This is an optimization exercise on Yosys and OpenROAD, whose aim is small area and a short achievable clock period, not a production implementation.
At most, simulation tests tie the RTL to the original design; equivalence was not proved.
The series may have gaps, and a smaller design here may also do less where the tests do not look.
The RTL of runs 3 and 6 to 10 was laid out without a check of its function.

### design/flow/design.v
`timescale 1ns / 1ps
module color_identify(
    input clk,
	input rst_n,
	input per_frame_vsync,
	input per_frame_href,
	input per_frame_clken,
	input [15:0] img_data,
	output post_frame_vsync,
	output post_frame_href,
	output post_frame_clken,
	output  post_img_Y,
	output reg	[7:0]	img_Y_r1,
	output [15:0] y
	);
	wire	[7:0]	per_img_red	;
    wire	[7:0]	per_img_green;
    wire	[7:0]	per_img_blue;
	assign  per_img_red		=	{img_data[15:11], img_data[13:11]};
    assign  per_img_green	=	{img_data[10:5], img_data[6:5]};	
    assign 	per_img_blue	=	{img_data[4:0], img_data[2:0]};	
reg	[15:0]	img_red_r0,		img_red_r1,		img_red_r2;	
reg	[15:0]	img_green_r0,	img_green_r1,	img_green_r2; 
reg	[15:0]	img_blue_r0,	img_blue_r1,	img_blue_r2; 
always@(posedge clk or negedge rst_n)
begin
	if(!rst_n)
		begin
		img_red_r0		<=	0; 		
		img_red_r1		<=	0; 		
		img_red_r2		<=	0; 	
		img_green_r0	<=	0; 		
		img_green_r1	<=	0; 		
		img_green_r2	<=	0; 	
		img_blue_r0		<=	0; 		
		img_blue_r1		<=	0; 		
		img_blue_r2		<=	0; 			
		end
	else
		begin
		img_red_r0		<=	per_img_red 	* 	8'd77; 		
		img_red_r1		<=	per_img_red 	* 	8'd43; 	
		img_red_r2		<=	per_img_red 	* 	8'd128; 	
		img_green_r0	<=	per_img_green 	* 	8'd150; 
		img_green_r1	<=	per_img_green 	* 	8'd85; 		
		img_green_r2	<=	per_img_green 	* 	8'd107; 
		img_blue_r0		<=	per_img_blue 	* 	8'd29; 				
		img_blue_r1		<=	per_img_blue 	* 	8'd128; 			
		img_blue_r2		<=	per_img_blue 	* 	8'd21; 		
		end
end
reg	[15:0]	img_Y_r0;	
reg	[15:0]	img_Cb_r0; 
reg	[15:0]	img_Cr_r0; 
always@(posedge clk or negedge rst_n)
begin
	if(!rst_n)
		begin
		img_Y_r0	<=	0; 		
		img_Cb_r0	<=	0; 		
		img_Cr_r0	<=	0; 	
		end
	else
		begin
		img_Y_r0	<=	img_red_r0 	+ 	img_green_r0 	+ 	img_blue_r0; 		
		img_Cb_r0	<=	img_blue_r1 - 	img_red_r1 		- 	img_green_r1	+	16'd32768; 		
		img_Cr_r0	<=	img_red_r2 	- 	img_green_r2 	- 	img_blue_r2		+	16'd32768; 		
		end
end
reg	[7:0]	img_Cb_r1; 
reg	[7:0]	img_Cr_r1; 
reg [15:0]  y1;
always@(posedge clk or negedge rst_n)
begin
	if(!rst_n)
		begin
		img_Y_r1	<=	0; 		
		img_Cb_r1	<=	0; 		
		img_Cr_r1	<=	0; 	
		y1      <=  0;
		end
	else
		begin
		img_Y_r1	<=	img_Y_r0[15:8];
		img_Cb_r1	<=	img_Cb_r0[15:8];
		img_Cr_r1	<=	img_Cr_r0[15:8]; 
		y1      <=  {img_Y_r0[15:11],img_Y_r0[15:10],img_Y_r0[15:11]};
		end
end
reg     color_zone;
always@(posedge clk or negedge rst_n) begin
	    if(!rst_n) color_zone <= 0;
		else if(img_Cb_r1 >= 'd150 && img_Cb_r1 <= 'd180 && img_Cr_r1 >= 'd80 && img_Cr_r1 <= 'd111) color_zone <= 1'b1;
		else color_zone <= 1'b0;
	end
reg 	[3:0] 	per_frame_clken_r;
reg 	[3:0] 	per_frame_href_r;
reg 	[3:0] 	per_frame_vsync_r;
always @(posedge clk or negedge rst_n)
begin
	if(!rst_n)begin
		per_frame_clken_r <= 4'b0;
		per_frame_href_r <=  4'b0;
		per_frame_vsync_r <= 4'b0;
	end	
	else begin
		per_frame_clken_r <= {per_frame_clken_r [2:0], per_frame_clken};
		per_frame_href_r  <= {per_frame_href_r  [2:0],per_frame_href};
		per_frame_vsync_r <= {per_frame_vsync_r [2:0],per_frame_vsync};
	end
end
assign post_frame_clken = per_frame_clken_r [3];
assign post_frame_href  = per_frame_href_r  [3];
assign post_frame_vsync = per_frame_vsync_r [2];
wire	[7:0]	post_img_Cb; 
wire	[7:0]	post_img_Cr; 
assign	post_img_Y 	= 	post_frame_href ? color_zone : 1'd0;
assign	post_img_Cb =	post_frame_href ? img_Cb_r1: 8'd0;
assign	post_img_Cr = 	post_frame_href ? img_Cr_r1: 8'd0;
assign  y       =   post_frame_href ? y1   : 16'd0;
endmodule
`timescale 1ns / 1ps
module position(
	input					sclk			, 
	input					s_rst_n			,
	input					vsync_i			,
	input					hsync_i			,
	input					data_en_i		,
	input					bound_data_i	,
	output	wire	[10:0]	x_coor			,
	output	wire  	[9:0]	y_coor			,
	output	wire			coor_valid_flag	
);
reg 						data_en_i_pos	;
reg 						data_en_i_r1	;
reg 						vsync_i_pos		;
reg 						vsync_i_neg		;
reg 						vsync_i_r1		;
reg 			[15:0]		valid_num_cnt	;
reg 						valid_flag		;
reg				[31:0]		x_coor_all		;
reg				[31:0]		y_coor_all		;
reg 			[9:0]		row_cnt			;
reg 			[10:0]		col_cnt			;
reg 			[9:0]		row_cnt_0			;
reg 			[9:0]		row_cnt_1			;
reg 			[9:0]		row_cnt_2			;
reg 			[9:0]		row_cnt_3			;
reg 			[10:0]		col_cnt_0			;
reg 			[10:0]		col_cnt_1			;
reg 			[10:0]		col_cnt_2			;
reg 			[10:0]		col_cnt_3			;
parameter     RANGE     =     4000;
always @ (posedge sclk) begin	
	data_en_i_r1 <= data_en_i;
end
always @ (posedge sclk or negedge s_rst_n) begin
	if(s_rst_n == 1'b0)
		data_en_i_pos <= 1'b0;
	else if (~data_en_i_r1 && data_en_i)
	    data_en_i_pos <= 1'b1;    
	else	
        data_en_i_pos <= 1'b0;
end
always @ (posedge sclk) begin	
	vsync_i_r1 <= vsync_i;
end
always @ (posedge sclk or negedge s_rst_n) begin
	if(s_rst_n == 1'b0)
		vsync_i_pos <= 1'b0;
	else if (~vsync_i_r1 && vsync_i)
	    vsync_i_pos <= 1'b1;    
	else	
        vsync_i_pos <= 1'b0;
end
always @ (posedge sclk or negedge s_rst_n) begin
	if(s_rst_n == 1'b0)
		vsync_i_neg <= 1'b0;
	else if (vsync_i_r1 && ~vsync_i)
	    vsync_i_neg <= 1'b1;    
	else	
        vsync_i_neg <= 1'b0;
end
reg vsync_i_neg_r;
always @ (posedge sclk ) 
    vsync_i_neg_r <= vsync_i_neg;
always @ (posedge sclk or negedge s_rst_n) begin
	if(s_rst_n == 1'b0)
		row_cnt <= 10'd0;
	else if (vsync_i_neg == 1'b1)        	
		row_cnt <= 10'd0; 	
	else if (data_en_i_pos == 1'b1 )
		row_cnt <= row_cnt + 1'b1;   
end
 always @ (posedge sclk or negedge s_rst_n) begin
 	if(s_rst_n == 1'b0)
 		col_cnt <= 11'd0;
 	else if (data_en_i == 1'b1 )
 		col_cnt <= col_cnt + 1'b1;
 	else	
         col_cnt <= 11'd0;
 end
always @ (posedge sclk or negedge s_rst_n) begin
	if(s_rst_n == 1'b0)
		valid_num_cnt <= 16'd0;
	else if (vsync_i_neg == 1'b1)
		valid_num_cnt <= 16'd0;   
	else if (data_en_i == 1'b1 && bound_data_i == 1'b1 )
		valid_num_cnt <= valid_num_cnt + 1'b1;   
end
always @ (posedge sclk or negedge s_rst_n) begin
	if(s_rst_n == 1'b0)
		valid_flag <= 1'b0;
	else if (vsync_i_neg == 1'b1)
		valid_flag <= 1'b0;	        
	else if (valid_num_cnt >= RANGE)
		valid_flag <= 1'b1;      
end
always @ (posedge sclk or negedge s_rst_n) begin
	if(s_rst_n == 1'b0)
		x_coor_all <= 32'd0;
	else if (data_en_i == 1'b1 && bound_data_i == 1'b1)
	    x_coor_all <=  x_coor_all +  col_cnt;  
	else if (vsync_i_neg == 1'b1)
	    x_coor_all <= 32'd0;    	   
end
always @ (posedge sclk or negedge s_rst_n) begin
	if(s_rst_n == 1'b0)
		y_coor_all <= 32'd0;
	else if (data_en_i == 1'b1 && bound_data_i == 1'b1 )
	    y_coor_all <=  y_coor_all +  row_cnt;  
	else if (vsync_i_neg == 1'b1)
	    y_coor_all <= 32'd0;    	   
end
reg [10:0] x_coor_nocir; 
reg [9:0] y_coor_nocir; 
always @ (posedge sclk or negedge s_rst_n) begin
	if(s_rst_n == 1'b0)
	   x_coor_nocir <= 11'd0;
	else if((vsync_i == 1'b1 && valid_flag))
	    x_coor_nocir <=  x_coor_all/valid_num_cnt;
	else 
	   x_coor_nocir <= x_coor_nocir;
	 end
assign x_coor = x_coor_nocir ;
reg coor_valid_hold;
always @ (posedge sclk or negedge s_rst_n) begin
	if(s_rst_n == 1'b0)
	   coor_valid_hold <= 1'b0;
	else
	   coor_valid_hold <= coor_valid_flag;
end
assign coor_valid_flag = (vsync_i) ? valid_flag : coor_valid_hold;
always @ (posedge sclk or negedge s_rst_n) begin
	if(s_rst_n == 1'b0)
	   y_coor_nocir <= 10'd0;
	else if((vsync_i == 1'b1 && valid_flag))
	    y_coor_nocir <=  y_coor_all/valid_num_cnt;
	else 
	   y_coor_nocir <= y_coor_nocir;
	 end
 assign y_coor = y_coor_nocir ;
endmodule
`timescale 1ns / 1ps
module color_tracker(
	input			clk,
	input			rst_n,
	input			vsync,
	input			de,
	input	[15:0]	rgb,
	output			mask_valid,
	output			mask,
	output	[10:0]	x_coor,
	output	[9:0]	y_coor,
	output			coor_valid
);
wire		post_vsync;
wire		post_href;
wire		post_clken;
wire		post_mask;
wire [7:0]	img_Y;
wire [15:0]	y_unused;
color_identify color_identify (
	.clk				(clk),
	.rst_n				(rst_n),
	.per_frame_vsync	(vsync),
	.per_frame_href		(de),
	.per_frame_clken	(de),
	.img_data			(rgb),
	.post_frame_vsync	(post_vsync),
	.post_frame_href	(post_href),
	.post_frame_clken	(post_clken),
	.post_img_Y			(post_mask),
	.img_Y_r1			(img_Y),
	.y					(y_unused)
);
position position (
	.sclk				(clk),
	.s_rst_n			(rst_n),
	.vsync_i			(post_vsync),
	.hsync_i			(1'b0),
	.data_en_i			(post_href),
	.bound_data_i		(post_mask),
	.x_coor				(x_coor),
	.y_coor				(y_coor),
	.coor_valid_flag	(coor_valid)
);
assign mask_valid = post_href;
assign mask       = post_mask;
endmodule
### design/flow/constraint.sdc
create_clock -name core_clock -period 95.0 [get_ports {clk}]
set_input_delay 19.0000 -clock core_clock [delete_from_list [all_inputs] [get_ports {clk}]]
set_output_delay 19.0000 -clock core_clock [all_outputs]
set_load 0.01 [all_outputs]
### design/flow/config.mk
export PLATFORM = sky130hd
export DESIGN_NAME = color_tracker
export DESIGN_NICKNAME = color_tracker
export VERILOG_FILES = /design/flow/design.v
export SDC_FILE = /design/flow/constraint.sdc
export NUM_CORES = 4
export LEC_CHECK = 0
export CAP_MARGIN = 20
export CORE_MARGIN = 2
export CORE_UTILIZATION = 40
export SLEW_MARGIN = 20
### design/flow/run.sh
#!/bin/bash
# synth_recipe.tcl (not shown) runs the flow's synth.tcl, then flattens the netlist and writes it again
# the make line also repeats each setting of config.mk as NAME=value (left out here)
make -C /OpenROAD-flow-scripts/flow DESIGN_CONFIG=/design/flow/config.mk WORK_HOME=/design/flow/orfs CLKGATE_MAP_FILE= SYNTH_SCRIPT=/design/flow/synth_recipe.tcl finish
==> qor.tcl, run 1 <==
set qor(gp_routability_congestion) 0.945
set qor(ant_nets) 0
set qor(dpl.cell_count) 9609
set qor(cts_max_path_buffers) 3
set qor(most_frequent_cells_in_the_layout) {sky130_fd_sc_hd__ha_1 (964), sky130_fd_sc_hd__nand2_1 (697), sky130_fd_sc_hd__nor2_1 (620)}
set qor(synth_cell_types) 132
set qor(grt_pass1_wl_um) 291000
set qor(worstSetupStartpointType) {register}
set qor(die_area_sq_um) 146000
set qor(final-hold-violation-count) 0
set qor(ctsHoldBuffers) 0
set qor(tritoncts_clock_tree) {yes}
set qor(timing.critical_path.slowest_stage_cell) {sky130_fd_sc_hd__or4_4}
set qor(crit_path_max_fanout) 31
set qor(worst_hold_path.num_cells) 0
set qor(dp_slack_ns) -1.41
set qor(min_path_type) {reg2reg}
set qor(start_util_pct) 40.3
set qor(final.setup.tns_ns) 0
set qor(status) {finished clean}
set qor(synth_edf_count) 0
set qor(remaining_routing_drc_violations) 0
set qor(avgRoutedWirePerCell_um) 19.0
set qor(critical-path-top-cell-by-count) {sky130_fd_sc_hd__o21a_1}
set qor(startpoint_of_the_tightest_hold_check_path) {color_identify.per_frame_href_r[2]}
set qor(postSynthNetCount) 8603
set qor(clk-insertion-delay-late_ns) 0.65
set qor(critical_path_class) {reg2reg}
set qor(mappedNetlistArea_sq_um) 57100
set qor(grt_overflow_total) 0
set qor(grt_start_max_net_pins) 131
set qor(drtPass1Iterations) 6
set qor(setup.worst_path.start) {position.valid_num_cnt[13]}
set qor(maxClockFrequency_ghz) 0.0113
set qor(cts_inserted_buffers) 29
[run 1: area by class of cell]
class,instances,area [sq um]
clock buffers,37,806
fillers,14439,77500
diodes,1,2.50
clock inverters,17,186
well taps,1890,2360
flip-flops and latches,221,5520
multi-input cells,6825,50500
inverters,291,1100
repair buffers,456,3580
[run 1: metal layers]
metal / wire, um / vias to the layer above / share of wire, % / track usage (%)
met4: 4660 / 0 / 2.5 / 6.28
met1: 88100 / 27678 / 48 / 33.9
li1: - / 29019 / - / -
met3: 10100 / 245 / 5.4 / 2.21
met2: 82300 / 1537 / 44 / 39.4
met5: 0 / - / 0 / 0
[run 1: worst max-delay path by stage]
| stage | to | slack, ns |
|---|---|---|
| floorplan | position.y_coor_nocir[0] | 1.82 |
| global placement | position.x_coor_nocir[0] | 1.04 |
| detailed placement | position.x_coor_nocir[0] | -1.41 |
| CTS | position.x_coor_nocir[0] | 0.09 |
| global route | position.y_coor_nocir[0] | -0.27 |
| finish | position.x_coor_nocir[0] | 6.20 |
[run 1: flip-flops by register name (all words and copies together) (netlist names), 3 cells and up]
name / count
position.x_coor_nocir: 11
color_identify.img_blue_r1: 5
color_identify.img_red_r2: 5
color_identify.img_green_r1: 13
position.valid_num_cnt: 16
color_identify.img_green_r2: 14
position.row_cnt: 10
color_identify.img_Cb_r0: 8
color_identify.per_frame_vsync_r: 3
color_identify.img_Cb_r1: 8
position.x_coor_all: 32
position.y_coor_nocir: 10
color_identify.img_Cr_r0: 4
color_identify.img_red_r1: 13
color_identify.per_frame_href_r: 4
position.y_coor_all: 32
color_identify.img_Cr_r1: 4
position.col_cnt: 11
color_identify.img_blue_r2: 11
[run 1: kinds of logic after synthesis]
group / share of synthesized area, %
xor+xnor: 6.89
buf+inv: 3.70
simple gates: 23.4
mux: 4.88
fa+ha+maj: 22.6
compound gates: 28.8
flops: 9.68
[run 1: cells in the mapped netlist, types with 25 or more instances]
cell type,count
sky130_fd_sc_hd__mux2i_1,80
sky130_fd_sc_hd__mux2_2,167
sky130_fd_sc_hd__xnor2_1,278
sky130_fd_sc_hd__nand3_1,192
sky130_fd_sc_hd__inv_1,289
sky130_fd_sc_hd__nor3_1,436
sky130_fd_sc_hd__clkbuf_1,188
sky130_fd_sc_hd__a211oi_1,61
sky130_fd_sc_hd__o21bai_1,56
sky130_fd_sc_hd__and2_1,78
sky130_fd_sc_hd__and3_1,75
sky130_fd_sc_hd__dfrtp_1,219
sky130_fd_sc_hd__nand4_1,68
sky130_fd_sc_hd__nor4_1,49
sky130_fd_sc_hd__o211ai_1,87
sky130_fd_sc_hd__nand2b_1,88
sky130_fd_sc_hd__nor2_1,629
sky130_fd_sc_hd__buf_1,25
sky130_fd_sc_hd__xor2_1,171
sky130_fd_sc_hd__ha_1,966
sky130_fd_sc_hd__o22ai_1,31
sky130_fd_sc_hd__fa_1,38
sky130_fd_sc_hd__a21o_1,176
sky130_fd_sc_hd__nand3b_1,27
sky130_fd_sc_hd__o21ai_0,364
sky130_fd_sc_hd__a21boi_0,37
sky130_fd_sc_hd__a21oi_1,470
sky130_fd_sc_hd__o31ai_1,236
sky130_fd_sc_hd__or2_2,91
sky130_fd_sc_hd__o31a_1,26
sky130_fd_sc_hd__a31oi_1,69
sky130_fd_sc_hd__a211o_1,34
sky130_fd_sc_hd__nand2_1,703
sky130_fd_sc_hd__or3_1,84
sky130_fd_sc_hd__o21a_1,384
sky130_fd_sc_hd__nor2b_1,76
[run 1: what timing repair did]
| action | 4_1_cts | 5_1_grt |
|---|---|---|
| setup endpoints to repair | 1 | 4 |
| setup buffers | 4 | 66 |
| cloned | 0 | 4 |
| resized for setup | 10 | 233 |
| pin swaps | 2 | 27 |
[run 1: critical path, delay by kind of cell, from the launching register on]
family	cells	cell delay, ns
AOI/OAI and AO/OA	266	54.62
and+or+nand+nor	93	18.08
adders and majority gates	31	9.46
buffers and inverters	19	3.23
muxes	8	2.55
DFF	1	0.49
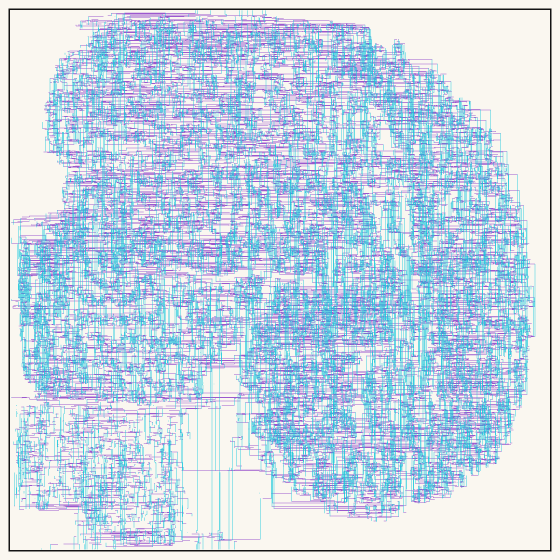
Figure 1: run 1, metal layers overlaid.
Two of the layers only.
met1: in purple, wire length 88.1 mm. met2: in cyan, wire length 82.3 mm.

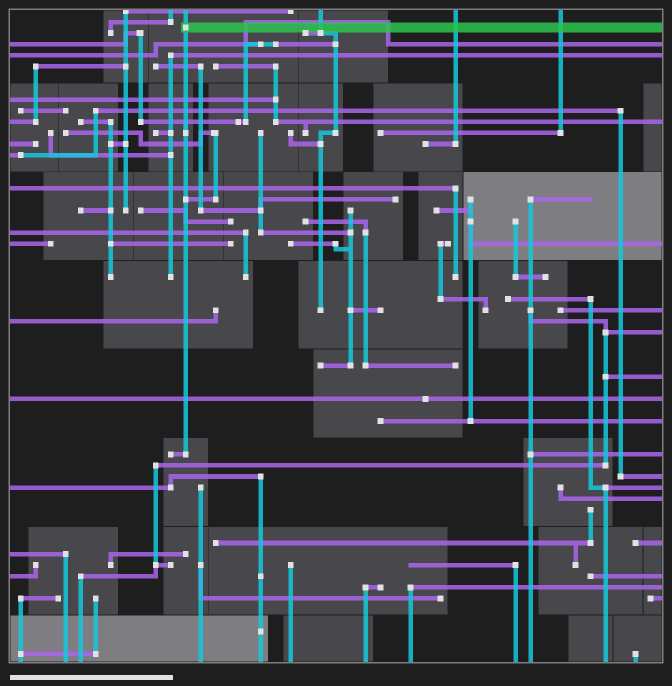
Figure 2: run 1, close-up of the layout.
Bar = 5 um. Region (85, 276) to (105, 296) um. Cells in gray, sequential cells in the stronger gray; small squares are vias.
met3: in green. met2: in cyan. met1: in purple.
Sequential cells in the window: 2. Most frequent: nand2_1 (4), o31ai_1 (4). Netlist names of flops here include `position.y_coor_all` (2). 28 logic cells have their middle in the window.

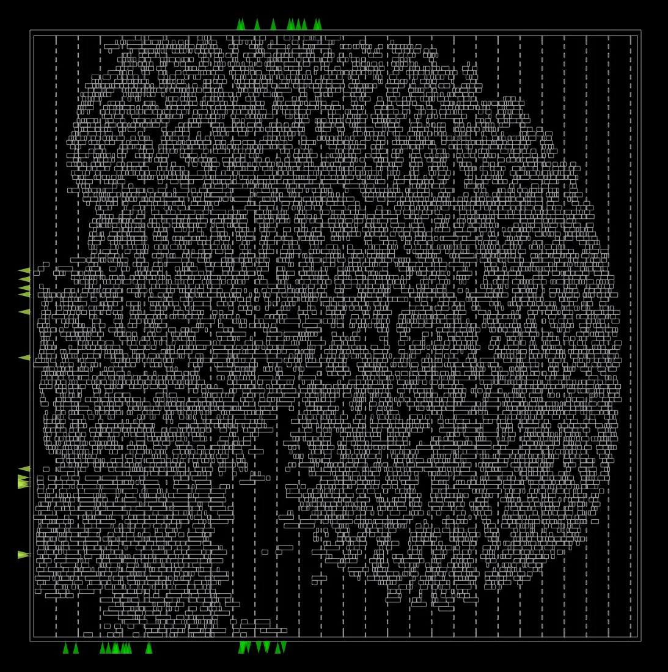
Figure 3: run 1, cell outlines without signal wires.
count of sequential standard cells: 221
final core area utilization: 45.3%
number of fillers in the final layout: 14,439
post-route insts no fill: 9,738
std cell rows: 138

--- run 2 (diff from run 1) ---
==> design/flow/design.v (replaced) <==
module color_identify(
	input	[15:0]	img_data,
	output			hit
);
wire [7:0] R = {img_data[15:11], img_data[13:11]};
wire [7:0] G = {img_data[10:5],  img_data[6:5]};
wire [7:0] B = {img_data[4:0],   img_data[2:0]};
wire [10:0] u = {3'd0,B} + {2'd0,B,1'b0} + {3'd0,~R} + {2'd0,~G,1'b0};
wire [11:0] v = {3'd0,R,1'b0} + {2'd0,R,2'b0} + {4'd0,~G} + {2'd0,~G,2'b0} + {4'd0,~B};
assign hit = (u >= 11'd897) && (u <= 11'd1082) && (v >= 12'd954) && (v <= 12'd1337);
endmodule
module position(
	input				clk,
	input				rst_n,
	input				vs,		 
	input				mv,		 
	input				hit,	 
	output	reg	[10:0]	x_coor,
	output	reg	[9:0]	y_coor,
	output	reg			coor_valid
);
reg  [10:0] col;	 
reg  [9:0]  line;	 
reg         mv_d;
reg  [15:0] n;		 
reg  [52:0] z;		 
wire        line_end = mv_d & ~mv;
wire        col_inc  = mv | ~col[6];	 
wire        col_ge2  = |col[10:1];
wire [10:0] addx = hit ? col : 11'd0;
wire [10:0] addy = hit ? {1'b0, line} + col_ge2 : 11'd0;
wire [26:0] sx = z[52:26] + addx;
wire [25:0] sy = z[25:0] + addy;
wire        valid = (n >= 16'd4000);
wire        xstep = (col <= 11'd10);
wire        ystep = (col >= 11'd27) && (col <= 11'd36);
wire [16:0] p     = z[52:36];
wire [16:0] diff  = p - {1'b0, n};
wire        q     = (xstep | ystep) & ~diff[16];
wire [15:0] top   = q ? diff[15:0] : p[15:0];
always @(posedge clk or negedge rst_n) begin
	if (!rst_n) begin
		col <= 11'd0;
		line <= 10'd0;
		mv_d <= 1'b0;
		n <= 16'd0;
		z <= 53'd0;
		x_coor <= 11'd0;
		y_coor <= 10'd0;
		coor_valid <= 1'b0;
	end else begin
		mv_d <= mv;
		if (mv | vs)
			col <= col + col_inc;
		else
			col <= 11'd0;
		if (vs)
			line <= 10'd0;
		else
			line <= line + line_end;
		if (vs & col[6])
			n <= 16'd0;
		else
			n <= n + {15'd0, hit};
		if (vs)
			z <= {top, z[35:0], 1'b0};
		else
			z <= {sx, sy};
		if (vs & ~col[6])
			coor_valid <= valid;
		if (vs & valid & (xstep | ystep))
			{x_coor, y_coor} <= {x_coor[9:0], y_coor, q};
	end
end
endmodule
module color_tracker(
	input			clk,
	input			rst_n,
	input			vsync,
	input			de,
	input	[15:0]	rgb,
	output			mask_valid,
	output			mask,
	output	[10:0]	x_coor,
	output	[9:0]	y_coor,
	output			coor_valid
);
wire hit_c;
reg  mv, hit, vs;
color_identify color_identify (
	.img_data	(rgb),
	.hit		(hit_c)
);
always @(posedge clk or negedge rst_n) begin
	if (!rst_n) begin
		mv  <= 1'b0;
		hit <= 1'b0;
		vs  <= 1'b0;
	end else begin
		mv  <= de;
		hit <= de & hit_c;
		vs  <= vsync;
	end
end
position position (
	.clk		(clk),
	.rst_n		(rst_n),
	.vs			(vs),
	.mv			(mv),
	.hit		(hit),
	.x_coor		(x_coor),
	.y_coor		(y_coor),
	.coor_valid	(coor_valid)
);
assign mask_valid = mv;
assign mask       = hit;
endmodule
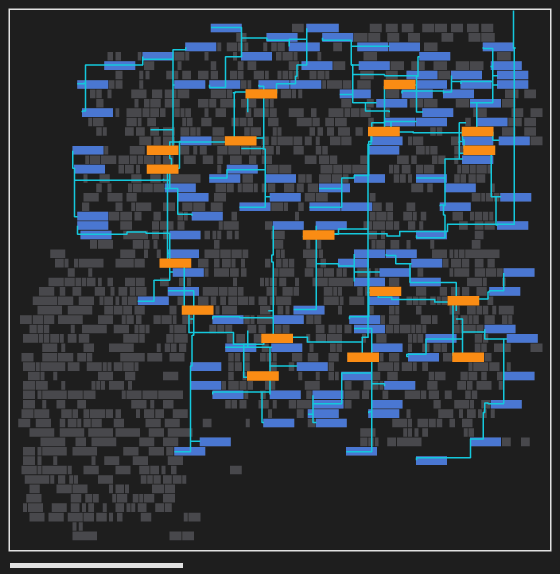
Figure 4: run 2, clock network drawn from the DEF.
Bar = 50 um.
clock wires: in cyan, length 1,760 um. flip-flops: in blue, count 116. cells driving clock nets: in orange, count 17.
There are 18 routed clock nets.
worst-skew pair later-pin latency: 0.43 ns

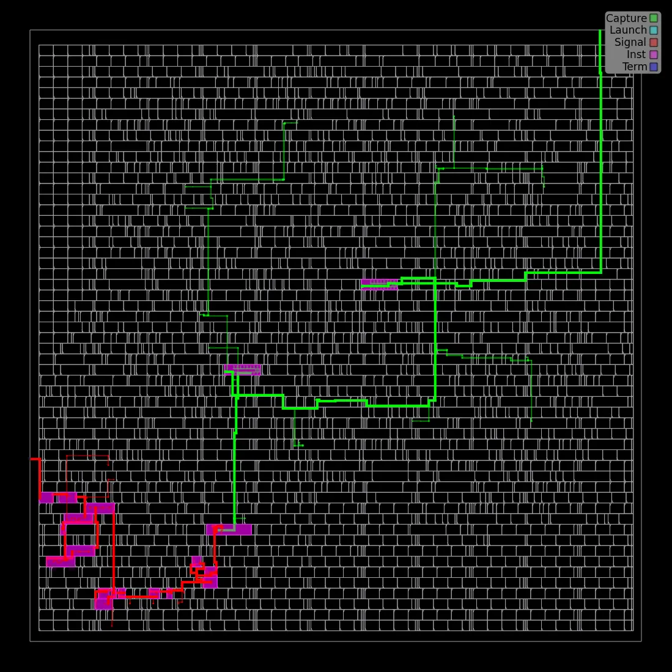
Figure 5: run 2, the worst timing path.
min setup slack post-route: 71.52 ns
final core area utilization: 46.6%
setup TNS: 0 ns
post-route minimum period: 23.48 ns

==> run 2 against run 1 <==
  * Hold slack better by 0.15 ns
  * Cell count shrank 86%
  * Largest cell class unchanged
  * Highest routed layer unchanged
  * Clock skew decreased by 0.0046 ns
  * Wire length decreased by 90%
  * Critical path type is now in2reg
  * Setup slack improved by 65 ns
  * Still clean
  * Sequential cell count fell by 105
==> qor.tcl, run 2 <==
set qor(tritoncts_clock_tree) {yes}
set qor(synth_cell_types) 67 ;# -49%
set qor(synth_edf_count) 0 ;# unchanged
set qor(drtPass1Iterations) 4 ;# -2
set qor(gr-usage-met2_pct) 27.6 ;# -12 points
set qor(cts_max_path_buffers) 2 ;# -1
set qor(grt_busiest_layer) {met2}
set qor(cell_with_the_most_instances_after_synthesis) {sky130_fd_sc_hd__dfrtp_1}
set qor(postSynthNetCount) 1141 ;# -87%
set qor(avgRoutedWirePerCell_um) 13.6 ;# -28%
set qor(setup.worst_path.start) {rgb[12]}
set qor(remaining_routing_drc_violations) 0 ;# unchanged
set qor(max_ffs_per_register) 53
set qor(status) {finished clean}
set qor(grt_start_max_net_pins) 82 ;# -37%
set qor(cts_inserted_buffers) 17 ;# -41%
set qor(final-hold-violation-count) 0 ;# unchanged
set qor(die_area_sq_um) 24400 ;# -83%
set qor(grt_overflow_total) 0 ;# unchanged
set qor(met3_usage_pct) 2.64 ;# +0.43 points
set qor(min_path_type) {reg2reg}
set qor(ctsHoldBuffers) 0 ;# unchanged
set qor(cts_resized) 0 ;# -10
set qor(cp-endpoint) {hit}
set qor(largest_reg_by_ff_count) {position.z}
set qor(layout_top_registers) {position.z: 53 flops, position.n: 16 flops}
set qor(startpoint_of_the_tightest_hold_check_path) {mv}
set qor(ant_nets) 0 ;# unchanged
set qor(commonest_cells_post_synth) {sky130_fd_sc_hd__dfrtp_1 (116), sky130_fd_sc_hd__ha_1 (94), sky130_fd_sc_hd__nor2_1 (70)}
set qor(post-cts-setup-buffer-count) 0 ;# -4
set qor(mappedNetlistArea_sq_um) 9260 ;# -84%
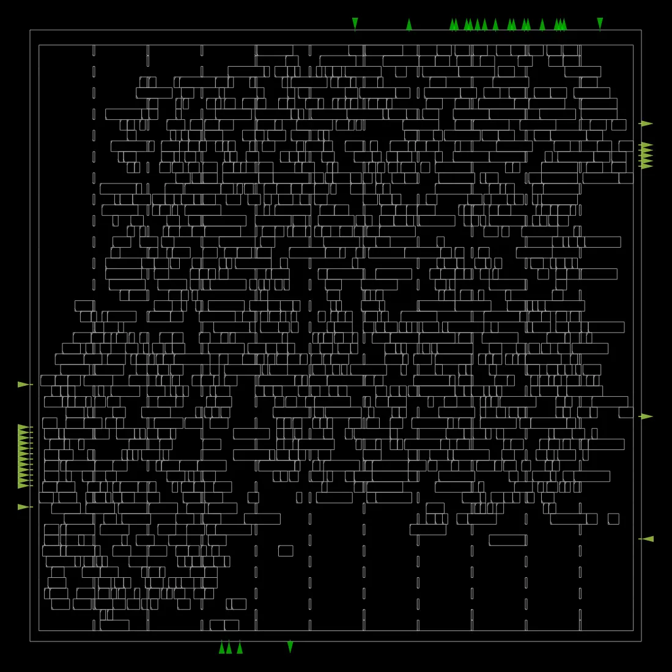
Figure 6: run 2, cell outlines without signal wires.
std cell rows: 55
inserted tap cell count: 285

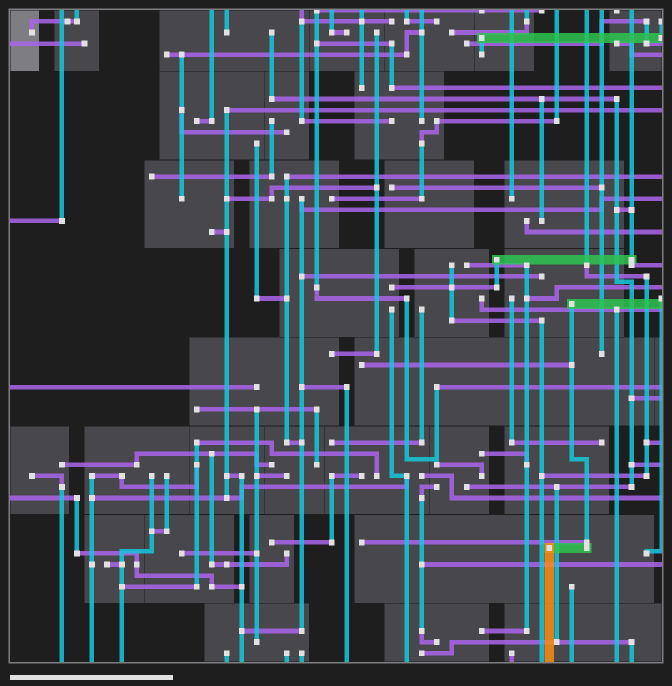
Figure 7: run 2, close-up of the layout.
Bar = 5 um. Region (29, 107) to (49, 127) um. Cells in gray, sequential cells in the stronger gray; small squares are vias.
met2: in cyan. met4: in orange. met3: in green. met1: in purple.
Most frequent: mux2i_1 (3). 30 logic cells have their middle in the window. Sequential cells in the window: 0.

run 2: worst min path at each step:
stage | end | cells past startpoint
floorplan | position.z[36] | 2
global placement | position.z[1] | 2
detailed placement | position.z[36] | 2
CTS | position.mv_d | 0
global route | position.z[1] | 2
finish | position.mv_d | 0
run 2: critical path, stage by stage:
cell,delay (ns)
sky130_fd_sc_hd__clkdlybuf4s50_1,0.51
sky130_fd_sc_hd__ha_1,0.28
sky130_fd_sc_hd__fa_1,0.50
sky130_fd_sc_hd__inv_1,0.05
sky130_fd_sc_hd__fa_1,0.39
sky130_fd_sc_hd__fa_1,0.51
sky130_fd_sc_hd__fa_1,0.62
sky130_fd_sc_hd__inv_1,0.06
sky130_fd_sc_hd__ha_1,0.28
sky130_fd_sc_hd__a21o_1,0.16
sky130_fd_sc_hd__a21oi_1,0.25
sky130_fd_sc_hd__o21a_1,0.17
sky130_fd_sc_hd__nor2_1,0.07
sky130_fd_sc_hd__o311a_1,0.32
sky130_fd_sc_hd__nor4_1,0.32
sky130_fd_sc_hd__o221ai_1,0.18
sky130_fd_sc_hd__a31oi_1,0.15
run 2: area by class of cell:
cell class | count | area, sq um | share of cell area [%]
timing repair buffer | 51 | 488 | 4.61
inverter | 68 | 255 | 2.41
multi-input combinational | 791 | 6030 | 57.0
tap | 285 | 357 | 3.37
sequential | 116 | 2900 | 27.5
clock buffer | 18 | 429 | 4.06
clock inverter | 13 | 111 | 1.05
run 2: cell families (layout without fill, tap and decap cells):
family,Yosys count,after routing,share of synthesized area (%)
buf+inv,94,150,3.90
compound gates,213,213,14.7
xor+xnor,90,90,8.51
simple gates,318,318,17.4
mux,50,50,5.78
flops,116,116,31.3
fa+ha+maj,120,120,18.3
run 2: through the flow:
step	setup WS (ns)	utilization, %	std cells	area, sq um
after detailed placement	71.17	44.1	1311	10000
after global routing	71.31	46.6	1342	10600
after global placement	71.22	44.1	1311	10000
final	71.52	46.6	1342	10600
after floorplan	71.99	-	1001	9260
after CTS	71.54	46.5	1342	10600
run 2: layer usage:
layer / part of all wire (%) / wire, um
met5: 0 / 0
met4: 1.0 / 185
met3: 2.1 / 387
met2: 49 / 8890
met1: 48 / 8840
--- run 3 (changed files replaced; the others as in run 2) ---
==> design/flow/design.v <==
module color_identify(
	input	[15:0]	img_data,
	output			hit
);
function [12:0] radd;
	input [12:0] a, b; input ci;
	integer k; reg c;
	begin
		c = ci;
		for (k = 0; k < 13; k = k + 1) begin
			radd[k] = a[k] ^ b[k] ^ c;
			c = (a[k] & b[k]) | (c & (a[k] ^ b[k]));
		end
	end
endfunction
function rge;
	input [12:0] a, k;
	integer j; reg g;
	begin
		g = 1'b1;
		for (j = 0; j < 13; j = j + 1)
			g = k[j] ? (a[j] & g) : (a[j] | g);
		rge = g;
	end
endfunction
wire [7:0] R = {img_data[15:11], img_data[13:11]};
wire [7:0] G = {img_data[10:5],  img_data[6:5]};
wire [7:0] B = {img_data[4:0],   img_data[2:0]};
wire [12:0] d1 = radd({5'd0,B}, {5'd0,~G}, 1'b1);
wire [12:0] d2 = radd({5'd0,R}, {5'd0,~G}, 1'b1);
wire [12:0] du = {4'd0, d1[8:0]};
wire [12:0] dv = {4'd0, d2[8:0]};
wire [12:0] u1 = radd({3'd0,du[8:0],1'b0}, du, 1'b1);				 
wire [12:0] u  = radd(u1, {4'd0,~dv[8:0]}, 1'b0);				 
wire [12:0] v1 = radd({2'd0,dv[8:0],2'b0}, {3'd0,dv[8:0],1'b0}, 1'b0);
wire [12:0] v  = radd(v1, {4'd0,~du[8:0]}, 1'b0);				 
assign hit = rge(u, 13'd1156) & ~rge(u, 13'd1342) & rge(v, 13'd1215) & ~rge(v, 13'd1599);
endmodule
module position(
	input				clk,
	input				rst_n,
	input				vs,		 
	input				mv,		 
	input				hit,	 
	output	reg	[10:0]	x_coor,
	output	reg	[9:0]	y_coor,
	output	reg			coor_valid
);
reg  [10:0] col;	 
reg  [9:0]  line;	 
reg         mv_d;
reg  [15:0] n;		 
reg  [52:0] z;		 
genvar i;
wire        col_inc = mv | ~col[6];
wire [11:0] col_c;
wire [10:0] col_s;
assign col_c[0] = col_inc;
generate for (i = 0; i < 11; i = i + 1) begin : g_col
	assign col_s[i]   = col[i] ^ col_c[i];
	assign col_c[i+1] = col[i] & col_c[i];
end endgenerate
wire        line_end = mv_d & ~mv;
wire [10:0] line_c;
wire [9:0]  line_s;
assign line_c[0] = line_end;
generate for (i = 0; i < 10; i = i + 1) begin : g_line
	assign line_s[i]   = line[i] ^ line_c[i];
	assign line_c[i+1] = line[i] & line_c[i];
end endgenerate
wire [16:0] n_c;
wire [15:0] n_s;
assign n_c[0] = hit;
generate for (i = 0; i < 16; i = i + 1) begin : g_n
	assign n_s[i]   = n[i] ^ n_c[i];
	assign n_c[i+1] = n[i] & n_c[i];
end endgenerate
wire [26:0] ax = {16'd0, col & {11{hit}}};
wire [25:0] ay = {16'd0, line & {10{hit}}};
wire [27:0] sx_c;
wire [26:0] sx;
wire [26:0] sy_c;
wire [25:0] sy;
assign sx_c[0] = 1'b0;
assign sy_c[0] = hit & (|col[10:1]);
generate for (i = 0; i < 27; i = i + 1) begin : g_sx
	assign sx[i]     = z[26+i] ^ ax[i] ^ sx_c[i];
	assign sx_c[i+1] = (z[26+i] & ax[i]) | (sx_c[i] & (z[26+i] ^ ax[i]));
end endgenerate
generate for (i = 0; i < 26; i = i + 1) begin : g_sy
	assign sy[i]     = z[i] ^ ay[i] ^ sy_c[i];
	assign sy_c[i+1] = (z[i] & ay[i]) | (sy_c[i] & (z[i] ^ ay[i]));
end endgenerate
wire [16:0] p = z[52:36];
wire [16:0] nn = {1'b0, n};
wire [17:0] bw;
wire [16:0] diff;
assign bw[0] = 1'b0;
generate for (i = 0; i < 17; i = i + 1) begin : g_div
	assign diff[i] = p[i] ^ nn[i] ^ bw[i];
	assign bw[i+1] = (~p[i] & nn[i]) | (bw[i] & ~(p[i] ^ nn[i]));
end endgenerate
wire        xstep = ~col[6] & ~col[5] & ~col[4] & (~col[3] | (~col[2] & ~(col[1] & col[0])));	 
wire        ystep = ~col[6] & ((~col[5] & col[4] & col[3] & (col[2] | (col[1] & col[0])))	 
				| (col[5] & ~col[4] & ~col[3] & (~col[2] | (~col[1] & ~col[0]))));			 
wire        step  = xstep | ystep;
wire        q     = step & ~bw[17];
wire [15:0] top   = q ? diff[15:0] : p[15:0];
wire        valid = (|n[15:12]) | (&n[11:7] & (n[6] | n[5]));	 
always @(posedge clk) begin
	col <= (mv | vs) ? col_s : 11'd0;
end
always @(posedge clk or negedge rst_n) begin
	if (!rst_n) begin
		line <= 10'd0;
		mv_d <= 1'b0;
		n <= 16'd0;
		z <= 53'd0;
		x_coor <= 11'd0;
		y_coor <= 10'd0;
		coor_valid <= 1'b0;
	end else begin
		mv_d <= mv;
		line <= vs ? 10'd0 : line_s;
		n <= (vs & col[6]) ? 16'd0 : n_s;
		z <= vs ? {top, z[35:0], 1'b0} : {sx, sy};
		if (vs & ~col[6])
			coor_valid <= valid;
		if (vs & valid & step)
			{x_coor, y_coor} <= {x_coor[9:0], y_coor, q};
	end
end
endmodule
module color_tracker(
	input			clk,
	input			rst_n,
	input			vsync,
	input			de,
	input	[15:0]	rgb,
	output			mask_valid,
	output			mask,
	output	[10:0]	x_coor,
	output	[9:0]	y_coor,
	output			coor_valid
);
reg  [15:0] rgb_r;
reg  de_r, mv, hit, vs;
wire hit_c;
color_identify color_identify (
	.img_data	(rgb_r),
	.hit		(hit_c)
);
always @(posedge clk) begin
	rgb_r <= rgb;
end
always @(posedge clk or negedge rst_n) begin
	if (!rst_n) begin
		de_r <= 1'b0;
		mv   <= 1'b0;
		hit  <= 1'b0;
		vs   <= 1'b0;
	end else begin
		de_r <= de;
		mv   <= de_r;
		hit  <= de_r & hit_c;
		vs   <= vsync;
	end
end
position position (
	.clk		(clk),
	.rst_n		(rst_n),
	.vs			(vs),
	.mv			(mv),
	.hit		(hit),
	.x_coor		(x_coor),
	.y_coor		(y_coor),
	.coor_valid	(coor_valid)
);
assign mask_valid = mv;
assign mask       = hit;
endmodule
==> design/flow/config.mk <==
export PLATFORM = sky130hd
export DESIGN_NAME = color_tracker
export DESIGN_NICKNAME = color_tracker
export VERILOG_FILES = /design/flow/design.v
export SDC_FILE = /design/flow/constraint.sdc
export NUM_CORES = 4
export LEC_CHECK = 0
export CAP_MARGIN = 20
export CORE_MARGIN = 2
export CORE_UTILIZATION = 40
export CTS_BUF_LIST = sky130_fd_sc_hd__clkbuf_4 sky130_fd_sc_hd__clkbuf_8
export SLEW_MARGIN = 20
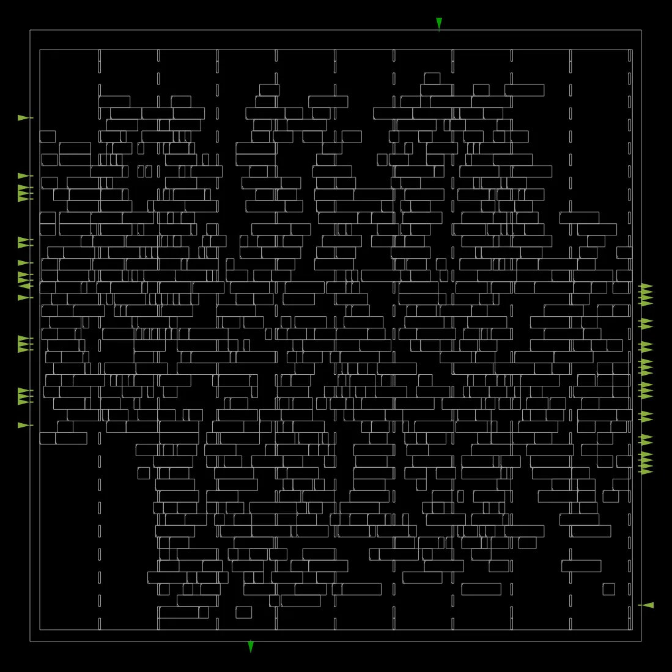
Figure 8: run 3, cell outlines without signal wires.
post-route insts no fill: 922
inserted tap cell count: 260
final core area utilization: 47.0%
fraction of area in registers: 36.0%
count of sequential standard cells: 133

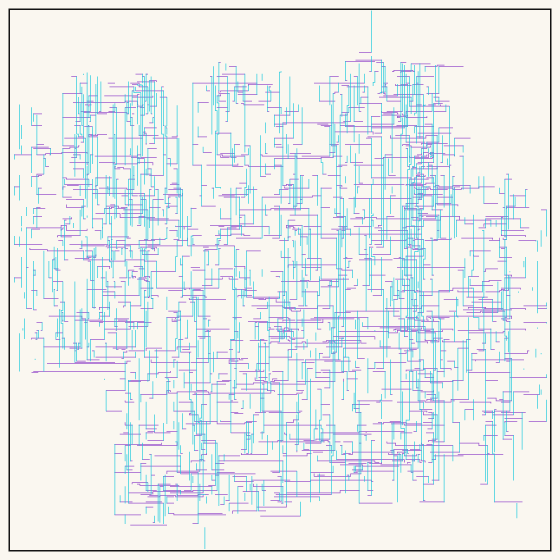
Figure 9: run 3, metal layers overlaid.
Two of the layers only.
met2: in cyan, wire length 6,780 um. met1: in purple, wire length 4,930 um.
final WL: 12,300 um
total routing resource utilization after global routing: 13.7%
Avg WL per Cell: 13.3 um
Via Count: 4,323

==> run 3 against run 2 <==
  * First-iteration DRC count shrank 44%
  * Via count shrank 39%
  * Synthesized cell count shrank 40%
  * Wire length shrank 33%
  * Sequential cell count grew 17
  * Critical path depth shrank 16
  * Hold slack lost 0.095 ns
  * Setup slack gained 2.6 ns
  * Still clean on timing, DRC and antenna
  * Non-clock buffer count shrank 5
  * Global-route usage shrank 2.3 points
==> qor.tcl, run 3 <==
set qor(status) {finished clean}
set qor(final_clock_skew_ns) 0.0135
set qor(mappedNetlistArea_sq_um) 7760 ;# -16%
set qor(remaining_routing_drc_violations) 0 ;# unchanged
set qor(setup_slack_ns) 74.16 ;# +2.64 ns
set qor(cp-endpoint) {mask}
set qor(synth_edf_count) 0 ;# unchanged
set qor(crit_family) {flip-flops}
set qor(ant_nets) 0 ;# unchanged
set qor(final.setup.tns_ns) 0 ;# unchanged
set qor(summed_area_of_non_filler_cells_in_the_final_layout_sq_um) 8880 ;# -16%
set qor(period_minus_slack_ns) 20.84 ;# -2.64 ns
set qor(worst_hold_path.num_cells) 0 ;# unchanged
set qor(cpPeakStageDelay_ns) 0.74 ;# +0.12 ns
set qor(dpl_cell_area_sq_um) 8480 ;# -15%
set qor(min_path_type) {reg2reg}
set qor(post-cts-setup-buffer-count) 0 ;# unchanged
set qor(maxCapViolCount) 0
set qor(max_ffs_per_register) 53 ;# unchanged
set qor(grt_overflow_total) 0 ;# unchanged
set qor(largest_reg_by_ff_count) {position.z}
set qor(drtPass1Iterations) 4 ;# unchanged
set qor(fp-row-count) 50 ;# -9.1%
set qor(worstPathBufferInverterCount) 1 ;# -2
set qor(die_area_sq_um) 20500 ;# -16%
set qor(clk-insertion-delay-late_ns) 0.45 ;# +0.02 ns
set qor(multiInputGateArea_sq_um) 4170 ;# -31%
set qor(timing.critical_path.slowest_stage_cell) {sky130_fd_sc_hd__dfrtp_1}
set qor(ctsHoldBuffers) 0 ;# unchanged
set qor(commonest_cells_post_synth) {sky130_fd_sc_hd__dfrtp_1 (106), sky130_fd_sc_hd__inv_1 (90), sky130_fd_sc_hd__fa_1 (80)}
set qor(final-hold-violation-count) 0 ;# unchanged
set qor(startpoint_of_the_tightest_hold_check_path) {de_r}
set qor(cts_max_path_buffers) 2 ;# unchanged
set qor(dp_slack_ns) 74.57 ;# +3.40 ns
set qor(layout_top_registers) {position.z: 53 flops, position.n: 16 flops, rgb_r: 16 flops}
set qor(tritoncts_clock_tree) {yes}
set qor(postSynthNetCount) 776 ;# -32%
set qor(cts_resized) 0 ;# unchanged
set qor(sequential_cell_area_sq_um) 3190 ;# +10%
set qor(cp.depth) 1 ;# -16
set qor(cts_inserted_buffers) 17 ;# unchanged
set qor(setup.worst_path.start) {hit}
set qor(cell_with_the_most_instances_after_synthesis) {sky130_fd_sc_hd__dfrtp_1}
set qor(synth_top_area_share_pct) 34.2
set qor(crit_path_cell_trace) {clkdlybuf4s50_1}
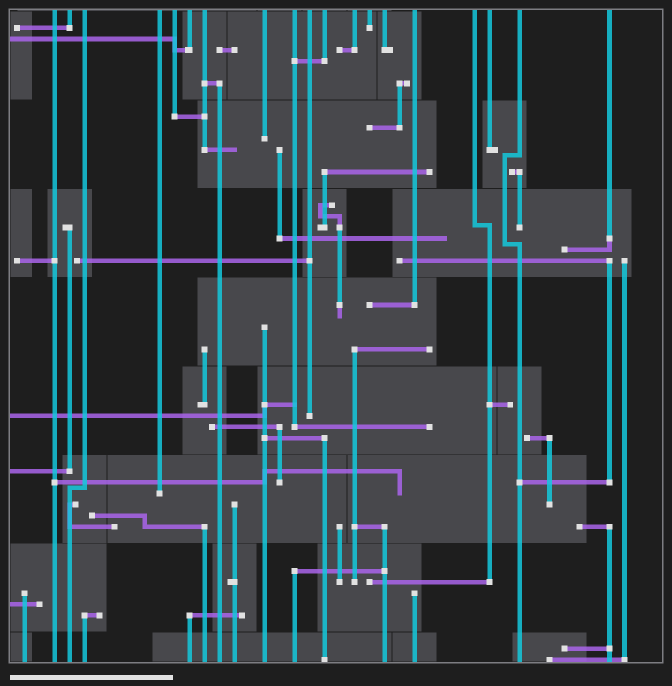
Figure 10: run 3, close-up of the layout.
Bar = 5 um. Region (26, 97) to (46, 117) um. Cells in gray, sequential cells in the stronger gray; small squares are vias.
met2: in cyan. met1: in purple.
Sequential cells in the window: 0. Most frequent: inv_1 (8), fa_1 (6). 17 logic cells have their middle in the window.

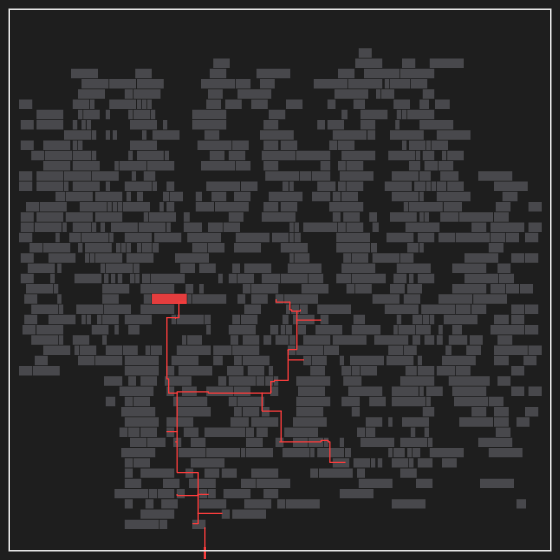
Figure 11: run 3, I/O nets highlighted.
`mask`: in red, direction output, edge bottom, end cells 1, wire 214 um.
PortBufs: 43
num ports: 44

-- run 3: cell types whose count changed after synthesis, moves of 19 or more --
cell	before	now
sky130_fd_sc_hd__a21oi_1	51	7
sky130_fd_sc_hd__dfxtp_1	0	27
sky130_fd_sc_hd__fa_1	26	80
sky130_fd_sc_hd__inv_1	68	90
sky130_fd_sc_hd__mux2_2	24	57
sky130_fd_sc_hd__mux2i_1	25	6
sky130_fd_sc_hd__nand2_1	66	17
sky130_fd_sc_hd__nand3_1	45	1
sky130_fd_sc_hd__nor2_1	70	10
sky130_fd_sc_hd__o21ai_0	55	7
sky130_fd_sc_hd__xnor2_1	51	4
sky130_fd_sc_hd__xor2_1	39	1
-- run 3: per-stage QoR --
stage	util [%]
2_1_floorplan	-
3_3_place_gp	44.9
5_1_grt	47.0
4_1_cts	47.0
6_report	47.0
3_5_place_dp	44.9
-- run 3: per-layer routing --
layer	global-route usage (%)	part of all wire, %	up-vias
li1	-	-	2041
met1	15.4	40	2207
met2	25.0	55	62
met3	4.00	3.5	13
met4	4.33	1.3	0
met5	0	0	-
-- run 3: cells by family after synthesis --
family                     Yosys count  share of synthesized area [%]
adders and majority gates          157                           33.0
xor gates and xnor gates             5                          0.564
buffers and inverters              105                           5.20
DFF                                133                           41.1
AOI/OAI and AO/OA                   33                           3.25
and+or+nand+nor                    102                           7.59
muxes                               64                           9.23
-- run 3: final cells by class --
class,count,area share [%]
Multi-Input combinational cell,361,46.9
Sequential cell,133,36.0
Timing Repair Buffer,46,5.12
Inverter,90,3.80
Tap cell,260,3.66
Clock buffer,20,3.03
Clock inverter,12,1.47
-- run 3: how the worst min path moves through the flow --
| stage | endpoint | slack, ns |
|---|---|---|
| final | mv | 0.39 |
| after global routing | mv | 0.41 |
| after CTS | mv | 0.40 |
| after detailed placement | mv | 0.39 |
| after global placement | mv | 0.40 |
| after floorplan | mv | 0.35 |
--- run 4 (diff from run 3) ---
--- a/design/flow/design.v
+++ b/design/flow/design.v
@@ -4,3 +4,3 @@
 );
-function [12:0] radd;
+function [12:0] radd;	 
 	input [12:0] a, b; input ci;
@@ -15,3 +15,3 @@
 endfunction
-function rge;
+function rge;	 
 	input [12:0] a, k;
@@ -28,11 +28,11 @@
 wire [7:0] B = {img_data[4:0],   img_data[2:0]};
-wire [12:0] d1 = radd({5'd0,B}, {5'd0,~G}, 1'b1);
-wire [12:0] d2 = radd({5'd0,R}, {5'd0,~G}, 1'b1);
-wire [12:0] du = {4'd0, d1[8:0]};
-wire [12:0] dv = {4'd0, d2[8:0]};
-wire [12:0] u1 = radd({3'd0,du[8:0],1'b0}, du, 1'b1);				 
-wire [12:0] u  = radd(u1, {4'd0,~dv[8:0]}, 1'b0);				 
-wire [12:0] v1 = radd({2'd0,dv[8:0],2'b0}, {3'd0,dv[8:0],1'b0}, 1'b0);
-wire [12:0] v  = radd(v1, {4'd0,~du[8:0]}, 1'b0);				 
-assign hit = rge(u, 13'd1156) & ~rge(u, 13'd1342) & rge(v, 13'd1215) & ~rge(v, 13'd1599);
+wire [12:0] d1 = radd({5'd0,B}, {5'd0,~G}, 1'b1);	 
+wire [12:0] d2 = radd({5'd0,R}, {5'd0,~G}, 1'b1);	 
+wire        inr = d1[8] & ~d1[7] & ~d2[8] & d2[7];	 
+wire [6:0]  a = d1[6:0], b = d2[6:0];				 
+wire [12:0] u1 = radd({5'd0,a,1'b0}, {6'd0,a}, 1'b0);
+wire [12:0] u  = radd(u1, {6'd0,~b}, 1'b0);			 
+wire [12:0] v1 = radd({4'd0,b,2'b0}, {5'd0,b,1'b0}, 1'b0);
+wire [12:0] v  = radd(v1, {6'd0,~a}, 1'b0);			 
+assign hit = inr & rge(u, 13'd131) & ~rge(u, 13'd317) & rge(v, 13'd319) & ~rge(v, 13'd703);
 endmodule
@@ -146,3 +146,3 @@
 reg  [15:0] rgb_r;
-reg  de_r, mv, hit, vs;
+reg  de_r, mv, hit, hit_o, vs;	 
 wire hit_c;
@@ -160,2 +160,3 @@
 		hit  <= 1'b0;
+		hit_o <= 1'b0;
 		vs   <= 1'b0;
@@ -165,2 +166,3 @@
 		hit  <= de_r & hit_c;
+		hit_o <= hit_c;	 
 		vs   <= vsync;
@@ -179,3 +181,3 @@
 assign mask_valid = mv;
-assign mask       = hit;
+assign mask       = hit_o;
 endmodule
==> design/flow/flow/run.sh (new file) <==
#!/bin/bash
# Standard layout, with the port buffers made from the smallest buffer cell.
set -euo pipefail
bash standard.sh "BUFFER_PORTS_ARGS=-buffer_cell sky130_fd_sc_hd__buf_1" finish > flow.log 2>&1
==> design/flow/standard.sh (new file) <==
#!/bin/bash
# synth_recipe.tcl (not shown) runs the flow's synth.tcl, then flattens the netlist and writes it again
# the make line also repeats each setting of config.mk as NAME=value (left out here)
make -C /OpenROAD-flow-scripts/flow DESIGN_CONFIG=/design/flow/config.mk WORK_HOME=/design/flow/orfs CLKGATE_MAP_FILE= SYNTH_SCRIPT=/design/flow/synth_recipe.tcl "${@:-finish}"
removed: design/flow/run.sh
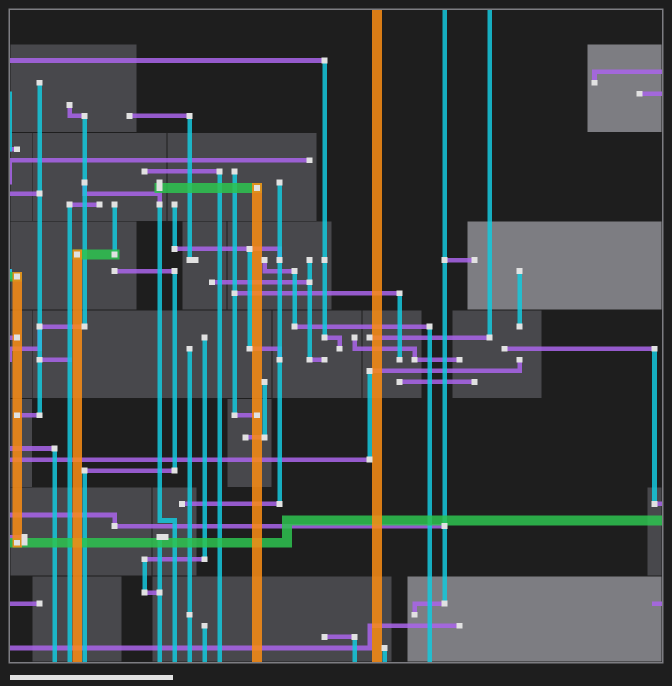
Figure 12: run 4, close-up of the layout.
Bar = 5 um. Region (26, 98) to (46, 118) um. Cells in gray, sequential cells in the stronger gray; small squares are vias.
met4: in orange. met2: in cyan. met3: in green. met1: in purple.
Netlist names of flops here include `de_r` (1), `hit` (1). Most frequent: inv_1 (3), fa_1 (3). Sequential cells in the window: 2. 17 logic cells have their middle in the window.

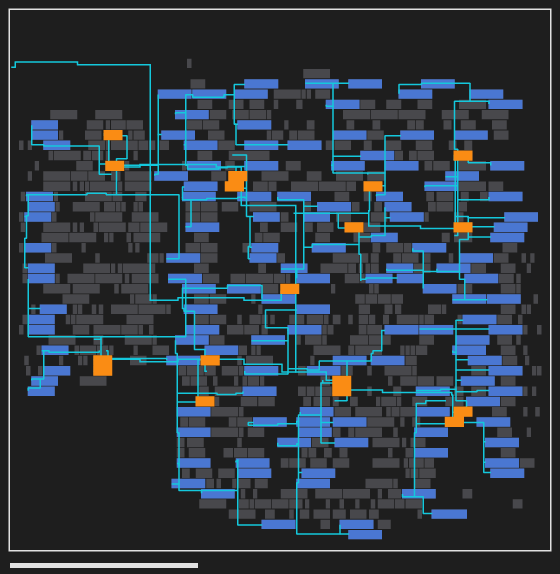
Figure 13: run 4, clock network drawn from the DEF.
Bar = 50 um.
flip-flops: in blue, count 134. cells driving clock nets: in orange, count 17. clock wires: in cyan, length 1,880 um.
There are 18 routed clock nets. Position of the flops: spread over the die.

==> run 4 against run 3 <==
  * Sequential cell count grew 1
  * Sequential share of layout area grew 1.5 points
  * Cell count grew 0.76%
  * Synthesized cell count grew 1.5%
  * Fmax grew 4.0%
  * Via count shrank 0.30%
  * Non-clock buffer count is the same
  * Global-route usage shrank 0.090 points
  * Critical endpoint is now mask_valid
  * Largest cell class unchanged
==> qor.tcl, run 4 <==
set qor(postSynthNetCount) 779 ;# +0.39%
set qor(layout_top_registers) {position.z: 53 flops, position.n: 16 flops, rgb_r: 16 flops}
set qor(final_clock_skew_ns) 0.0145 ;# +0.000993 ns
set qor(tritoncts_clock_tree) {yes}
set qor(dp_slack_ns) 74.57 ;# +0.00510 ns
set qor(setup_slack_ns) 74.97 ;# +0.803 ns
set qor(grtUsageTotal_pct) 13.6 ;# -0.090 points
set qor(num_vias) 4310 ;# -0.30%
set qor(post-cts-setup-buffer-count) 0 ;# unchanged
set qor(cts_resized) 0 ;# unchanged
set qor(commonest_cells_post_synth) {sky130_fd_sc_hd__dfrtp_1 (107), sky130_fd_sc_hd__inv_1 (86), sky130_fd_sc_hd__ha_1 (79)}
set qor(synth_edf_count) 0 ;# unchanged
set qor(maxCapViolCount) 0 ;# unchanged
set qor(ctsHoldBuffers) 0 ;# unchanged
set qor(largest_reg_by_ff_count) {position.z}
set qor(die_area_sq_um) 20600 ;# about the same
set qor(routed_wl_um) 12600 ;# +2.6%
set qor(crit_path_cell_trace) {buf_1}
set qor(fp-row-count) 50 ;# unchanged
set qor(status) {finished clean}
set qor(grt_overflow_total) 0 ;# unchanged
set qor(drtPass1Iterations) 4 ;# unchanged
set qor(timing.critical_path.slowest_stage_cell) {sky130_fd_sc_hd__dfrtp_1}
set qor(cts_max_path_buffers) 2 ;# unchanged
set qor(ios) 44 ;# unchanged
set qor(min_path_type) {reg2reg}
set qor(crit_family) {flip-flops}
set qor(cell_with_the_most_instances_after_synthesis) {sky130_fd_sc_hd__dfrtp_1}
set qor(cpPeakStageDelay_ns) 0.40 ;# -0.34 ns
set qor(period_minus_slack_ns) 20.03 ;# -0.803 ns
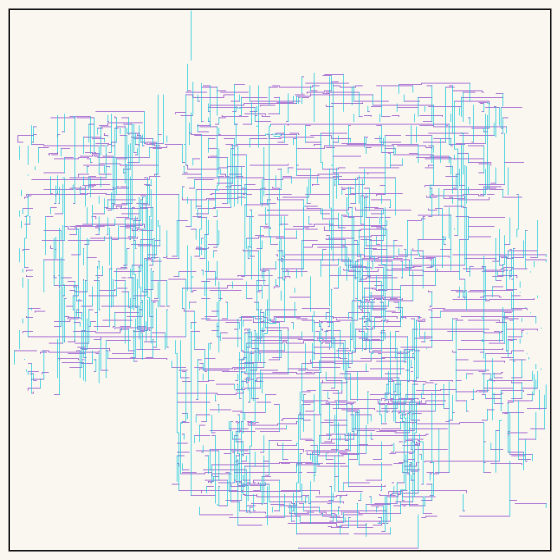
Figure 14: run 4, metal layers overlaid.
Two of the layers only.
met2: in cyan, wire length 6,180 um. met1: in purple, wire length 5,810 um.

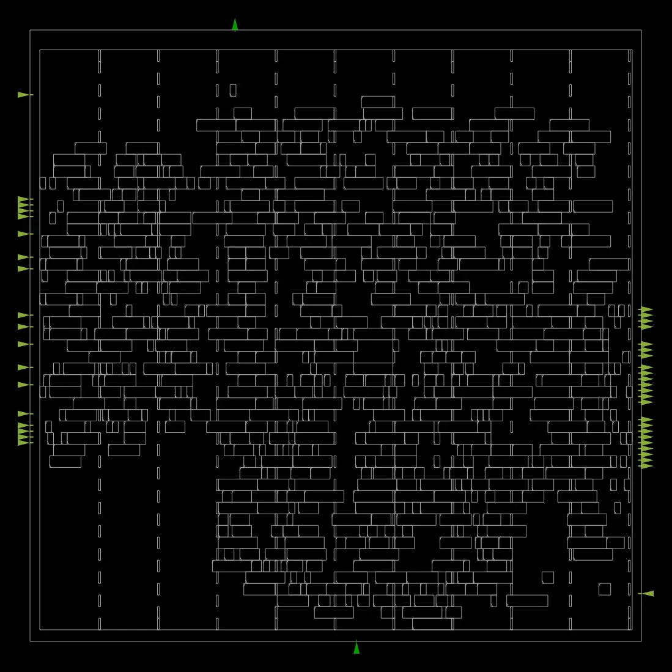
Figure 15: run 4, cell outlines without signal wires.
count of sequential standard cells: 134
post-route insts no fill: 929

[run 4: changes by cell type in the layout (fill, tap and decap cells not counted), sizes merged, moves of 6 or more]
cell           delta
clkdlybuf4s50    -42
buf              +41
nor2             +18
a221o            +14
fa                -8
nand2             -8
o221ai            -8
and2b             +7
nor2b             +7
clkbuf            +6
[run 4: cell type report]
type                            instances  area (sq um)
Clock buffer                           25           313
Clock inverter                          7          75.1
Fill cell                            1740         10300
Inverter                               86           323
Multi-Input combinational cell        371          4140
Sequential cell                       134          3220
Tap cell                              260           325
Timing Repair Buffer                   46           188
[run 4: path summary, 6_finish.rpt]
| check | slack [ns] | cells past startpoint | endpoint | startpoint |
|---|---|---|---|---|
| worst max-delay path | 74.97 | 1 | mask_valid | mv |
| worst min-delay path | 0.44 | 0 | mv | de_r |
| worst max register to register | 86.28 | 33 | position.z[51] | hit |
| worst min register to register | 0.44 | 0 | mv | de_r |
| max in group asynchronous | 75.16 | 2 | position.n[0] | rst_n |
| min in group asynchronous | 18.54 | 1 | vs | rst_n |
[run 4: through the flow]
stage                     area, sq um  hold WS (ns)  utilization [%]
after global routing             8580         0.473             45.4
final                            8580         0.443             45.4
after CTS                        8580         0.461             45.4
after detailed placement         8190         0.445             43.4
after global placement           8190         0.432             43.4
after floorplan                  7770         0.354                -
[run 4: cells by family (layout without fill, tap and decap cells)]
logic type | after synthesis | count (layout) | share of synthesized area, %
AO/OA/AOI/OAI | 41 | 41 | 4.73
XOR/XNOR | 5 | 5 | 0.564
adder cells (fa/ha/maj) | 151 | 151 | 31.3
buffers and inverters | 103 | 164 | 5.43
flip-flops | 134 | 134 | 41.4
multiplexers | 54 | 54 | 7.81
AND/OR/NAND/NOR | 120 | 120 | 8.78
[run 4: per-layer routing]
metal / vias to the layer above / routed length [um] / global-route usage, % / share of wire [%]
met4: 0 / 206 / 4.90 / 1.6
met5: - / 0 / 0 / 0
met1: 2139 / 5810 / 16.7 / 46
li1: 2092 / - / - / -
met2: 64 / 6180 / 23.0 / 49
met3: 15 / 435 / 3.87 / 3.4
--- run 5 (diff from run 4) ---
==> design/flow/run.sh (new file) <==
#!/bin/bash
# synth_recipe.tcl (not shown) runs the flow's synth.tcl, then flattens the netlist and writes it again
# the make line also repeats each setting of config.mk as NAME=value (left out here)
make -C /OpenROAD-flow-scripts/flow DESIGN_CONFIG=/design/flow/config.mk WORK_HOME=/design/flow/orfs CLKGATE_MAP_FILE= SYNTH_SCRIPT=/design/flow/synth_recipe.tcl finish
removed: design/flow/flow/run.sh
removed: design/flow/standard.sh
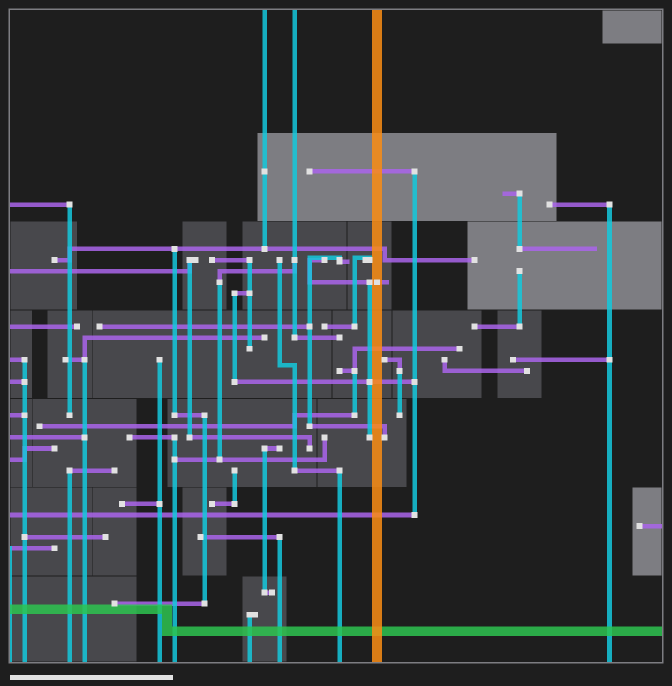
Figure 16: run 5, close-up of the layout.
Bar = 5 um. Region (26, 98) to (46, 118) um. Cells in gray, sequential cells in the stronger gray; small squares are vias.
met2: in cyan. met3: in green. met1: in purple. met4: in orange.
Netlist names of flops here include `de_r` (1), `hit` (1). Sequential cells in the window: 2. 18 logic cells have their middle in the window. Most frequent: inv_1 (7), dfrtp_1 (2).

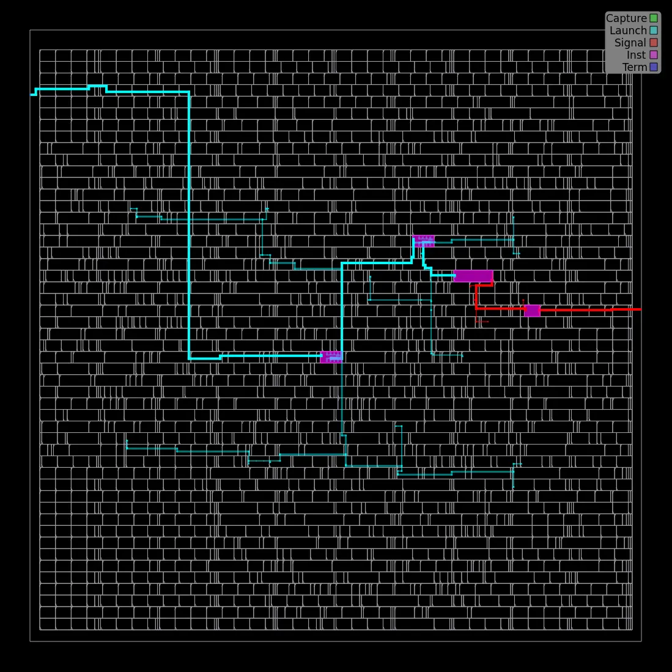
Figure 17: run 5, the worst timing path.
min setup slack post-route: 74.60 ns
final core area utilization: 47.3%
post-route minimum period: 20.40 ns

==> run 5 against run 4 <==
  * Non-clock buffer count unchanged
  * Utilization increased by 1.9 points
  * Fmax decreased by 1.8%
  * Clock skew decreased by 0.0017 ns
  * Synthesized cell count unchanged
  * Global-route usage increased by 0.26 points
  * Register-to-register slack about the same
  * Critical path type unchanged
==> qor.tcl, run 5 <==
set qor(tritoncts_clock_tree) {yes}
set qor(synthSimpleGateAreaFrac_pct) 8.78 ;# unchanged
set qor(postSynthNetCount) 779 ;# unchanged
set qor(wirelength_met1_um) 5640 ;# -2.8%
set qor(drtPass1Iterations) 4 ;# unchanged
set qor(cpPeakStageDelay_ns) 0.57 ;# +0.17 ns
set qor(post-cts-setup-buffer-count) 0 ;# unchanged
set qor(timing.critical_path.to_type) {output pin}
set qor(timing.critical_path.slowest_stage_cell) {sky130_fd_sc_hd__clkdlybuf4s50_1}
set qor(critical_path_arrival_ns) 1.40
set qor(routed_wl_um) 12400 ;# -2.1%
set qor(maxCapViolCount) 0 ;# unchanged
set qor(fp-row-count) 50 ;# unchanged
set qor(die_area_sq_um) 20600 ;# unchanged
set qor(grt_overflow_total) 0 ;# unchanged
set qor(synth_compound_area_share_pct) 4.73 ;# unchanged
set qor(reg2reg_depth) 33 ;# unchanged
set qor(num_vias) 4375 ;# +1.5%
set qor(routed-wl-met3_um) 395 ;# -9.2%
set qor(layout_top_registers) {position.z: 53 flops, position.n: 16 flops, rgb_r: 16 flops}
set qor(timing.reg2reg.setup_slack_ns) 86.27 ;# about the same
set qor(ys.warnings.count) 3
set qor(grtUsageTotal_pct) 13.9 ;# +0.26 points
set qor(met2WireLength_um) 6220 ;# +0.62%
set qor(n_antenna_cell) 0
set qor(r2r-start) {hit}
set qor(synth-xor-area-share_pct) 0.564 ;# unchanged
set qor(fillers) 1700 ;# -2.3%
set qor(dominant_combinational_cell_family_by_area_after_synthesis) {adder cells}
set qor(largest_reg_by_ff_count) {position.z}
set qor(ios) 44 ;# unchanged
set qor(setup.worst_path.start) {mv}
set qor(min_path_type) {reg2reg}
set qor(cts_resized) 0 ;# unchanged
set qor(crit_family) {buffers and inverters}
set qor(final_clock_skew_ns) 0.0128 ;# -0.00172 ns
set qor(cp-endpoint) {mask_valid}
set qor(commonest_non_fill_non_tap_cell_in_the_layout) {sky130_fd_sc_hd__dfrtp_1}
set qor(post_synth_fa_ha_maj_area_fraction_pct) 31.3 ;# unchanged
set qor(crit_path_cell_trace) {clkdlybuf4s50_1}
set qor(synth_edf_count) 0 ;# unchanged
set qor(muxShareOfSynthArea_pct) 7.81 ;# unchanged
set qor(status) {finished clean}
set qor(topRoutingLayerUsed) {met4}
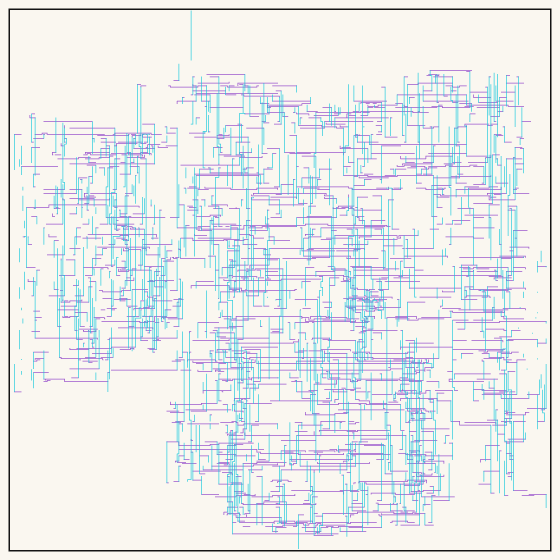
Figure 18: run 5, metal layers overlaid.
Two of the layers only.
met2: in cyan, wire length 6,220 um. met1: in purple, wire length 5,640 um.

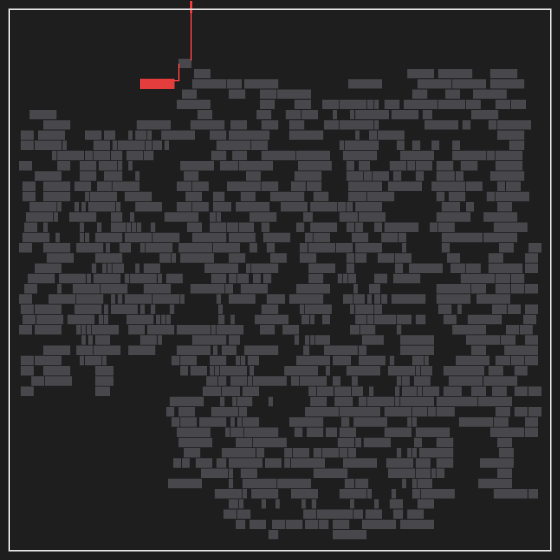
Figure 19: run 5, I/O nets highlighted.
`mask`: in red, direction output, edge top, end cells 1, wire 18.9 um.

[run 5: logic make-up after synthesis]
| logic type | count (synthesis) |
|---|---|
| compound gates | 41 |
| xor+xnor | 5 |
| fa+ha+maj | 151 |
| buf+inv | 103 |
| flops | 134 |
| mux | 54 |
| simple gates | 120 |
[run 5: how the worst min path moves through the flow]
stage | startpoint | to | slack [ns] | cells past startpoint
after detailed placement | mv | position.mv_d | 0.44 | 0
after CTS | mv | position.mv_d | 0.46 | 0
after global placement | mv | position.mv_d | 0.43 | 0
after global routing | mv | position.mv_d | 0.47 | 0
final | mv | position.mv_d | 0.45 | 0
after floorplan | de_r | mv | 0.35 | 0
[run 5: layer usage]
layer / vias to the layer above / GRT usage (%)
met3: 6 / 3.80
met4: 0 / 3.25
met2: 62 / 24.2
met1: 2216 / 17.2
met5: - / 0
li1: 2091 / -
[run 5: through the flow]
| stage | setup slack, ns | instances | cell area [sq um] | hold slack [ns] |
|---|---|---|---|---|
| 2_1_floorplan | 75.59 | 608 | 7770 | 0.354 |
| 3_3_place_gp | 74.63 | 897 | 8460 | 0.429 |
| 5_1_grt | 74.51 | 929 | 8930 | 0.474 |
| 6_report | 74.60 | 929 | 8930 | 0.451 |
| 4_1_cts | 74.55 | 929 | 8930 | 0.458 |
| 3_5_place_dp | 74.57 | 897 | 8460 | 0.445 |
[run 5: area by class of cell]
cell class	count	area [sq um]	share of cell area [%]
multi-input cells	371	4140	46.3
inverters	86	323	3.61
clock buffers	17	234	2.62
flip-flops and latches	134	3220	36.0
clock inverters	15	241	2.70
repair buffers	46	450	5.04
well taps	260	325	3.64
==> run 6: a larger rewrite; changed files in full <==
removed: design/flow/run.sh
==> design/flow/design.v <==
module color_identify(
	input	[15:0]	img_data,
	output			hit
);
function [12:0] radd;	 
	input [12:0] a, b; input ci;
	integer k; reg c;
	begin
		c = ci;
		for (k = 0; k < 13; k = k + 1)
			{c, radd[k]} = a[k] + b[k] + c;
	end
endfunction
function rge;	 
	input [12:0] a, k;
	integer j; reg g;
	begin
		g = 1'b1;
		for (j = 0; j < 13; j = j + 1)
			g = k[j] ? (a[j] & g) : (a[j] | g);
		rge = g;
	end
endfunction
wire [7:0] R = {img_data[15:11], img_data[13:11]};
wire [7:0] G = {img_data[10:5],  img_data[6:5]};
wire [7:0] B = {img_data[4:0],   img_data[2:0]};
wire [7:0] Gn = ~G, Rn = ~R;
wire [12:0] dx = radd({5'd0,B}, {5'd0,Gn}, 1'b1);	 
wire [12:0] dy = radd({5'd0,G}, {5'd0,Rn}, 1'b1);	 
wire        inr = dx[8] & ~dx[7] & dy[8] & ~dy[7];	 
wire [6:0]  x = dx[6:0], y = dy[6:0];
wire [12:0] u1 = radd({5'd0,x,1'b0}, {6'd0,x}, 1'b0);
wire [12:0] u  = radd(u1, {6'd0,y}, 1'b0);			 
wire [12:0] w1 = radd({4'd0,y,2'b0}, {5'd0,y,1'b0}, 1'b0);
wire [12:0] w  = radd(w1, {6'd0,x}, 1'b0);			 
assign hit = inr & rge(u, 13'd132) & ~rge(u, 13'd318) & rge(w, 13'd193) & ~rge(w, 13'd577);
endmodule
module position(
	input				clk,
	input				rst_n,
	input				vs,		 
	input				mv,		 
	input				hit,	 
	output	reg	[10:0]	x_coor,
	output	reg	[9:0]	y_coor,
	output	reg			coor_valid
);
reg  [10:0] col;	 
reg  [9:0]  line;	 
reg         mv_d;
reg  [15:0] n;		 
reg  [52:0] z;		 
genvar i;
wire        col_inc = mv | ~col[6];
wire [11:0] col_c;
wire [10:0] col_s;
assign col_c[0] = col_inc;
generate for (i = 0; i < 11; i = i + 1) begin : g_col
	assign {col_c[i+1], col_s[i]} = col[i] + col_c[i];
end endgenerate
wire        line_end = mv_d & ~mv;
wire [10:0] line_c;
wire [9:0]  line_s;
assign line_c[0] = line_end;
generate for (i = 0; i < 10; i = i + 1) begin : g_line
	assign {line_c[i+1], line_s[i]} = line[i] + line_c[i];
end endgenerate
wire [16:0] n_c;
wire [15:0] n_s;
assign n_c[0] = hit;
generate for (i = 0; i < 16; i = i + 1) begin : g_n
	assign {n_c[i+1], n_s[i]} = n[i] + n_c[i];
end endgenerate
wire [26:0] ax = {16'd0, col & {11{hit}}};
wire [25:0] ay = {16'd0, line & {10{hit}}};
wire [27:0] sx_c;
wire [26:0] sx;
wire [26:0] sy_c;
wire [25:0] sy;
assign sx_c[0] = 1'b0;
assign sy_c[0] = hit & (|col[10:1]);
generate for (i = 0; i < 27; i = i + 1) begin : g_sx
	assign {sx_c[i+1], sx[i]} = z[26+i] + ax[i] + sx_c[i];
end endgenerate
generate for (i = 0; i < 26; i = i + 1) begin : g_sy
	assign {sy_c[i+1], sy[i]} = z[i] + ay[i] + sy_c[i];
end endgenerate
wire [16:0] p = z[52:36];
wire [16:0] nb = ~{1'b0, n};
wire [17:0] dc;		 
wire [16:0] diff;
assign dc[0] = 1'b1;
generate for (i = 0; i < 17; i = i + 1) begin : g_div
	assign {dc[i+1], diff[i]} = p[i] + nb[i] + dc[i];
end endgenerate
wire        xstep = ~col[6] & ~col[5] & ~col[4] & (~col[3] | (~col[2] & ~(col[1] & col[0])));	 
wire        ystep = ~col[6] & ((~col[5] & col[4] & col[3] & (col[2] | (col[1] & col[0])))	 
				| (col[5] & ~col[4] & ~col[3] & (~col[2] | (~col[1] & ~col[0]))));			 
wire        step  = xstep | ystep;
wire        q     = step & dc[17];
wire [15:0] top   = q ? diff[15:0] : p[15:0];
wire        valid = (|n[15:12]) | (&n[11:7] & (n[6] | n[5]));	 
always @(posedge clk) begin
	col <= (mv | vs) ? col_s : 11'd0;
end
always @(posedge clk or negedge rst_n) begin
	if (!rst_n) begin
		line <= 10'd0;
		mv_d <= 1'b0;
		n <= 16'd0;
		z <= 53'd0;
		x_coor <= 11'd0;
		y_coor <= 10'd0;
		coor_valid <= 1'b0;
	end else begin
		mv_d <= mv;
		line <= vs ? 10'd0 : line_s;
		n <= (vs & col[6]) ? 16'd0 : n_s;
		z <= vs ? {top, z[35:0], 1'b0} : {sx, sy};
		if (vs & ~col[6])
			coor_valid <= valid;
		if (vs & valid & step)
			{x_coor, y_coor} <= {x_coor[9:0], y_coor, q};
	end
end
endmodule
module color_tracker(
	input			clk,
	input			rst_n,
	input			vsync,
	input			de,
	input	[15:0]	rgb,
	output			mask_valid,
	output			mask,
	output	[10:0]	x_coor,
	output	[9:0]	y_coor,
	output			coor_valid
);
reg  [15:0] rgb_r;
reg  de_r, mv, hit, hit_o, vs;	 
wire hit_c;
color_identify color_identify (
	.img_data	(rgb_r),
	.hit		(hit_c)
);
always @(posedge clk) begin
	rgb_r <= rgb;
end
always @(posedge clk or negedge rst_n) begin
	if (!rst_n) begin
		de_r <= 1'b0;
		mv   <= 1'b0;
		hit  <= 1'b0;
		hit_o <= 1'b0;
		vs   <= 1'b0;
	end else begin
		de_r <= de;
		mv   <= de_r;
		hit  <= de_r & hit_c;
		hit_o <= hit_c;	 
		vs   <= vsync;
	end
end
position position (
	.clk		(clk),
	.rst_n		(rst_n),
	.vs			(vs),
	.mv			(mv),
	.hit		(hit),
	.x_coor		(x_coor),
	.y_coor		(y_coor),
	.coor_valid	(coor_valid)
);
assign mask_valid = mv;
assign mask       = hit_o;
endmodule
==> design/flow/flow/run.sh <==
#!/bin/bash
# Standard layout, with the port buffers made from the smallest buffer cell.
set -euo pipefail
bash standard.sh "BUFFER_PORTS_ARGS=-buffer_cell sky130_fd_sc_hd__buf_1" finish > flow.log 2>&1
==> design/flow/standard.sh <==
#!/bin/bash
# synth_recipe.tcl (not shown) runs the flow's synth.tcl, then flattens the netlist and writes it again
# the make line also repeats each setting of config.mk as NAME=value (left out here)
make -C /OpenROAD-flow-scripts/flow DESIGN_CONFIG=/design/flow/config.mk WORK_HOME=/design/flow/orfs CLKGATE_MAP_FILE= SYNTH_SCRIPT=/design/flow/synth_recipe.tcl "${@:-finish}"
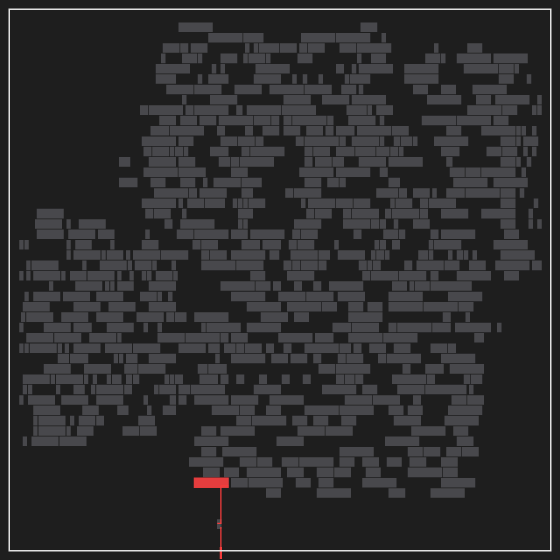
Figure 20: run 6, I/O nets highlighted.
`mask`: in red, direction output, edge bottom, end cells 1, wire 18.2 um.

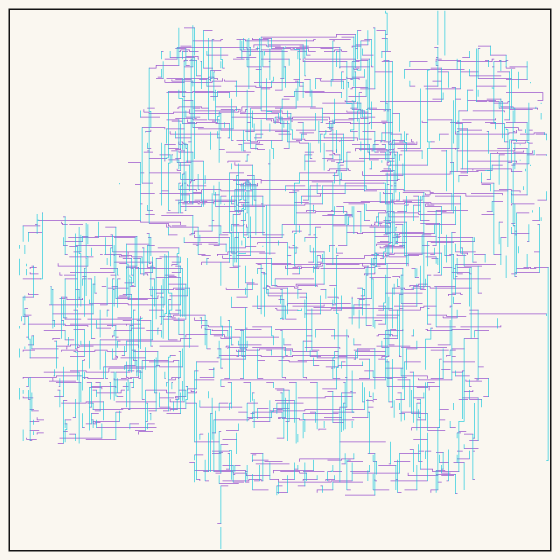
Figure 21: run 6, metal layers overlaid.
Two of the layers only.
met1: in purple, wire length 5,440 um. met2: in cyan, wire length 5,720 um.
total routing resource utilization after global routing: 13.1%
Via Count: 4,181
Avg WL per Cell: 13.5 um

==> run 6 against run 5 <==
  * Still clean on timing, DRC and antenna
  * Cell area fell by 5.9%
  * Register-to-register slack gained 0.22 ns
  * Clock skew is 0.0017 ns lower
  * Non-clock buffer count unchanged
  * Count of clock-buffer cells in the layout unchanged
  * Cell count decreased by 6.9%
  * Wire length is 5.3% lower
  * Die area decreased by 2.0%
  * Critical path type unchanged
==> qor.tcl, run 6 <==
set qor(status) {finished clean}
set qor(crit_family) {flip-flops}
set qor(commonest_non_fill_non_tap_cell_in_the_layout) {sky130_fd_sc_hd__dfrtp_1}
set qor(drtPass1Iterations) 4 ;# unchanged
set qor(crit_path_cell_trace) {buf_1}
set qor(min_path_type) {reg2reg}
set qor(timing.critical_path.slowest_stage_cell) {sky130_fd_sc_hd__dfrtp_1}
set qor(timing.reg2reg.setup_slack_ns) 86.49 ;# +0.22 ns
set qor(ys.warnings.count) 3 ;# unchanged
set qor(reg2reg_depth) 33 ;# unchanged
set qor(startpoint_of_the_tightest_hold_check_path) {de_r}
set qor(tritoncts_clock_tree) {yes}
set qor(n_antenna_cell) 0 ;# unchanged
set qor(r2r-start) {hit}
set qor(layout_top_registers) {position.z: 53 flops, position.n: 16 flops, rgb_r: 16 flops}
set qor(ios) 44 ;# unchanged
set qor(largest_reg_by_ff_count) {position.z}
set qor(cts_resized) 0 ;# unchanged
set qor(summed_area_of_non_filler_cells_in_the_final_layout_sq_um) 8400 ;# -5.9%
set qor(postSynthNetCount) 741 ;# -4.9%
set qor(die_area_sq_um) 20100 ;# -2.0%
set qor(cpPeakStageDelay_ns) 0.40 ;# -0.17 ns
set qor(dpl.cell_count) 832 ;# -7.2%
set qor(maxCapViolCount) 0 ;# unchanged
set qor(grt_overflow_total) 0 ;# unchanged
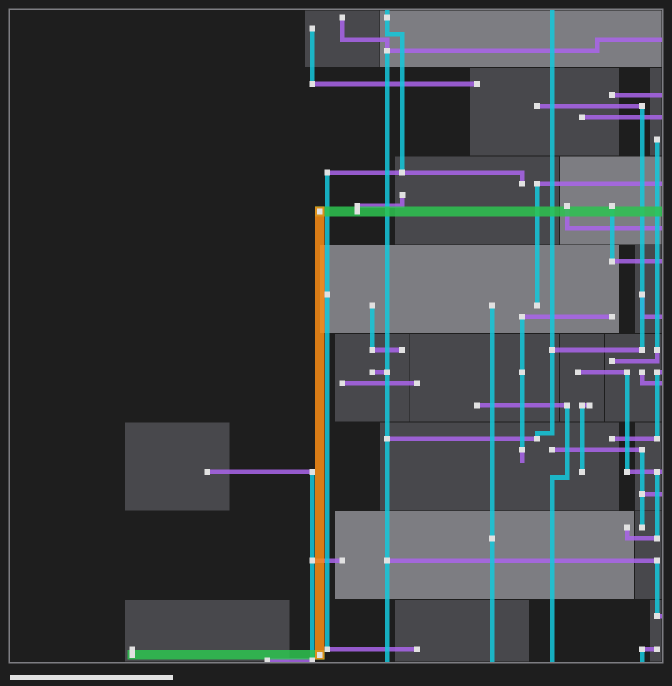
Figure 22: run 6, close-up of the layout.
Bar = 5 um. Region (25, 96) to (45, 116) um. Cells in gray, sequential cells in the stronger gray; small squares are vias.
met3: in green. met2: in cyan. met4: in orange. met1: in purple.
Netlist names of flops here include `position.n` (2), `position.z` (1). Most frequent: dfrtp_1 (3). 14 logic cells have their middle in the window. Sequential cells in the window: 3.

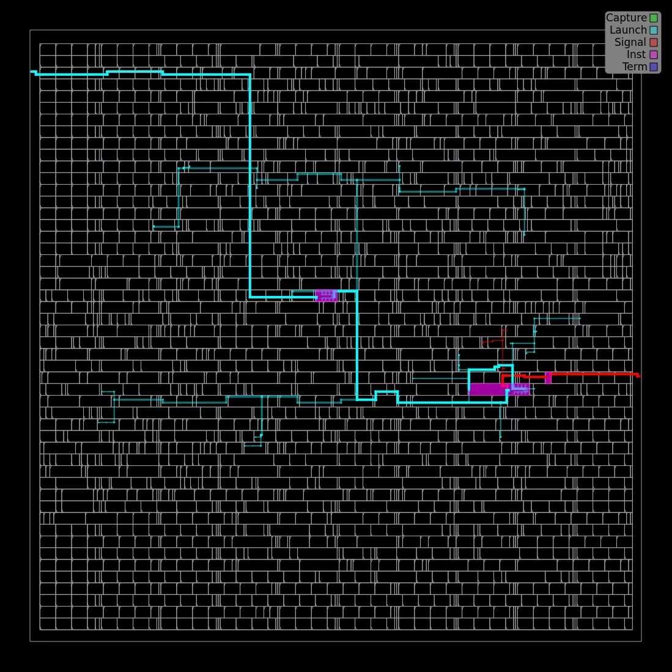
Figure 23: run 6, the worst timing path.
post-route minimum period: 20.03 ns
min setup slack post-route: 74.97 ns

run 6: worst max path at each step:
stage                from          to  depth (start not counted)
global placement    rst_n          vs                          2
finish                 mv  mask_valid                          1
detailed placement  rst_n          vs                          2
global route        rst_n          vs                          2
floorplan              mv  mask_valid                          0
CTS                    mv  mask_valid                          1
run 6: layout make-up:
| type | count | area (sq um) |
|---|---|---|
| clock buffers | 17 | 234 |
| well taps | 234 | 293 |
| inverters | 68 | 255 |
| clock inverters | 15 | 166 |
| multi-input cells | 351 | 4040 |
| flip-flops and latches | 134 | 3220 |
| fillers | 1674 | 10300 |
| repair buffers | 46 | 191 |
run 6: cells by family (layout without fill, tap and decap cells):
| logic type | after synthesis | count (layout) | synth area share [%] |
|---|---|---|---|
| AO/OA/AOI/OAI | 34 | 34 | 4.31 |
| XOR/XNOR | 5 | 5 | 0.576 |
| adder cells (fa/ha/maj) | 152 | 152 | 31.9 |
| buffers and inverters | 84 | 146 | 4.59 |
| flip-flops | 134 | 134 | 42.3 |
| multiplexers | 57 | 57 | 8.42 |
| AND/OR/NAND/NOR | 103 | 103 | 7.91 |
run 6: routing by layer:
| metal | GRT usage [%] | routed length [um] |
|---|---|---|
| met1 | 16.6 | 5440 |
| met4 | 4.05 | 125 |
| met5 | 0 | 0 |
| met2 | 21.8 | 5720 |
| met3 | 3.88 | 418 |
run 6: per-stage QoR:
step / setup slack [ns] / utilization (%)
finish: 74.97 / 44.9
global route: 74.85 / 44.9
CTS: 74.92 / 44.8
detailed placement: 74.56 / 42.7
global placement: 74.61 / 42.7
floorplan: 75.59 / -
--- run 7 (diff from run 6) ---
--- a/design/flow/config.mk
+++ b/design/flow/config.mk
@@ -10,3 +10,4 @@
 export CORE_UTILIZATION = 40
-export CTS_BUF_LIST = sky130_fd_sc_hd__clkbuf_4 sky130_fd_sc_hd__clkbuf_8
+export CTS_BUF_LIST = sky130_fd_sc_hd__clkbuf_8
+export CTS_CLUSTER_SIZE = 20
 export SLEW_MARGIN = 20
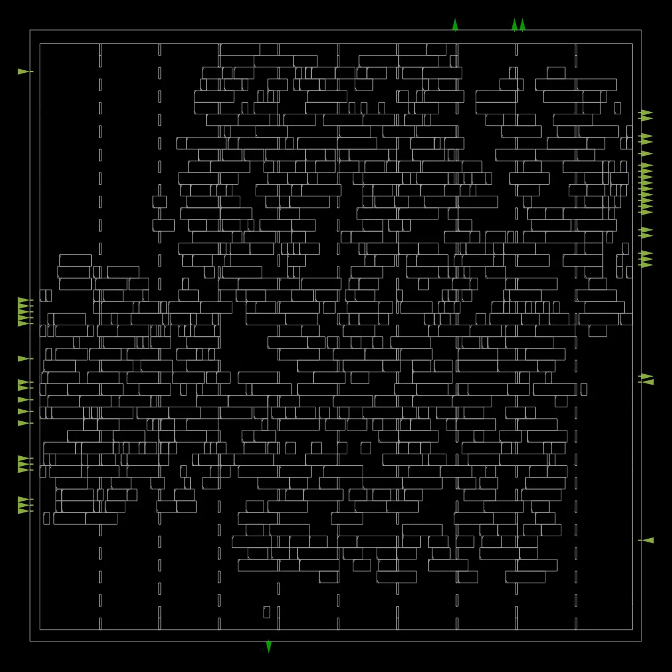
Figure 24: run 7, cell outlines without signal wires.
core area: 18,700 sq um
inserted tap cell count: 234
final core area utilization: 44.9%

==> run 7 against run 6 <==
  * Still clean
  * Synthesized cell count did not move
  * Fmax did not move
  * Wire length unchanged
  * Global-route usage unchanged
  * Sequential cell count is the same
  * Utilization is the same
  * Die area is the same
  * Count of clock-buffer cells in the layout stayed put
  * Critical path type unchanged
  * Critical endpoint unchanged
==> qor.tcl, run 7 <==
set qor(cp.depth) 1 ;# unchanged
set qor(largest_reg_by_ff_count) {position.z}
set qor(num_vias) 4181 ;# unchanged
set qor(cts_num_sinks) 134
set qor(cp-endpoint) {mask_valid}
set qor(postSynthNetCount) 741 ;# unchanged
set qor(min_path_type) {reg2reg}
set qor(crit_path_cell_trace) {buf_1}
set qor(cts_max_path_buffers) 2
set qor(status) {finished clean}
set qor(slew_viol_final) 0
set qor(drtPass1Iterations) 4 ;# unchanged
set qor(routed_wl_um) 11700
set qor(synth_compound_area_share_pct) 4.31 ;# unchanged
set qor(ctsHoldBuffers) 0
set qor(commonest_non_fill_non_tap_cell_in_the_layout) {sky130_fd_sc_hd__dfrtp_1}
set qor(avgRoutedWirePerCell_um) 13.5 ;# unchanged
set qor(timing.critical_path.slowest_stage_cell) {sky130_fd_sc_hd__dfrtp_1}
set qor(cpPeakStageDelay_ns) 0.40 ;# about the same
set qor(dominant_combinational_cell_family_by_area_after_synthesis) {adder cells}
set qor(r2r-start) {hit}
set qor(die_area_sq_um) 20100 ;# unchanged
set qor(post_synth.cell_area_avg_sq_um) 13.4
set qor(ios) 44 ;# unchanged
set qor(sequential_cell_area_sq_um) 3220 ;# unchanged
set qor(wirelength_met1_um) 5440 ;# unchanged
set qor(met2WireLength_um) 5720 ;# unchanged
set qor(topRoutingLayerUsed) {met4}
set qor(maxCapViolCount) 0 ;# unchanged
set qor(grt_overflow_total) 0 ;# unchanged
set qor(multiInputGateArea_sq_um) 4040 ;# unchanged
set qor(muxShareOfSynthArea_pct) 8.42 ;# unchanged
set qor(layout_top_registers) {position.z: 53 flops, position.n: 16 flops, rgb_r: 16 flops}
set qor(grtUsageTotal_pct) 13.1 ;# unchanged
set qor(post_synth_fa_ha_maj_area_fraction_pct) 31.9 ;# unchanged
set qor(n_antenna_cell) 0 ;# unchanged
set qor(tritoncts_clock_tree) {yes}
set qor(setup.worst_path.start) {mv}
set qor(reg2reg_depth) 33 ;# unchanged
set qor(cts_resized) 0 ;# unchanged
set qor(fillers) 1674 ;# unchanged
set qor(synth-xor-area-share_pct) 0.576 ;# unchanged
set qor(period_minus_slack_ns) 20.03 ;# unchanged
set qor(timing.reg2reg.setup_slack_ns) 86.49 ;# about the same
set qor(ys.warnings.count) 3 ;# unchanged
set qor(crit_family) {flip-flops}
set qor(routed-wl-met3_um) 418 ;# unchanged
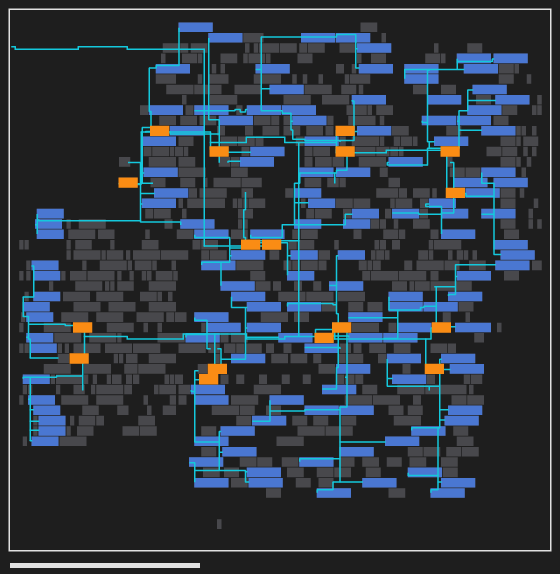
Figure 25: run 7, clock network drawn from the DEF.
Bar = 50 um.
clock wires: in cyan, length 1,690 um. cells driving clock nets: in orange, count 17. flip-flops: in blue, count 134.
Position of the flops: spread over the die.

[run 7: cell counts in the layout (fill, tap and decap cells not counted)]
Identical to the previous run, type by type.
[run 7: worst min-delay path by stage]
stage	start	to	slack (ns)	cells past startpoint
final	de_r	mv	0.45	0
after global routing	de_r	mv	0.47	0
after CTS	de_r	mv	0.45	0
after detailed placement	de_r	mv	0.43	0
after global placement	mv	position.mv_d	0.44	0
after floorplan	de_r	mv	0.35	0
[run 7: layout make-up]
cell class,count,share of cell area [%]
multi-input cells,351,48.1
flip-flops and latches,134,38.3
well taps,234,3.49
inverters,68,3.04
clock buffers,17,2.79
repair buffers,46,2.28
clock inverters,15,1.98
[run 7: through the flow]
| stage | hold slack, ns | setup WS (ns) | cells | cell area (sq um) |
|---|---|---|---|---|
| 3_3_place_gp | 0.437 | 74.61 | 832 | 7990 |
| 4_1_cts | 0.446 | 74.92 | 864 | 8390 |
| 5_1_grt | 0.467 | 74.85 | 865 | 8400 |
| 6_report | 0.451 | 74.97 | 865 | 8400 |
| 3_5_place_dp | 0.432 | 74.56 | 832 | 7990 |
| 2_1_floorplan | 0.354 | 75.59 | 569 | 7610 |
[run 7: cells by family after synthesis]
kind of cell,Yosys count
flops,134
buf+inv,84
compound gates,34
fa+ha+maj,152
simple gates,103
xor+xnor,5
mux,57
[run 7: layer usage]
layer	global-route usage, %	vias up
met4	4.05	0
li1	-	1983
met2	21.8	60
met3	3.88	9
met5	0	-
met1	16.6	2129
--- run 8 (diff from run 7) ---
--- a/design/flow/design.v
+++ b/design/flow/design.v
@@ -42,2 +42,3 @@
 	input				mv,		 
+	input				mv_next,	 
 	input				hit,	 
@@ -49,3 +50,2 @@
 reg  [9:0]  line;	 
-reg         mv_d;
 reg  [15:0] n;		 
@@ -60,3 +60,3 @@
 end endgenerate
-wire        line_end = mv_d & ~mv;
+wire        line_end = mv & ~mv_next;	 
 wire [10:0] line_c;
@@ -108,3 +108,2 @@
 		line <= 10'd0;
-		mv_d <= 1'b0;
 		n <= 16'd0;
@@ -115,3 +114,2 @@
 	end else begin
-		mv_d <= mv;
 		line <= vs ? 10'd0 : line_s;
@@ -168,2 +166,3 @@
 	.mv			(mv),
+	.mv_next	(de_r),
 	.hit		(hit),
==> design/flow/flow/run.sh (replaced) <==
#!/bin/bash
# Standard layout, with the port buffers made from the smallest buffer cell
# and a clock tree without dummy balancing loads.
set -euo pipefail
bash standard.sh "BUFFER_PORTS_ARGS=-buffer_cell sky130_fd_sc_hd__buf_1" \
	"CTS_ARGS=-sink_clustering_enable -repair_clock_nets -dont_use_dummy_load -buf_list sky130_fd_sc_hd__clkbuf_8" \
	finish > flow.log 2>&1
--- a/design/flow/config.mk
+++ b/design/flow/config.mk
@@ -10,4 +10,2 @@
 export CORE_UTILIZATION = 40
-export CTS_BUF_LIST = sky130_fd_sc_hd__clkbuf_8
-export CTS_CLUSTER_SIZE = 20
 export SLEW_MARGIN = 20
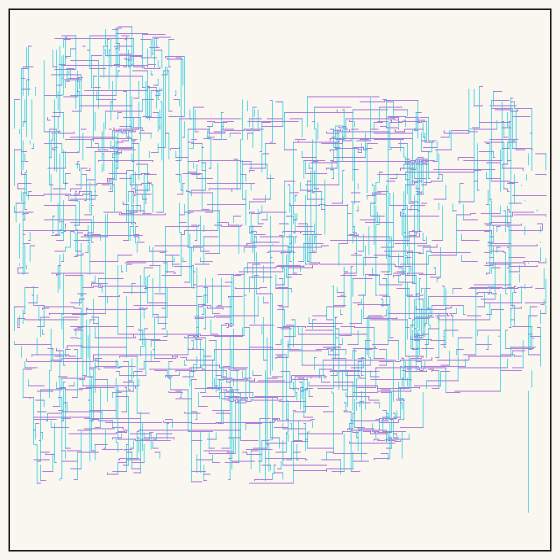
Figure 26: run 8, metal layers overlaid.
Two of the layers only.
met1: in purple, wire length 5,050 um. met2: in cyan, wire length 6,040 um.
Via Count: 4,185
Avg WL per Cell: 13.5 um
total routing resource utilization after global routing: 13.3%
final WL: 11,600 um

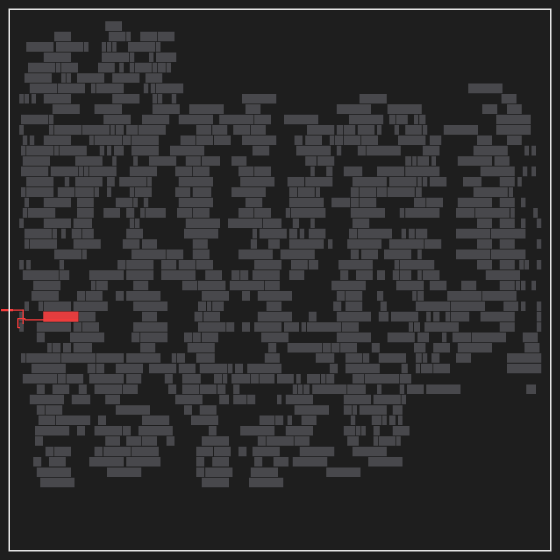
Figure 27: run 8, I/O nets highlighted.
`mask`: in red, direction output, edge left, end cells 1, wire 25.4 um.

==> run 8 against run 7 <==
  * Still clean
  * Via count barely moved
  * First-iteration DRC count rose by 29%
  * Global-route usage rose by 0.16 points
  * Clock skew rose by 0.017 ns
  * Non-clock buffer count fell by 1
  * Hold slack got worse by 0.047 ns
  * Wire length fell by 0.62%
  * Fmax barely moved
==> qor.tcl, run 8 <==
set qor(slew_viol_final) 0 ;# unchanged
set qor(dpl_cell_area_sq_um) 7960 ;# -0.38%
set qor(synth_top_area_share_pct) 35.0
set qor(timing.critical_path.slowest_stage_cell) {sky130_fd_sc_hd__dfrtp_1}
set qor(grt_busiest_layer) {met2}
set qor(grtUsageMet1_pct) 15.6 ;# -0.99 points
set qor(die_area_sq_um) 20000 ;# -0.46%
set qor(layout_top_registers) {position.z: 53 flops, position.n: 16 flops, rgb_r: 16 flops}
set qor(r2r-start) {hit}
set qor(crit_path_cell_trace) {buf_1}
set qor(tritoncts_clock_tree) {yes}
set qor(status) {finished clean}
set qor(timing.reg2reg.setup_slack_ns) 86.53 ;# +0.04 ns
set qor(postSynthNetCount) 756 ;# +2.0%
set qor(summed_area_of_non_filler_cells_in_the_final_layout_sq_um) 8190 ;# -2.5%
set qor(sequential_cell_area_sq_um) 3190 ;# -0.78%
set qor(dp_slack_ns) 74.52 ;# -0.0317 ns
set qor(crit_family) {flip-flops}
set qor(ys.warnings.count) 3 ;# unchanged
set qor(cts_max_path_buffers) 2 ;# unchanged
set qor(n_antenna_cell) 0 ;# unchanged
set qor(cp-endpoint) {mask_valid}
set qor(cp.depth) 1 ;# unchanged
set qor(ctsHoldBuffers) 0 ;# unchanged
set qor(largest_reg_by_ff_count) {position.z}
set qor(cts_resized) 0 ;# unchanged
set qor(maxCapViolCount) 0 ;# unchanged
set qor(setup.worst_path.start) {mv}
set qor(cts_num_sinks) 133 ;# -0.75%
set qor(met3_usage_pct) 3.71 ;# -0.17 points
set qor(post_synth.cell_area_avg_sq_um) 13.0 ;# -3.0%
set qor(gr-usage-met2_pct) 23.8 ;# +2.0 points
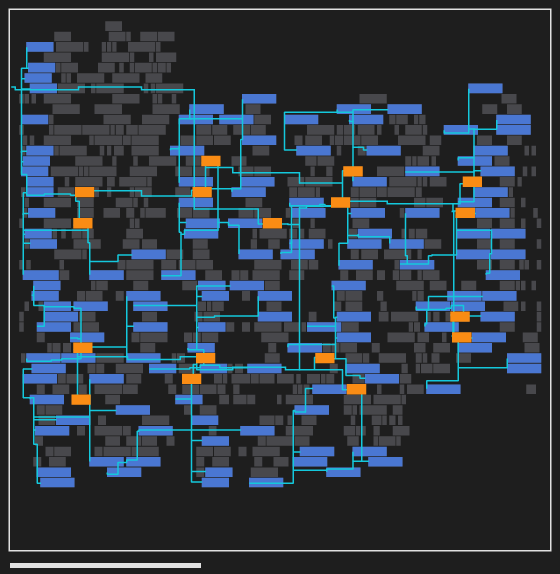
Figure 28: run 8, clock network drawn from the DEF.
Bar = 50 um.
clock wires: in cyan, length 1,610 um. cells driving clock nets: in orange, count 17. flip-flops: in blue, count 133.
There are 18 routed clock nets.
final clock skew: 0.0282 ns
worst-skew pair later-pin latency: 0.44 ns

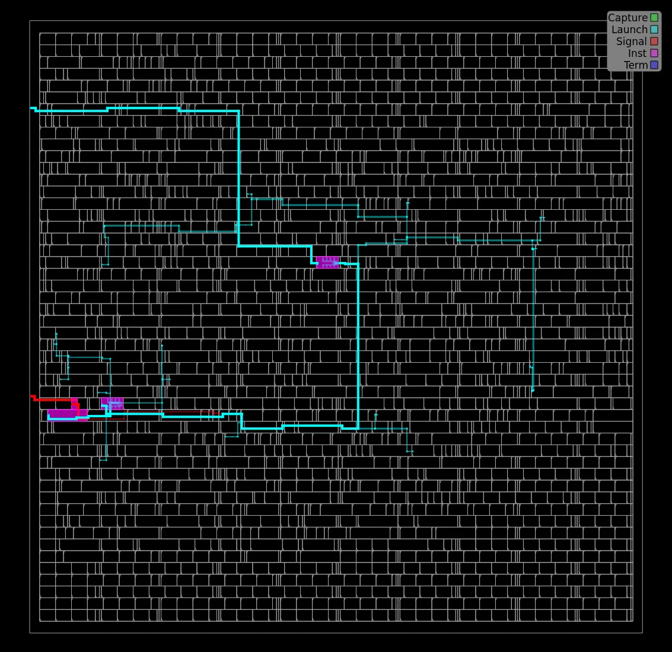
Figure 29: run 8, the worst timing path.
post-route minimum period: 20.02 ns
min setup slack post-route: 74.98 ns
final core area utilization: 43.9%
post-route insts no fill: 863

## run 8: worst min-delay path by stage
stage               start  to  cells after the start  slack (ns)
CTS                  de_r  mv                      0        0.41
detailed placement   de_r  mv                      0        0.40
floorplan            de_r  mv                      0        0.37
global placement     de_r  mv                      0        0.39
global route         de_r  mv                      0        0.45
finish               de_r  mv                      0        0.40
## run 8: through the flow
stage | cells | utilization (%) | hold WS [ns]
CTS | 863 | 43.9 | 0.409
detailed placement | 846 | 42.7 | 0.398
global route | 863 | 43.9 | 0.449
global placement | 846 | 42.7 | 0.393
floorplan | 584 | - | 0.367
finish | 863 | 43.9 | 0.405
## run 8: logic make-up after synthesis
logic type / after synthesis / synth area share [%]
AOI/OAI and AO/OA: 44 / 3.87
xor gates and xnor gates: 5 / 0.578
adders and majority gates: 152 / 32.1
buffers and inverters: 77 / 4.13
DFF: 133 / 42.2
muxes: 58 / 8.69
and+or+nand+nor: 115 / 8.51
## run 8: final cells by class
cell class,instances,area share [%]
Inverter,60,2.75
Timing Repair Buffer,45,2.20
Tap cell,234,3.57
Clock buffer,17,2.86
Multi-Input combinational cell,374,49.6
Sequential cell,133,39.0
## run 8: layer usage
metal	vias up	routed length [um]
met2	65	6040
met4	0	117
met5	-	0
li1	1997	-
met1	2112	5050
met3	11	423
## run 8: worst reg2reg max path, delay by kind of cell (launching register included)
| kind | cells | cell delay (ns) |
|---|---|---|
| fa+ha+maj | 26 | 6.97 |
| buf+inv | 2 | 0.12 |
| xor+xnor | 1 | 0.13 |
| flops | 1 | 0.62 |
| simple gates | 2 | 0.32 |
| compound gates | 1 | 0.21 |
--- run 9 (diff from run 8) ---
==> design/flow/flow/run.sh (replaced) <==
#!/bin/bash
# Standard layout, with the port buffers made from the smallest buffer cell
# and a clock tree without dummy balancing loads.
set -euo pipefail
bash standard.sh "BUFFER_PORTS_ARGS=-buffer_cell sky130_fd_sc_hd__buf_1" \
	"CTS_ARGS=-sink_clustering_enable -repair_clock_nets -dont_use_dummy_load -buf_list sky130_fd_sc_hd__clkbuf_8 -sink_clustering_size 30 -sink_clustering_max_diameter 200" \
	finish > flow.log 2>&1
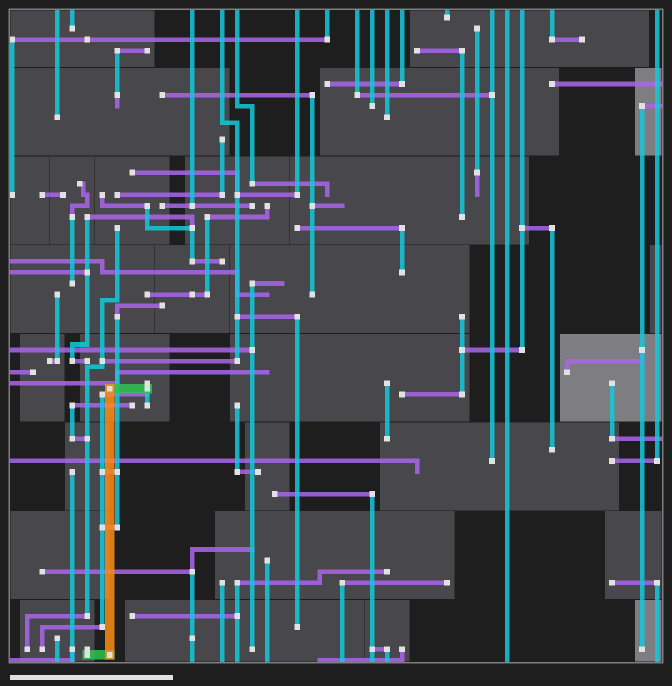
Figure 30: run 9, close-up of the layout.
Bar = 5 um. Region (25, 96) to (45, 116) um. Cells in gray, sequential cells in the stronger gray; small squares are vias.
met4: in orange. met3: in green. met2: in cyan. met1: in purple.
Sequential cells in the window: 0. Most frequent: fa_1 (11), inv_1 (3), nand2_1 (2). 21 logic cells have their middle in the window.

==> run 9 against run 8 <==
  * Global-route usage unchanged
  * Fmax unchanged
  * First-iteration DRC count did not move
  * Wire length unchanged
  * Die area unchanged
  * Critical path type unchanged
  * Non-clock buffer count did not move
  * Largest cell class unchanged
  * Sequential cell count is the same
  * Count of clock-buffer cells in the layout unchanged
  * Critical endpoint unchanged
  * Still clean
==> qor.tcl, run 9 <==
set qor(clk-insertion-delay-late_ns) 0.44 ;# about the same
set qor(cts_max_path_buffers) 2 ;# unchanged
set qor(grtUsageTotal_pct) 13.3 ;# unchanged
set qor(status) {finished clean}
set qor(ctsHoldBuffers) 0 ;# unchanged
set qor(avgRoutedWirePerCell_um) 13.5 ;# unchanged
set qor(n_antenna_cell) 0 ;# unchanged
set qor(setup.worst_path.start) {mv}
set qor(dp_slack_ns) 74.52 ;# unchanged
set qor(cp.depth) 1 ;# unchanged
set qor(cts_num_sinks) 133 ;# unchanged
set qor(crit_path_cell_trace) {buf_1}
set qor(period_minus_slack_ns) 20.02 ;# unchanged
set qor(ys.warnings.count) 3 ;# unchanged
set qor(slew_viol_final) 0 ;# unchanged
set qor(final_clock_skew_ns) 0.0282 ;# unchanged
set qor(maxCapViolCount) 0 ;# unchanged
set qor(postSynthNetCount) 756 ;# unchanged
set qor(num_vias) 4185 ;# unchanged
set qor(cp-endpoint) {mask_valid}
set qor(timing.critical_path.slowest_stage_cell) {sky130_fd_sc_hd__dfrtp_1}
set qor(layout_top_registers) {position.z: 53 flops, position.n: 16 flops, rgb_r: 16 flops}
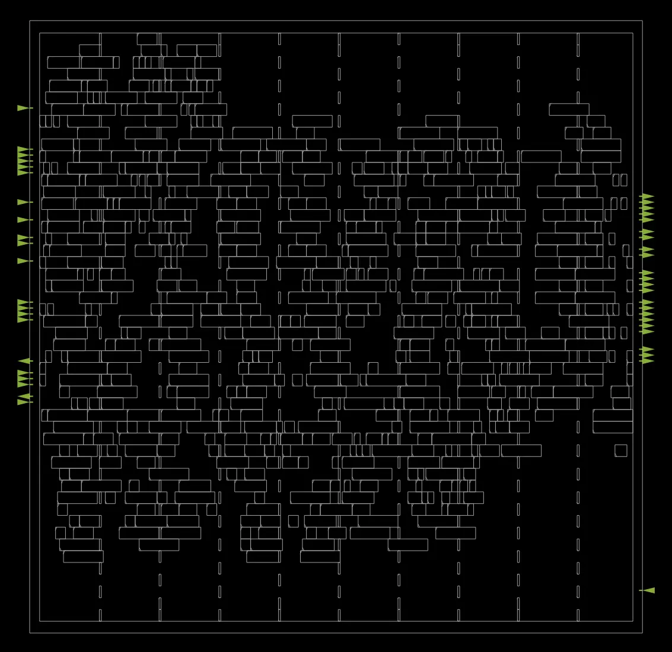
Figure 31: run 9, cell outlines without signal wires.
core area: 18,600 sq um
count of sequential standard cells: 133
std cell rows: 50
number of fillers in the final layout: 1,697
fraction of area in registers: 39.0%

run 9: cell counts after synthesis:
Identical to the previous run, type by type.
run 9: stage by stage:
step | cells | cell area, sq um | hold slack, ns | util, %
after global routing | 863 | 8190 | 0.449 | 43.9
after floorplan | 584 | 7570 | 0.367 | -
after detailed placement | 846 | 7960 | 0.398 | 42.7
final | 863 | 8190 | 0.405 | 43.9
after global placement | 846 | 7960 | 0.393 | 42.7
after CTS | 863 | 8190 | 0.409 | 43.9
run 9: logic make-up after synthesis:
| kind of cell | Yosys count | synth area share (%) |
|---|---|---|
| compound gates | 44 | 3.87 |
| fa+ha+maj | 152 | 32.1 |
| buf+inv | 77 | 4.13 |
| flops | 133 | 42.2 |
| mux | 58 | 8.69 |
| xor+xnor | 5 | 0.578 |
| simple gates | 115 | 8.51 |
run 9: worst min path at each step:
stage	end	slack, ns	cells past startpoint	startpoint
finish	mv	0.40	0	de_r
detailed placement	mv	0.40	0	de_r
CTS	mv	0.41	0	de_r
global placement	mv	0.39	0	de_r
floorplan	mv	0.37	0	de_r
global route	mv	0.45	0	de_r
run 9: cell type report:
class | instances | area, sq um | share of cell area, %
multi-input cells | 374 | 4070 | 49.6
flip-flops and latches | 133 | 3190 | 39.0
well taps | 234 | 293 | 3.57
clock buffers | 17 | 234 | 2.86
inverters | 60 | 225 | 2.75
repair buffers | 45 | 180 | 2.20
run 9: routing by layer:
metal | vias up | global-route usage (%) | wire (um)
met5 | - | 0 | 0
met4 | 0 | 3.74 | 117
met3 | 11 | 3.71 | 423
met2 | 65 | 23.8 | 6040
met1 | 2112 | 15.6 | 5050
li1 | 1997 | - | -
--- run 10 (diff from run 9) ---
--- a/design/flow/design.v
+++ b/design/flow/design.v
@@ -42,3 +42,3 @@
 	input				mv,		 
-	input				mv_next,	 
+	input				mv_prev,	 
 	input				hit,	 
@@ -60,3 +60,3 @@
 end endgenerate
-wire        line_end = mv & ~mv_next;	 
+wire        line_end = mv_prev & ~mv;	 
 wire [10:0] line_c;
@@ -137,3 +137,3 @@
 reg  [15:0] rgb_r;
-reg  de_r, mv, hit, hit_o, vs;	 
+reg  de_r, mv, hit_o, vs;
 wire hit_c;
@@ -150,3 +150,2 @@
 		mv   <= 1'b0;
-		hit  <= 1'b0;
 		hit_o <= 1'b0;
@@ -156,4 +155,3 @@
 		mv   <= de_r;
-		hit  <= de_r & hit_c;
-		hit_o <= hit_c;	 
+		hit_o <= hit_c;		 
 		vs   <= vsync;
@@ -165,5 +163,5 @@
 	.vs			(vs),
-	.mv			(mv),
-	.mv_next	(de_r),
-	.hit		(hit),
+	.mv			(de_r),
+	.mv_prev	(mv),
+	.hit		(de_r & hit_c),
 	.x_coor		(x_coor),
==> design/flow/flow/run.sh (replaced) <==
#!/bin/bash
# Standard layout, with the port buffers made from the smallest buffer cell
# and a clock tree without dummy balancing loads.
set -euo pipefail
bash standard.sh "BUFFER_PORTS_ARGS=-buffer_cell sky130_fd_sc_hd__buf_1" \
	"CTS_ARGS=-sink_clustering_enable -repair_clock_nets -dont_use_dummy_load -buf_list {sky130_fd_sc_hd__clkbuf_4 sky130_fd_sc_hd__clkbuf_8}" \
	finish > flow.log 2>&1
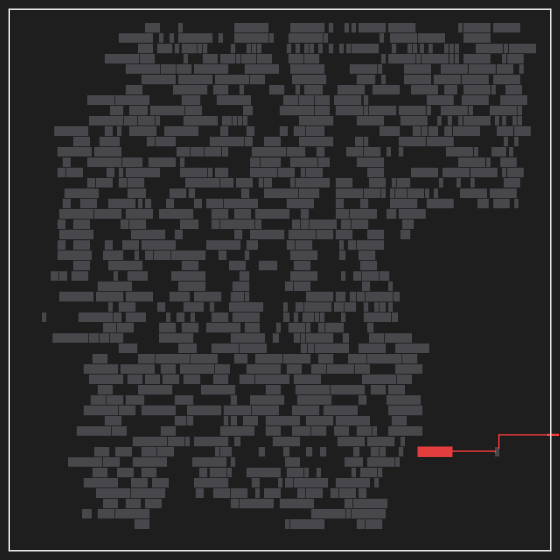
Figure 32: run 10, I/O nets highlighted.
`mask`: in red, direction output, edge right, end cells 1, wire 28.1 um.

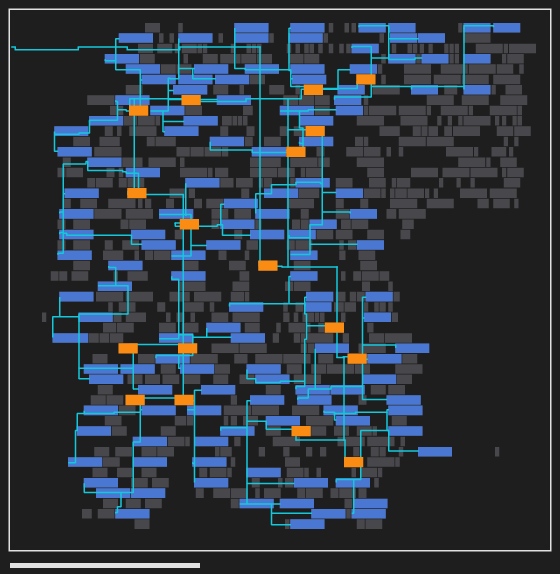
Figure 33: run 10, clock network drawn from the DEF.
Bar = 50 um.
flip-flops: in blue, count 132. cells driving clock nets: in orange, count 17. clock wires: in cyan, length 1,680 um.
There are 18 routed clock nets.

==> run 10 against run 9 <==
  * Critical path type unchanged
  * Clock skew grew 0.010 ns
  * Wire length grew 5.0%
  * Fmax grew 0.26%
  * Via count grew 0.26%
  * Die area grew 0.61%
  * Sequential share of layout area shrank 0.65 points
  * Utilization grew 0.24 points
  * Still clean on timing, DRC and antenna
  * Count of clock-buffer cells in the layout is the same
  * Setup slack gained 0.051 ns
  * Synthesized cell count shrank 0.51%
==> qor.tcl, run 10 <==
set qor(status) {finished clean}
set qor(period_minus_slack_ns) 19.97 ;# -0.0512 ns
set qor(layout.core_utilization_pct) 44.2 ;# +0.24 points
set qor(setup.worst_path.start) {position.y_coor[7]}
set qor(worstMarginPinSlew_ns) 0.927
set qor(ctsHoldBuffers) 0 ;# unchanged
set qor(final_clock_skew_ns) 0.0386 ;# +0.0104 ns
set qor(crit_path_cell_trace) {buf_1}
set qor(drive_above_1_share_pct) 15.4
set qor(cp.depth) 1 ;# unchanged
set qor(n_antenna_cell) 0 ;# unchanged
set qor(postSynthNetCount) 753 ;# -0.40%
set qor(grtUsageTotal_pct) 13.7 ;# +0.48 points
set qor(cts.htree.levels) 4
set qor(cts_max_path_buffers) 2 ;# unchanged
set qor(avgRoutedWirePerCell_um) 14.2 ;# +5.5%
set qor(die_width_um) 142
set qor(fillers) 1706 ;# +0.53%
set qor(slew_viol_final) 0 ;# unchanged
set qor(fraction_of_registers_with_async_set_or_reset_after_synthesis_pct) 79.5
set qor(ys.warnings.count) 3 ;# unchanged
set qor(clk-insertion-delay-late_ns) 0.45 ;# about the same
set qor(cts_num_sinks) 132 ;# -0.75%
set qor(core_area_sq_um) 18700 ;# +0.34%
set qor(timing.critical_path.slowest_stage_cell) {sky130_fd_sc_hd__dfrtp_1}
set qor(maxCapViolCount) 0 ;# unchanged
set qor(finalHoldWorstSlack_ns) 0.486 ;# +0.0810 ns
set qor(cp-endpoint) {y_coor[7]}
set qor(critical_path_class) {reg2out}
set qor(fp-row-count) 50 ;# unchanged
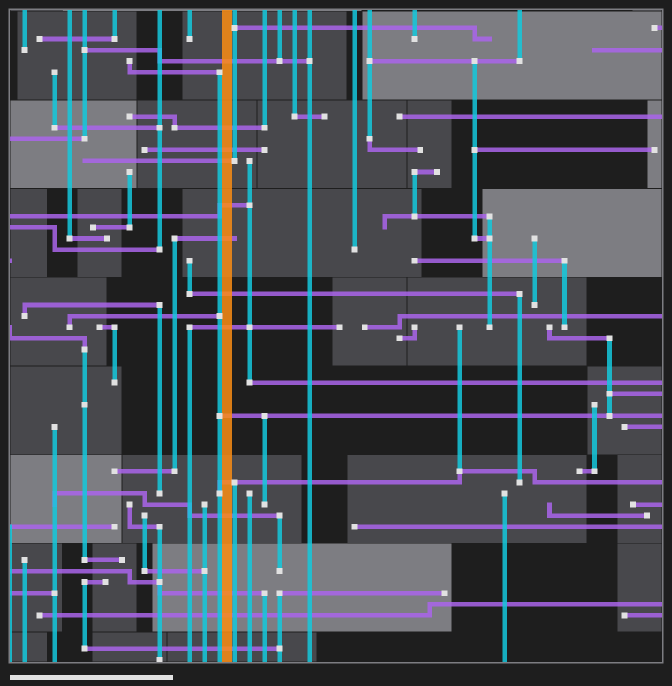
Figure 34: run 10, close-up of the layout.
Bar = 5 um. Region (26, 97) to (46, 117) um. Cells in gray, sequential cells in the stronger gray; small squares are vias.
met4: in orange. met2: in cyan. met1: in purple.
Netlist names of flops here include `position.z` (2), `position.y_coor` (1). Most frequent: inv_1 (4). 19 logic cells have their middle in the window. Sequential cells in the window: 3.

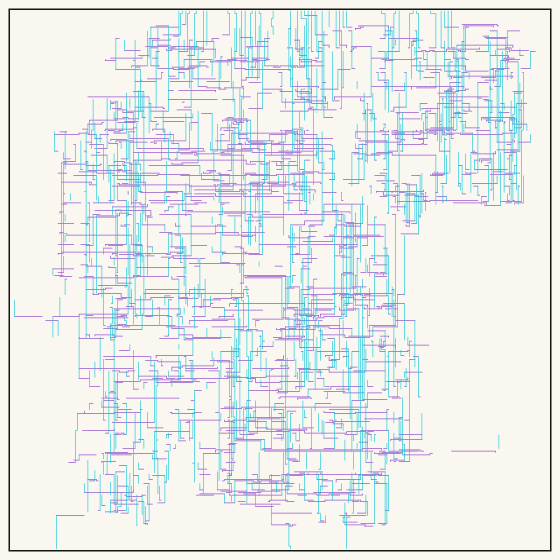
Figure 35: run 10, metal layers overlaid.
Two of the layers only.
met1: in purple, wire length 5,270 um. met2: in cyan, wire length 6,450 um.

run 10: layer usage:
metal / GRT usage (%) / up-vias / share of wire [%]
li1: - / 2027 / -
met1: 17.2 / 2118 / 43
met2: 23.1 / 30 / 53
met3: 2.99 / 21 / 1.9
met4: 5.84 / 0 / 2.1
met5: 0 / - / 0
run 10: final cells by class:
type	instances	area, sq um	area share, %
repair buffers	49	210	2.54
clock buffers	17	234	2.83
multi-input cells	373	4160	50.3
inverters	54	203	2.45
flip-flops and latches	132	3170	38.3
well taps	234	293	3.54
run 10: worst min path at each step:
stage	endpoint	cells past startpoint	from
2_1_floorplan	mv	0	de_r
3_3_place_gp	position.coor_valid	2	position.coor_valid
3_5_place_dp	position.coor_valid	2	position.coor_valid
4_1_cts	position.coor_valid	2	position.coor_valid
5_1_grt	position.coor_valid	2	position.coor_valid
6_report	position.coor_valid	2	position.coor_valid
run 10: cell families after synthesis:
family          Yosys count  share of synthesized area, %
flops                   132                          41.6
buf+inv                  76                          4.07
xor+xnor                  5                         0.575
fa+ha+maj               152                          31.9
simple gates            123                          8.83
compound gates           28                          3.65
mux                      65                          9.44
run 10: stage by stage:
stage,area (sq um),setup slack (ns),instances
floorplan,7620,75.61,581
global placement,8030,74.64,842
detailed placement,8030,74.60,842
CTS,8270,75.00,859
global route,8270,74.94,859
finish,8270,75.04,859

## afterwards: timing with drivers on the ports
Ports are ideal in the flow. The routed layouts listed here were re-timed in OpenROAD. Step 1, drivers: a clkbuf_16 drives clk and a buf_2 each remaining input, both assumed. Step 2 times the ports against the registers' clock, not the clock port: input delays grow and output delays shrink by t, the midpoint of the rising clock arrivals with the driver on. Slacks: no drivers / after step 1 / after step 2; pairs: no drivers / after step 1.
| run | t (ns) | slack for setup (ns) | hold slack, ns | clock arrival spread, ns | pins driven straight from the clock port |
|---|---|---|---|---|---|
| run 1 | 0.707 | 6.200 / 6.200 / 6.200 | 0.338 / 0.338 / 0.338 | 0.021 / 0.022 | 1 |
| run 2 | 0.462 | 71.518 / 71.537 / 71.075 | 0.488 / 0.488 / 0.488 | 0.016 / 0.017 | 1 |
| run 3 | 0.476 | 74.162 / 74.127 / 74.602 | 0.393 / 0.393 / 0.393 | 0.014 / 0.015 | 1 |
| run 4 | 0.474 | 74.965 / 74.925 / 74.702 | 0.443 / 0.443 / 0.443 | 0.014 / 0.015 | 1 |
| run 5 | 0.468 | 74.600 / 74.561 / 74.707 | 0.451 / 0.451 / 0.451 | 0.014 / 0.014 | 1 |
| run 6 | 0.474 | 74.965 / 74.930 / 74.639 | 0.451 / 0.451 / 0.451 | 0.013 / 0.012 | 1 |
| run 7 | 0.474 | 74.965 / 74.930 / 74.639 | 0.451 / 0.451 / 0.451 | 0.013 / 0.012 | 1 |
| run 8 | 0.456 | 74.984 / 74.950 / 74.598 | 0.405 / 0.405 / 0.405 | 0.028 / 0.029 | 1 |
| run 9 | 0.456 | 74.984 / 74.950 / 74.598 | 0.405 / 0.405 / 0.405 | 0.028 / 0.029 | 1 |
| run 10 | 0.469 | 75.035 / 74.998 / 74.724 | 0.486 / 0.486 / 0.486 | 0.039 / 0.038 | 1 |
After both steps setup and hold are still met in every run listed. For run 2, which loses most, drivers alone change the setup slack by +0.019 ns; drivers and shift together by -0.443 ns. Setup slack includes reset recovery checks.
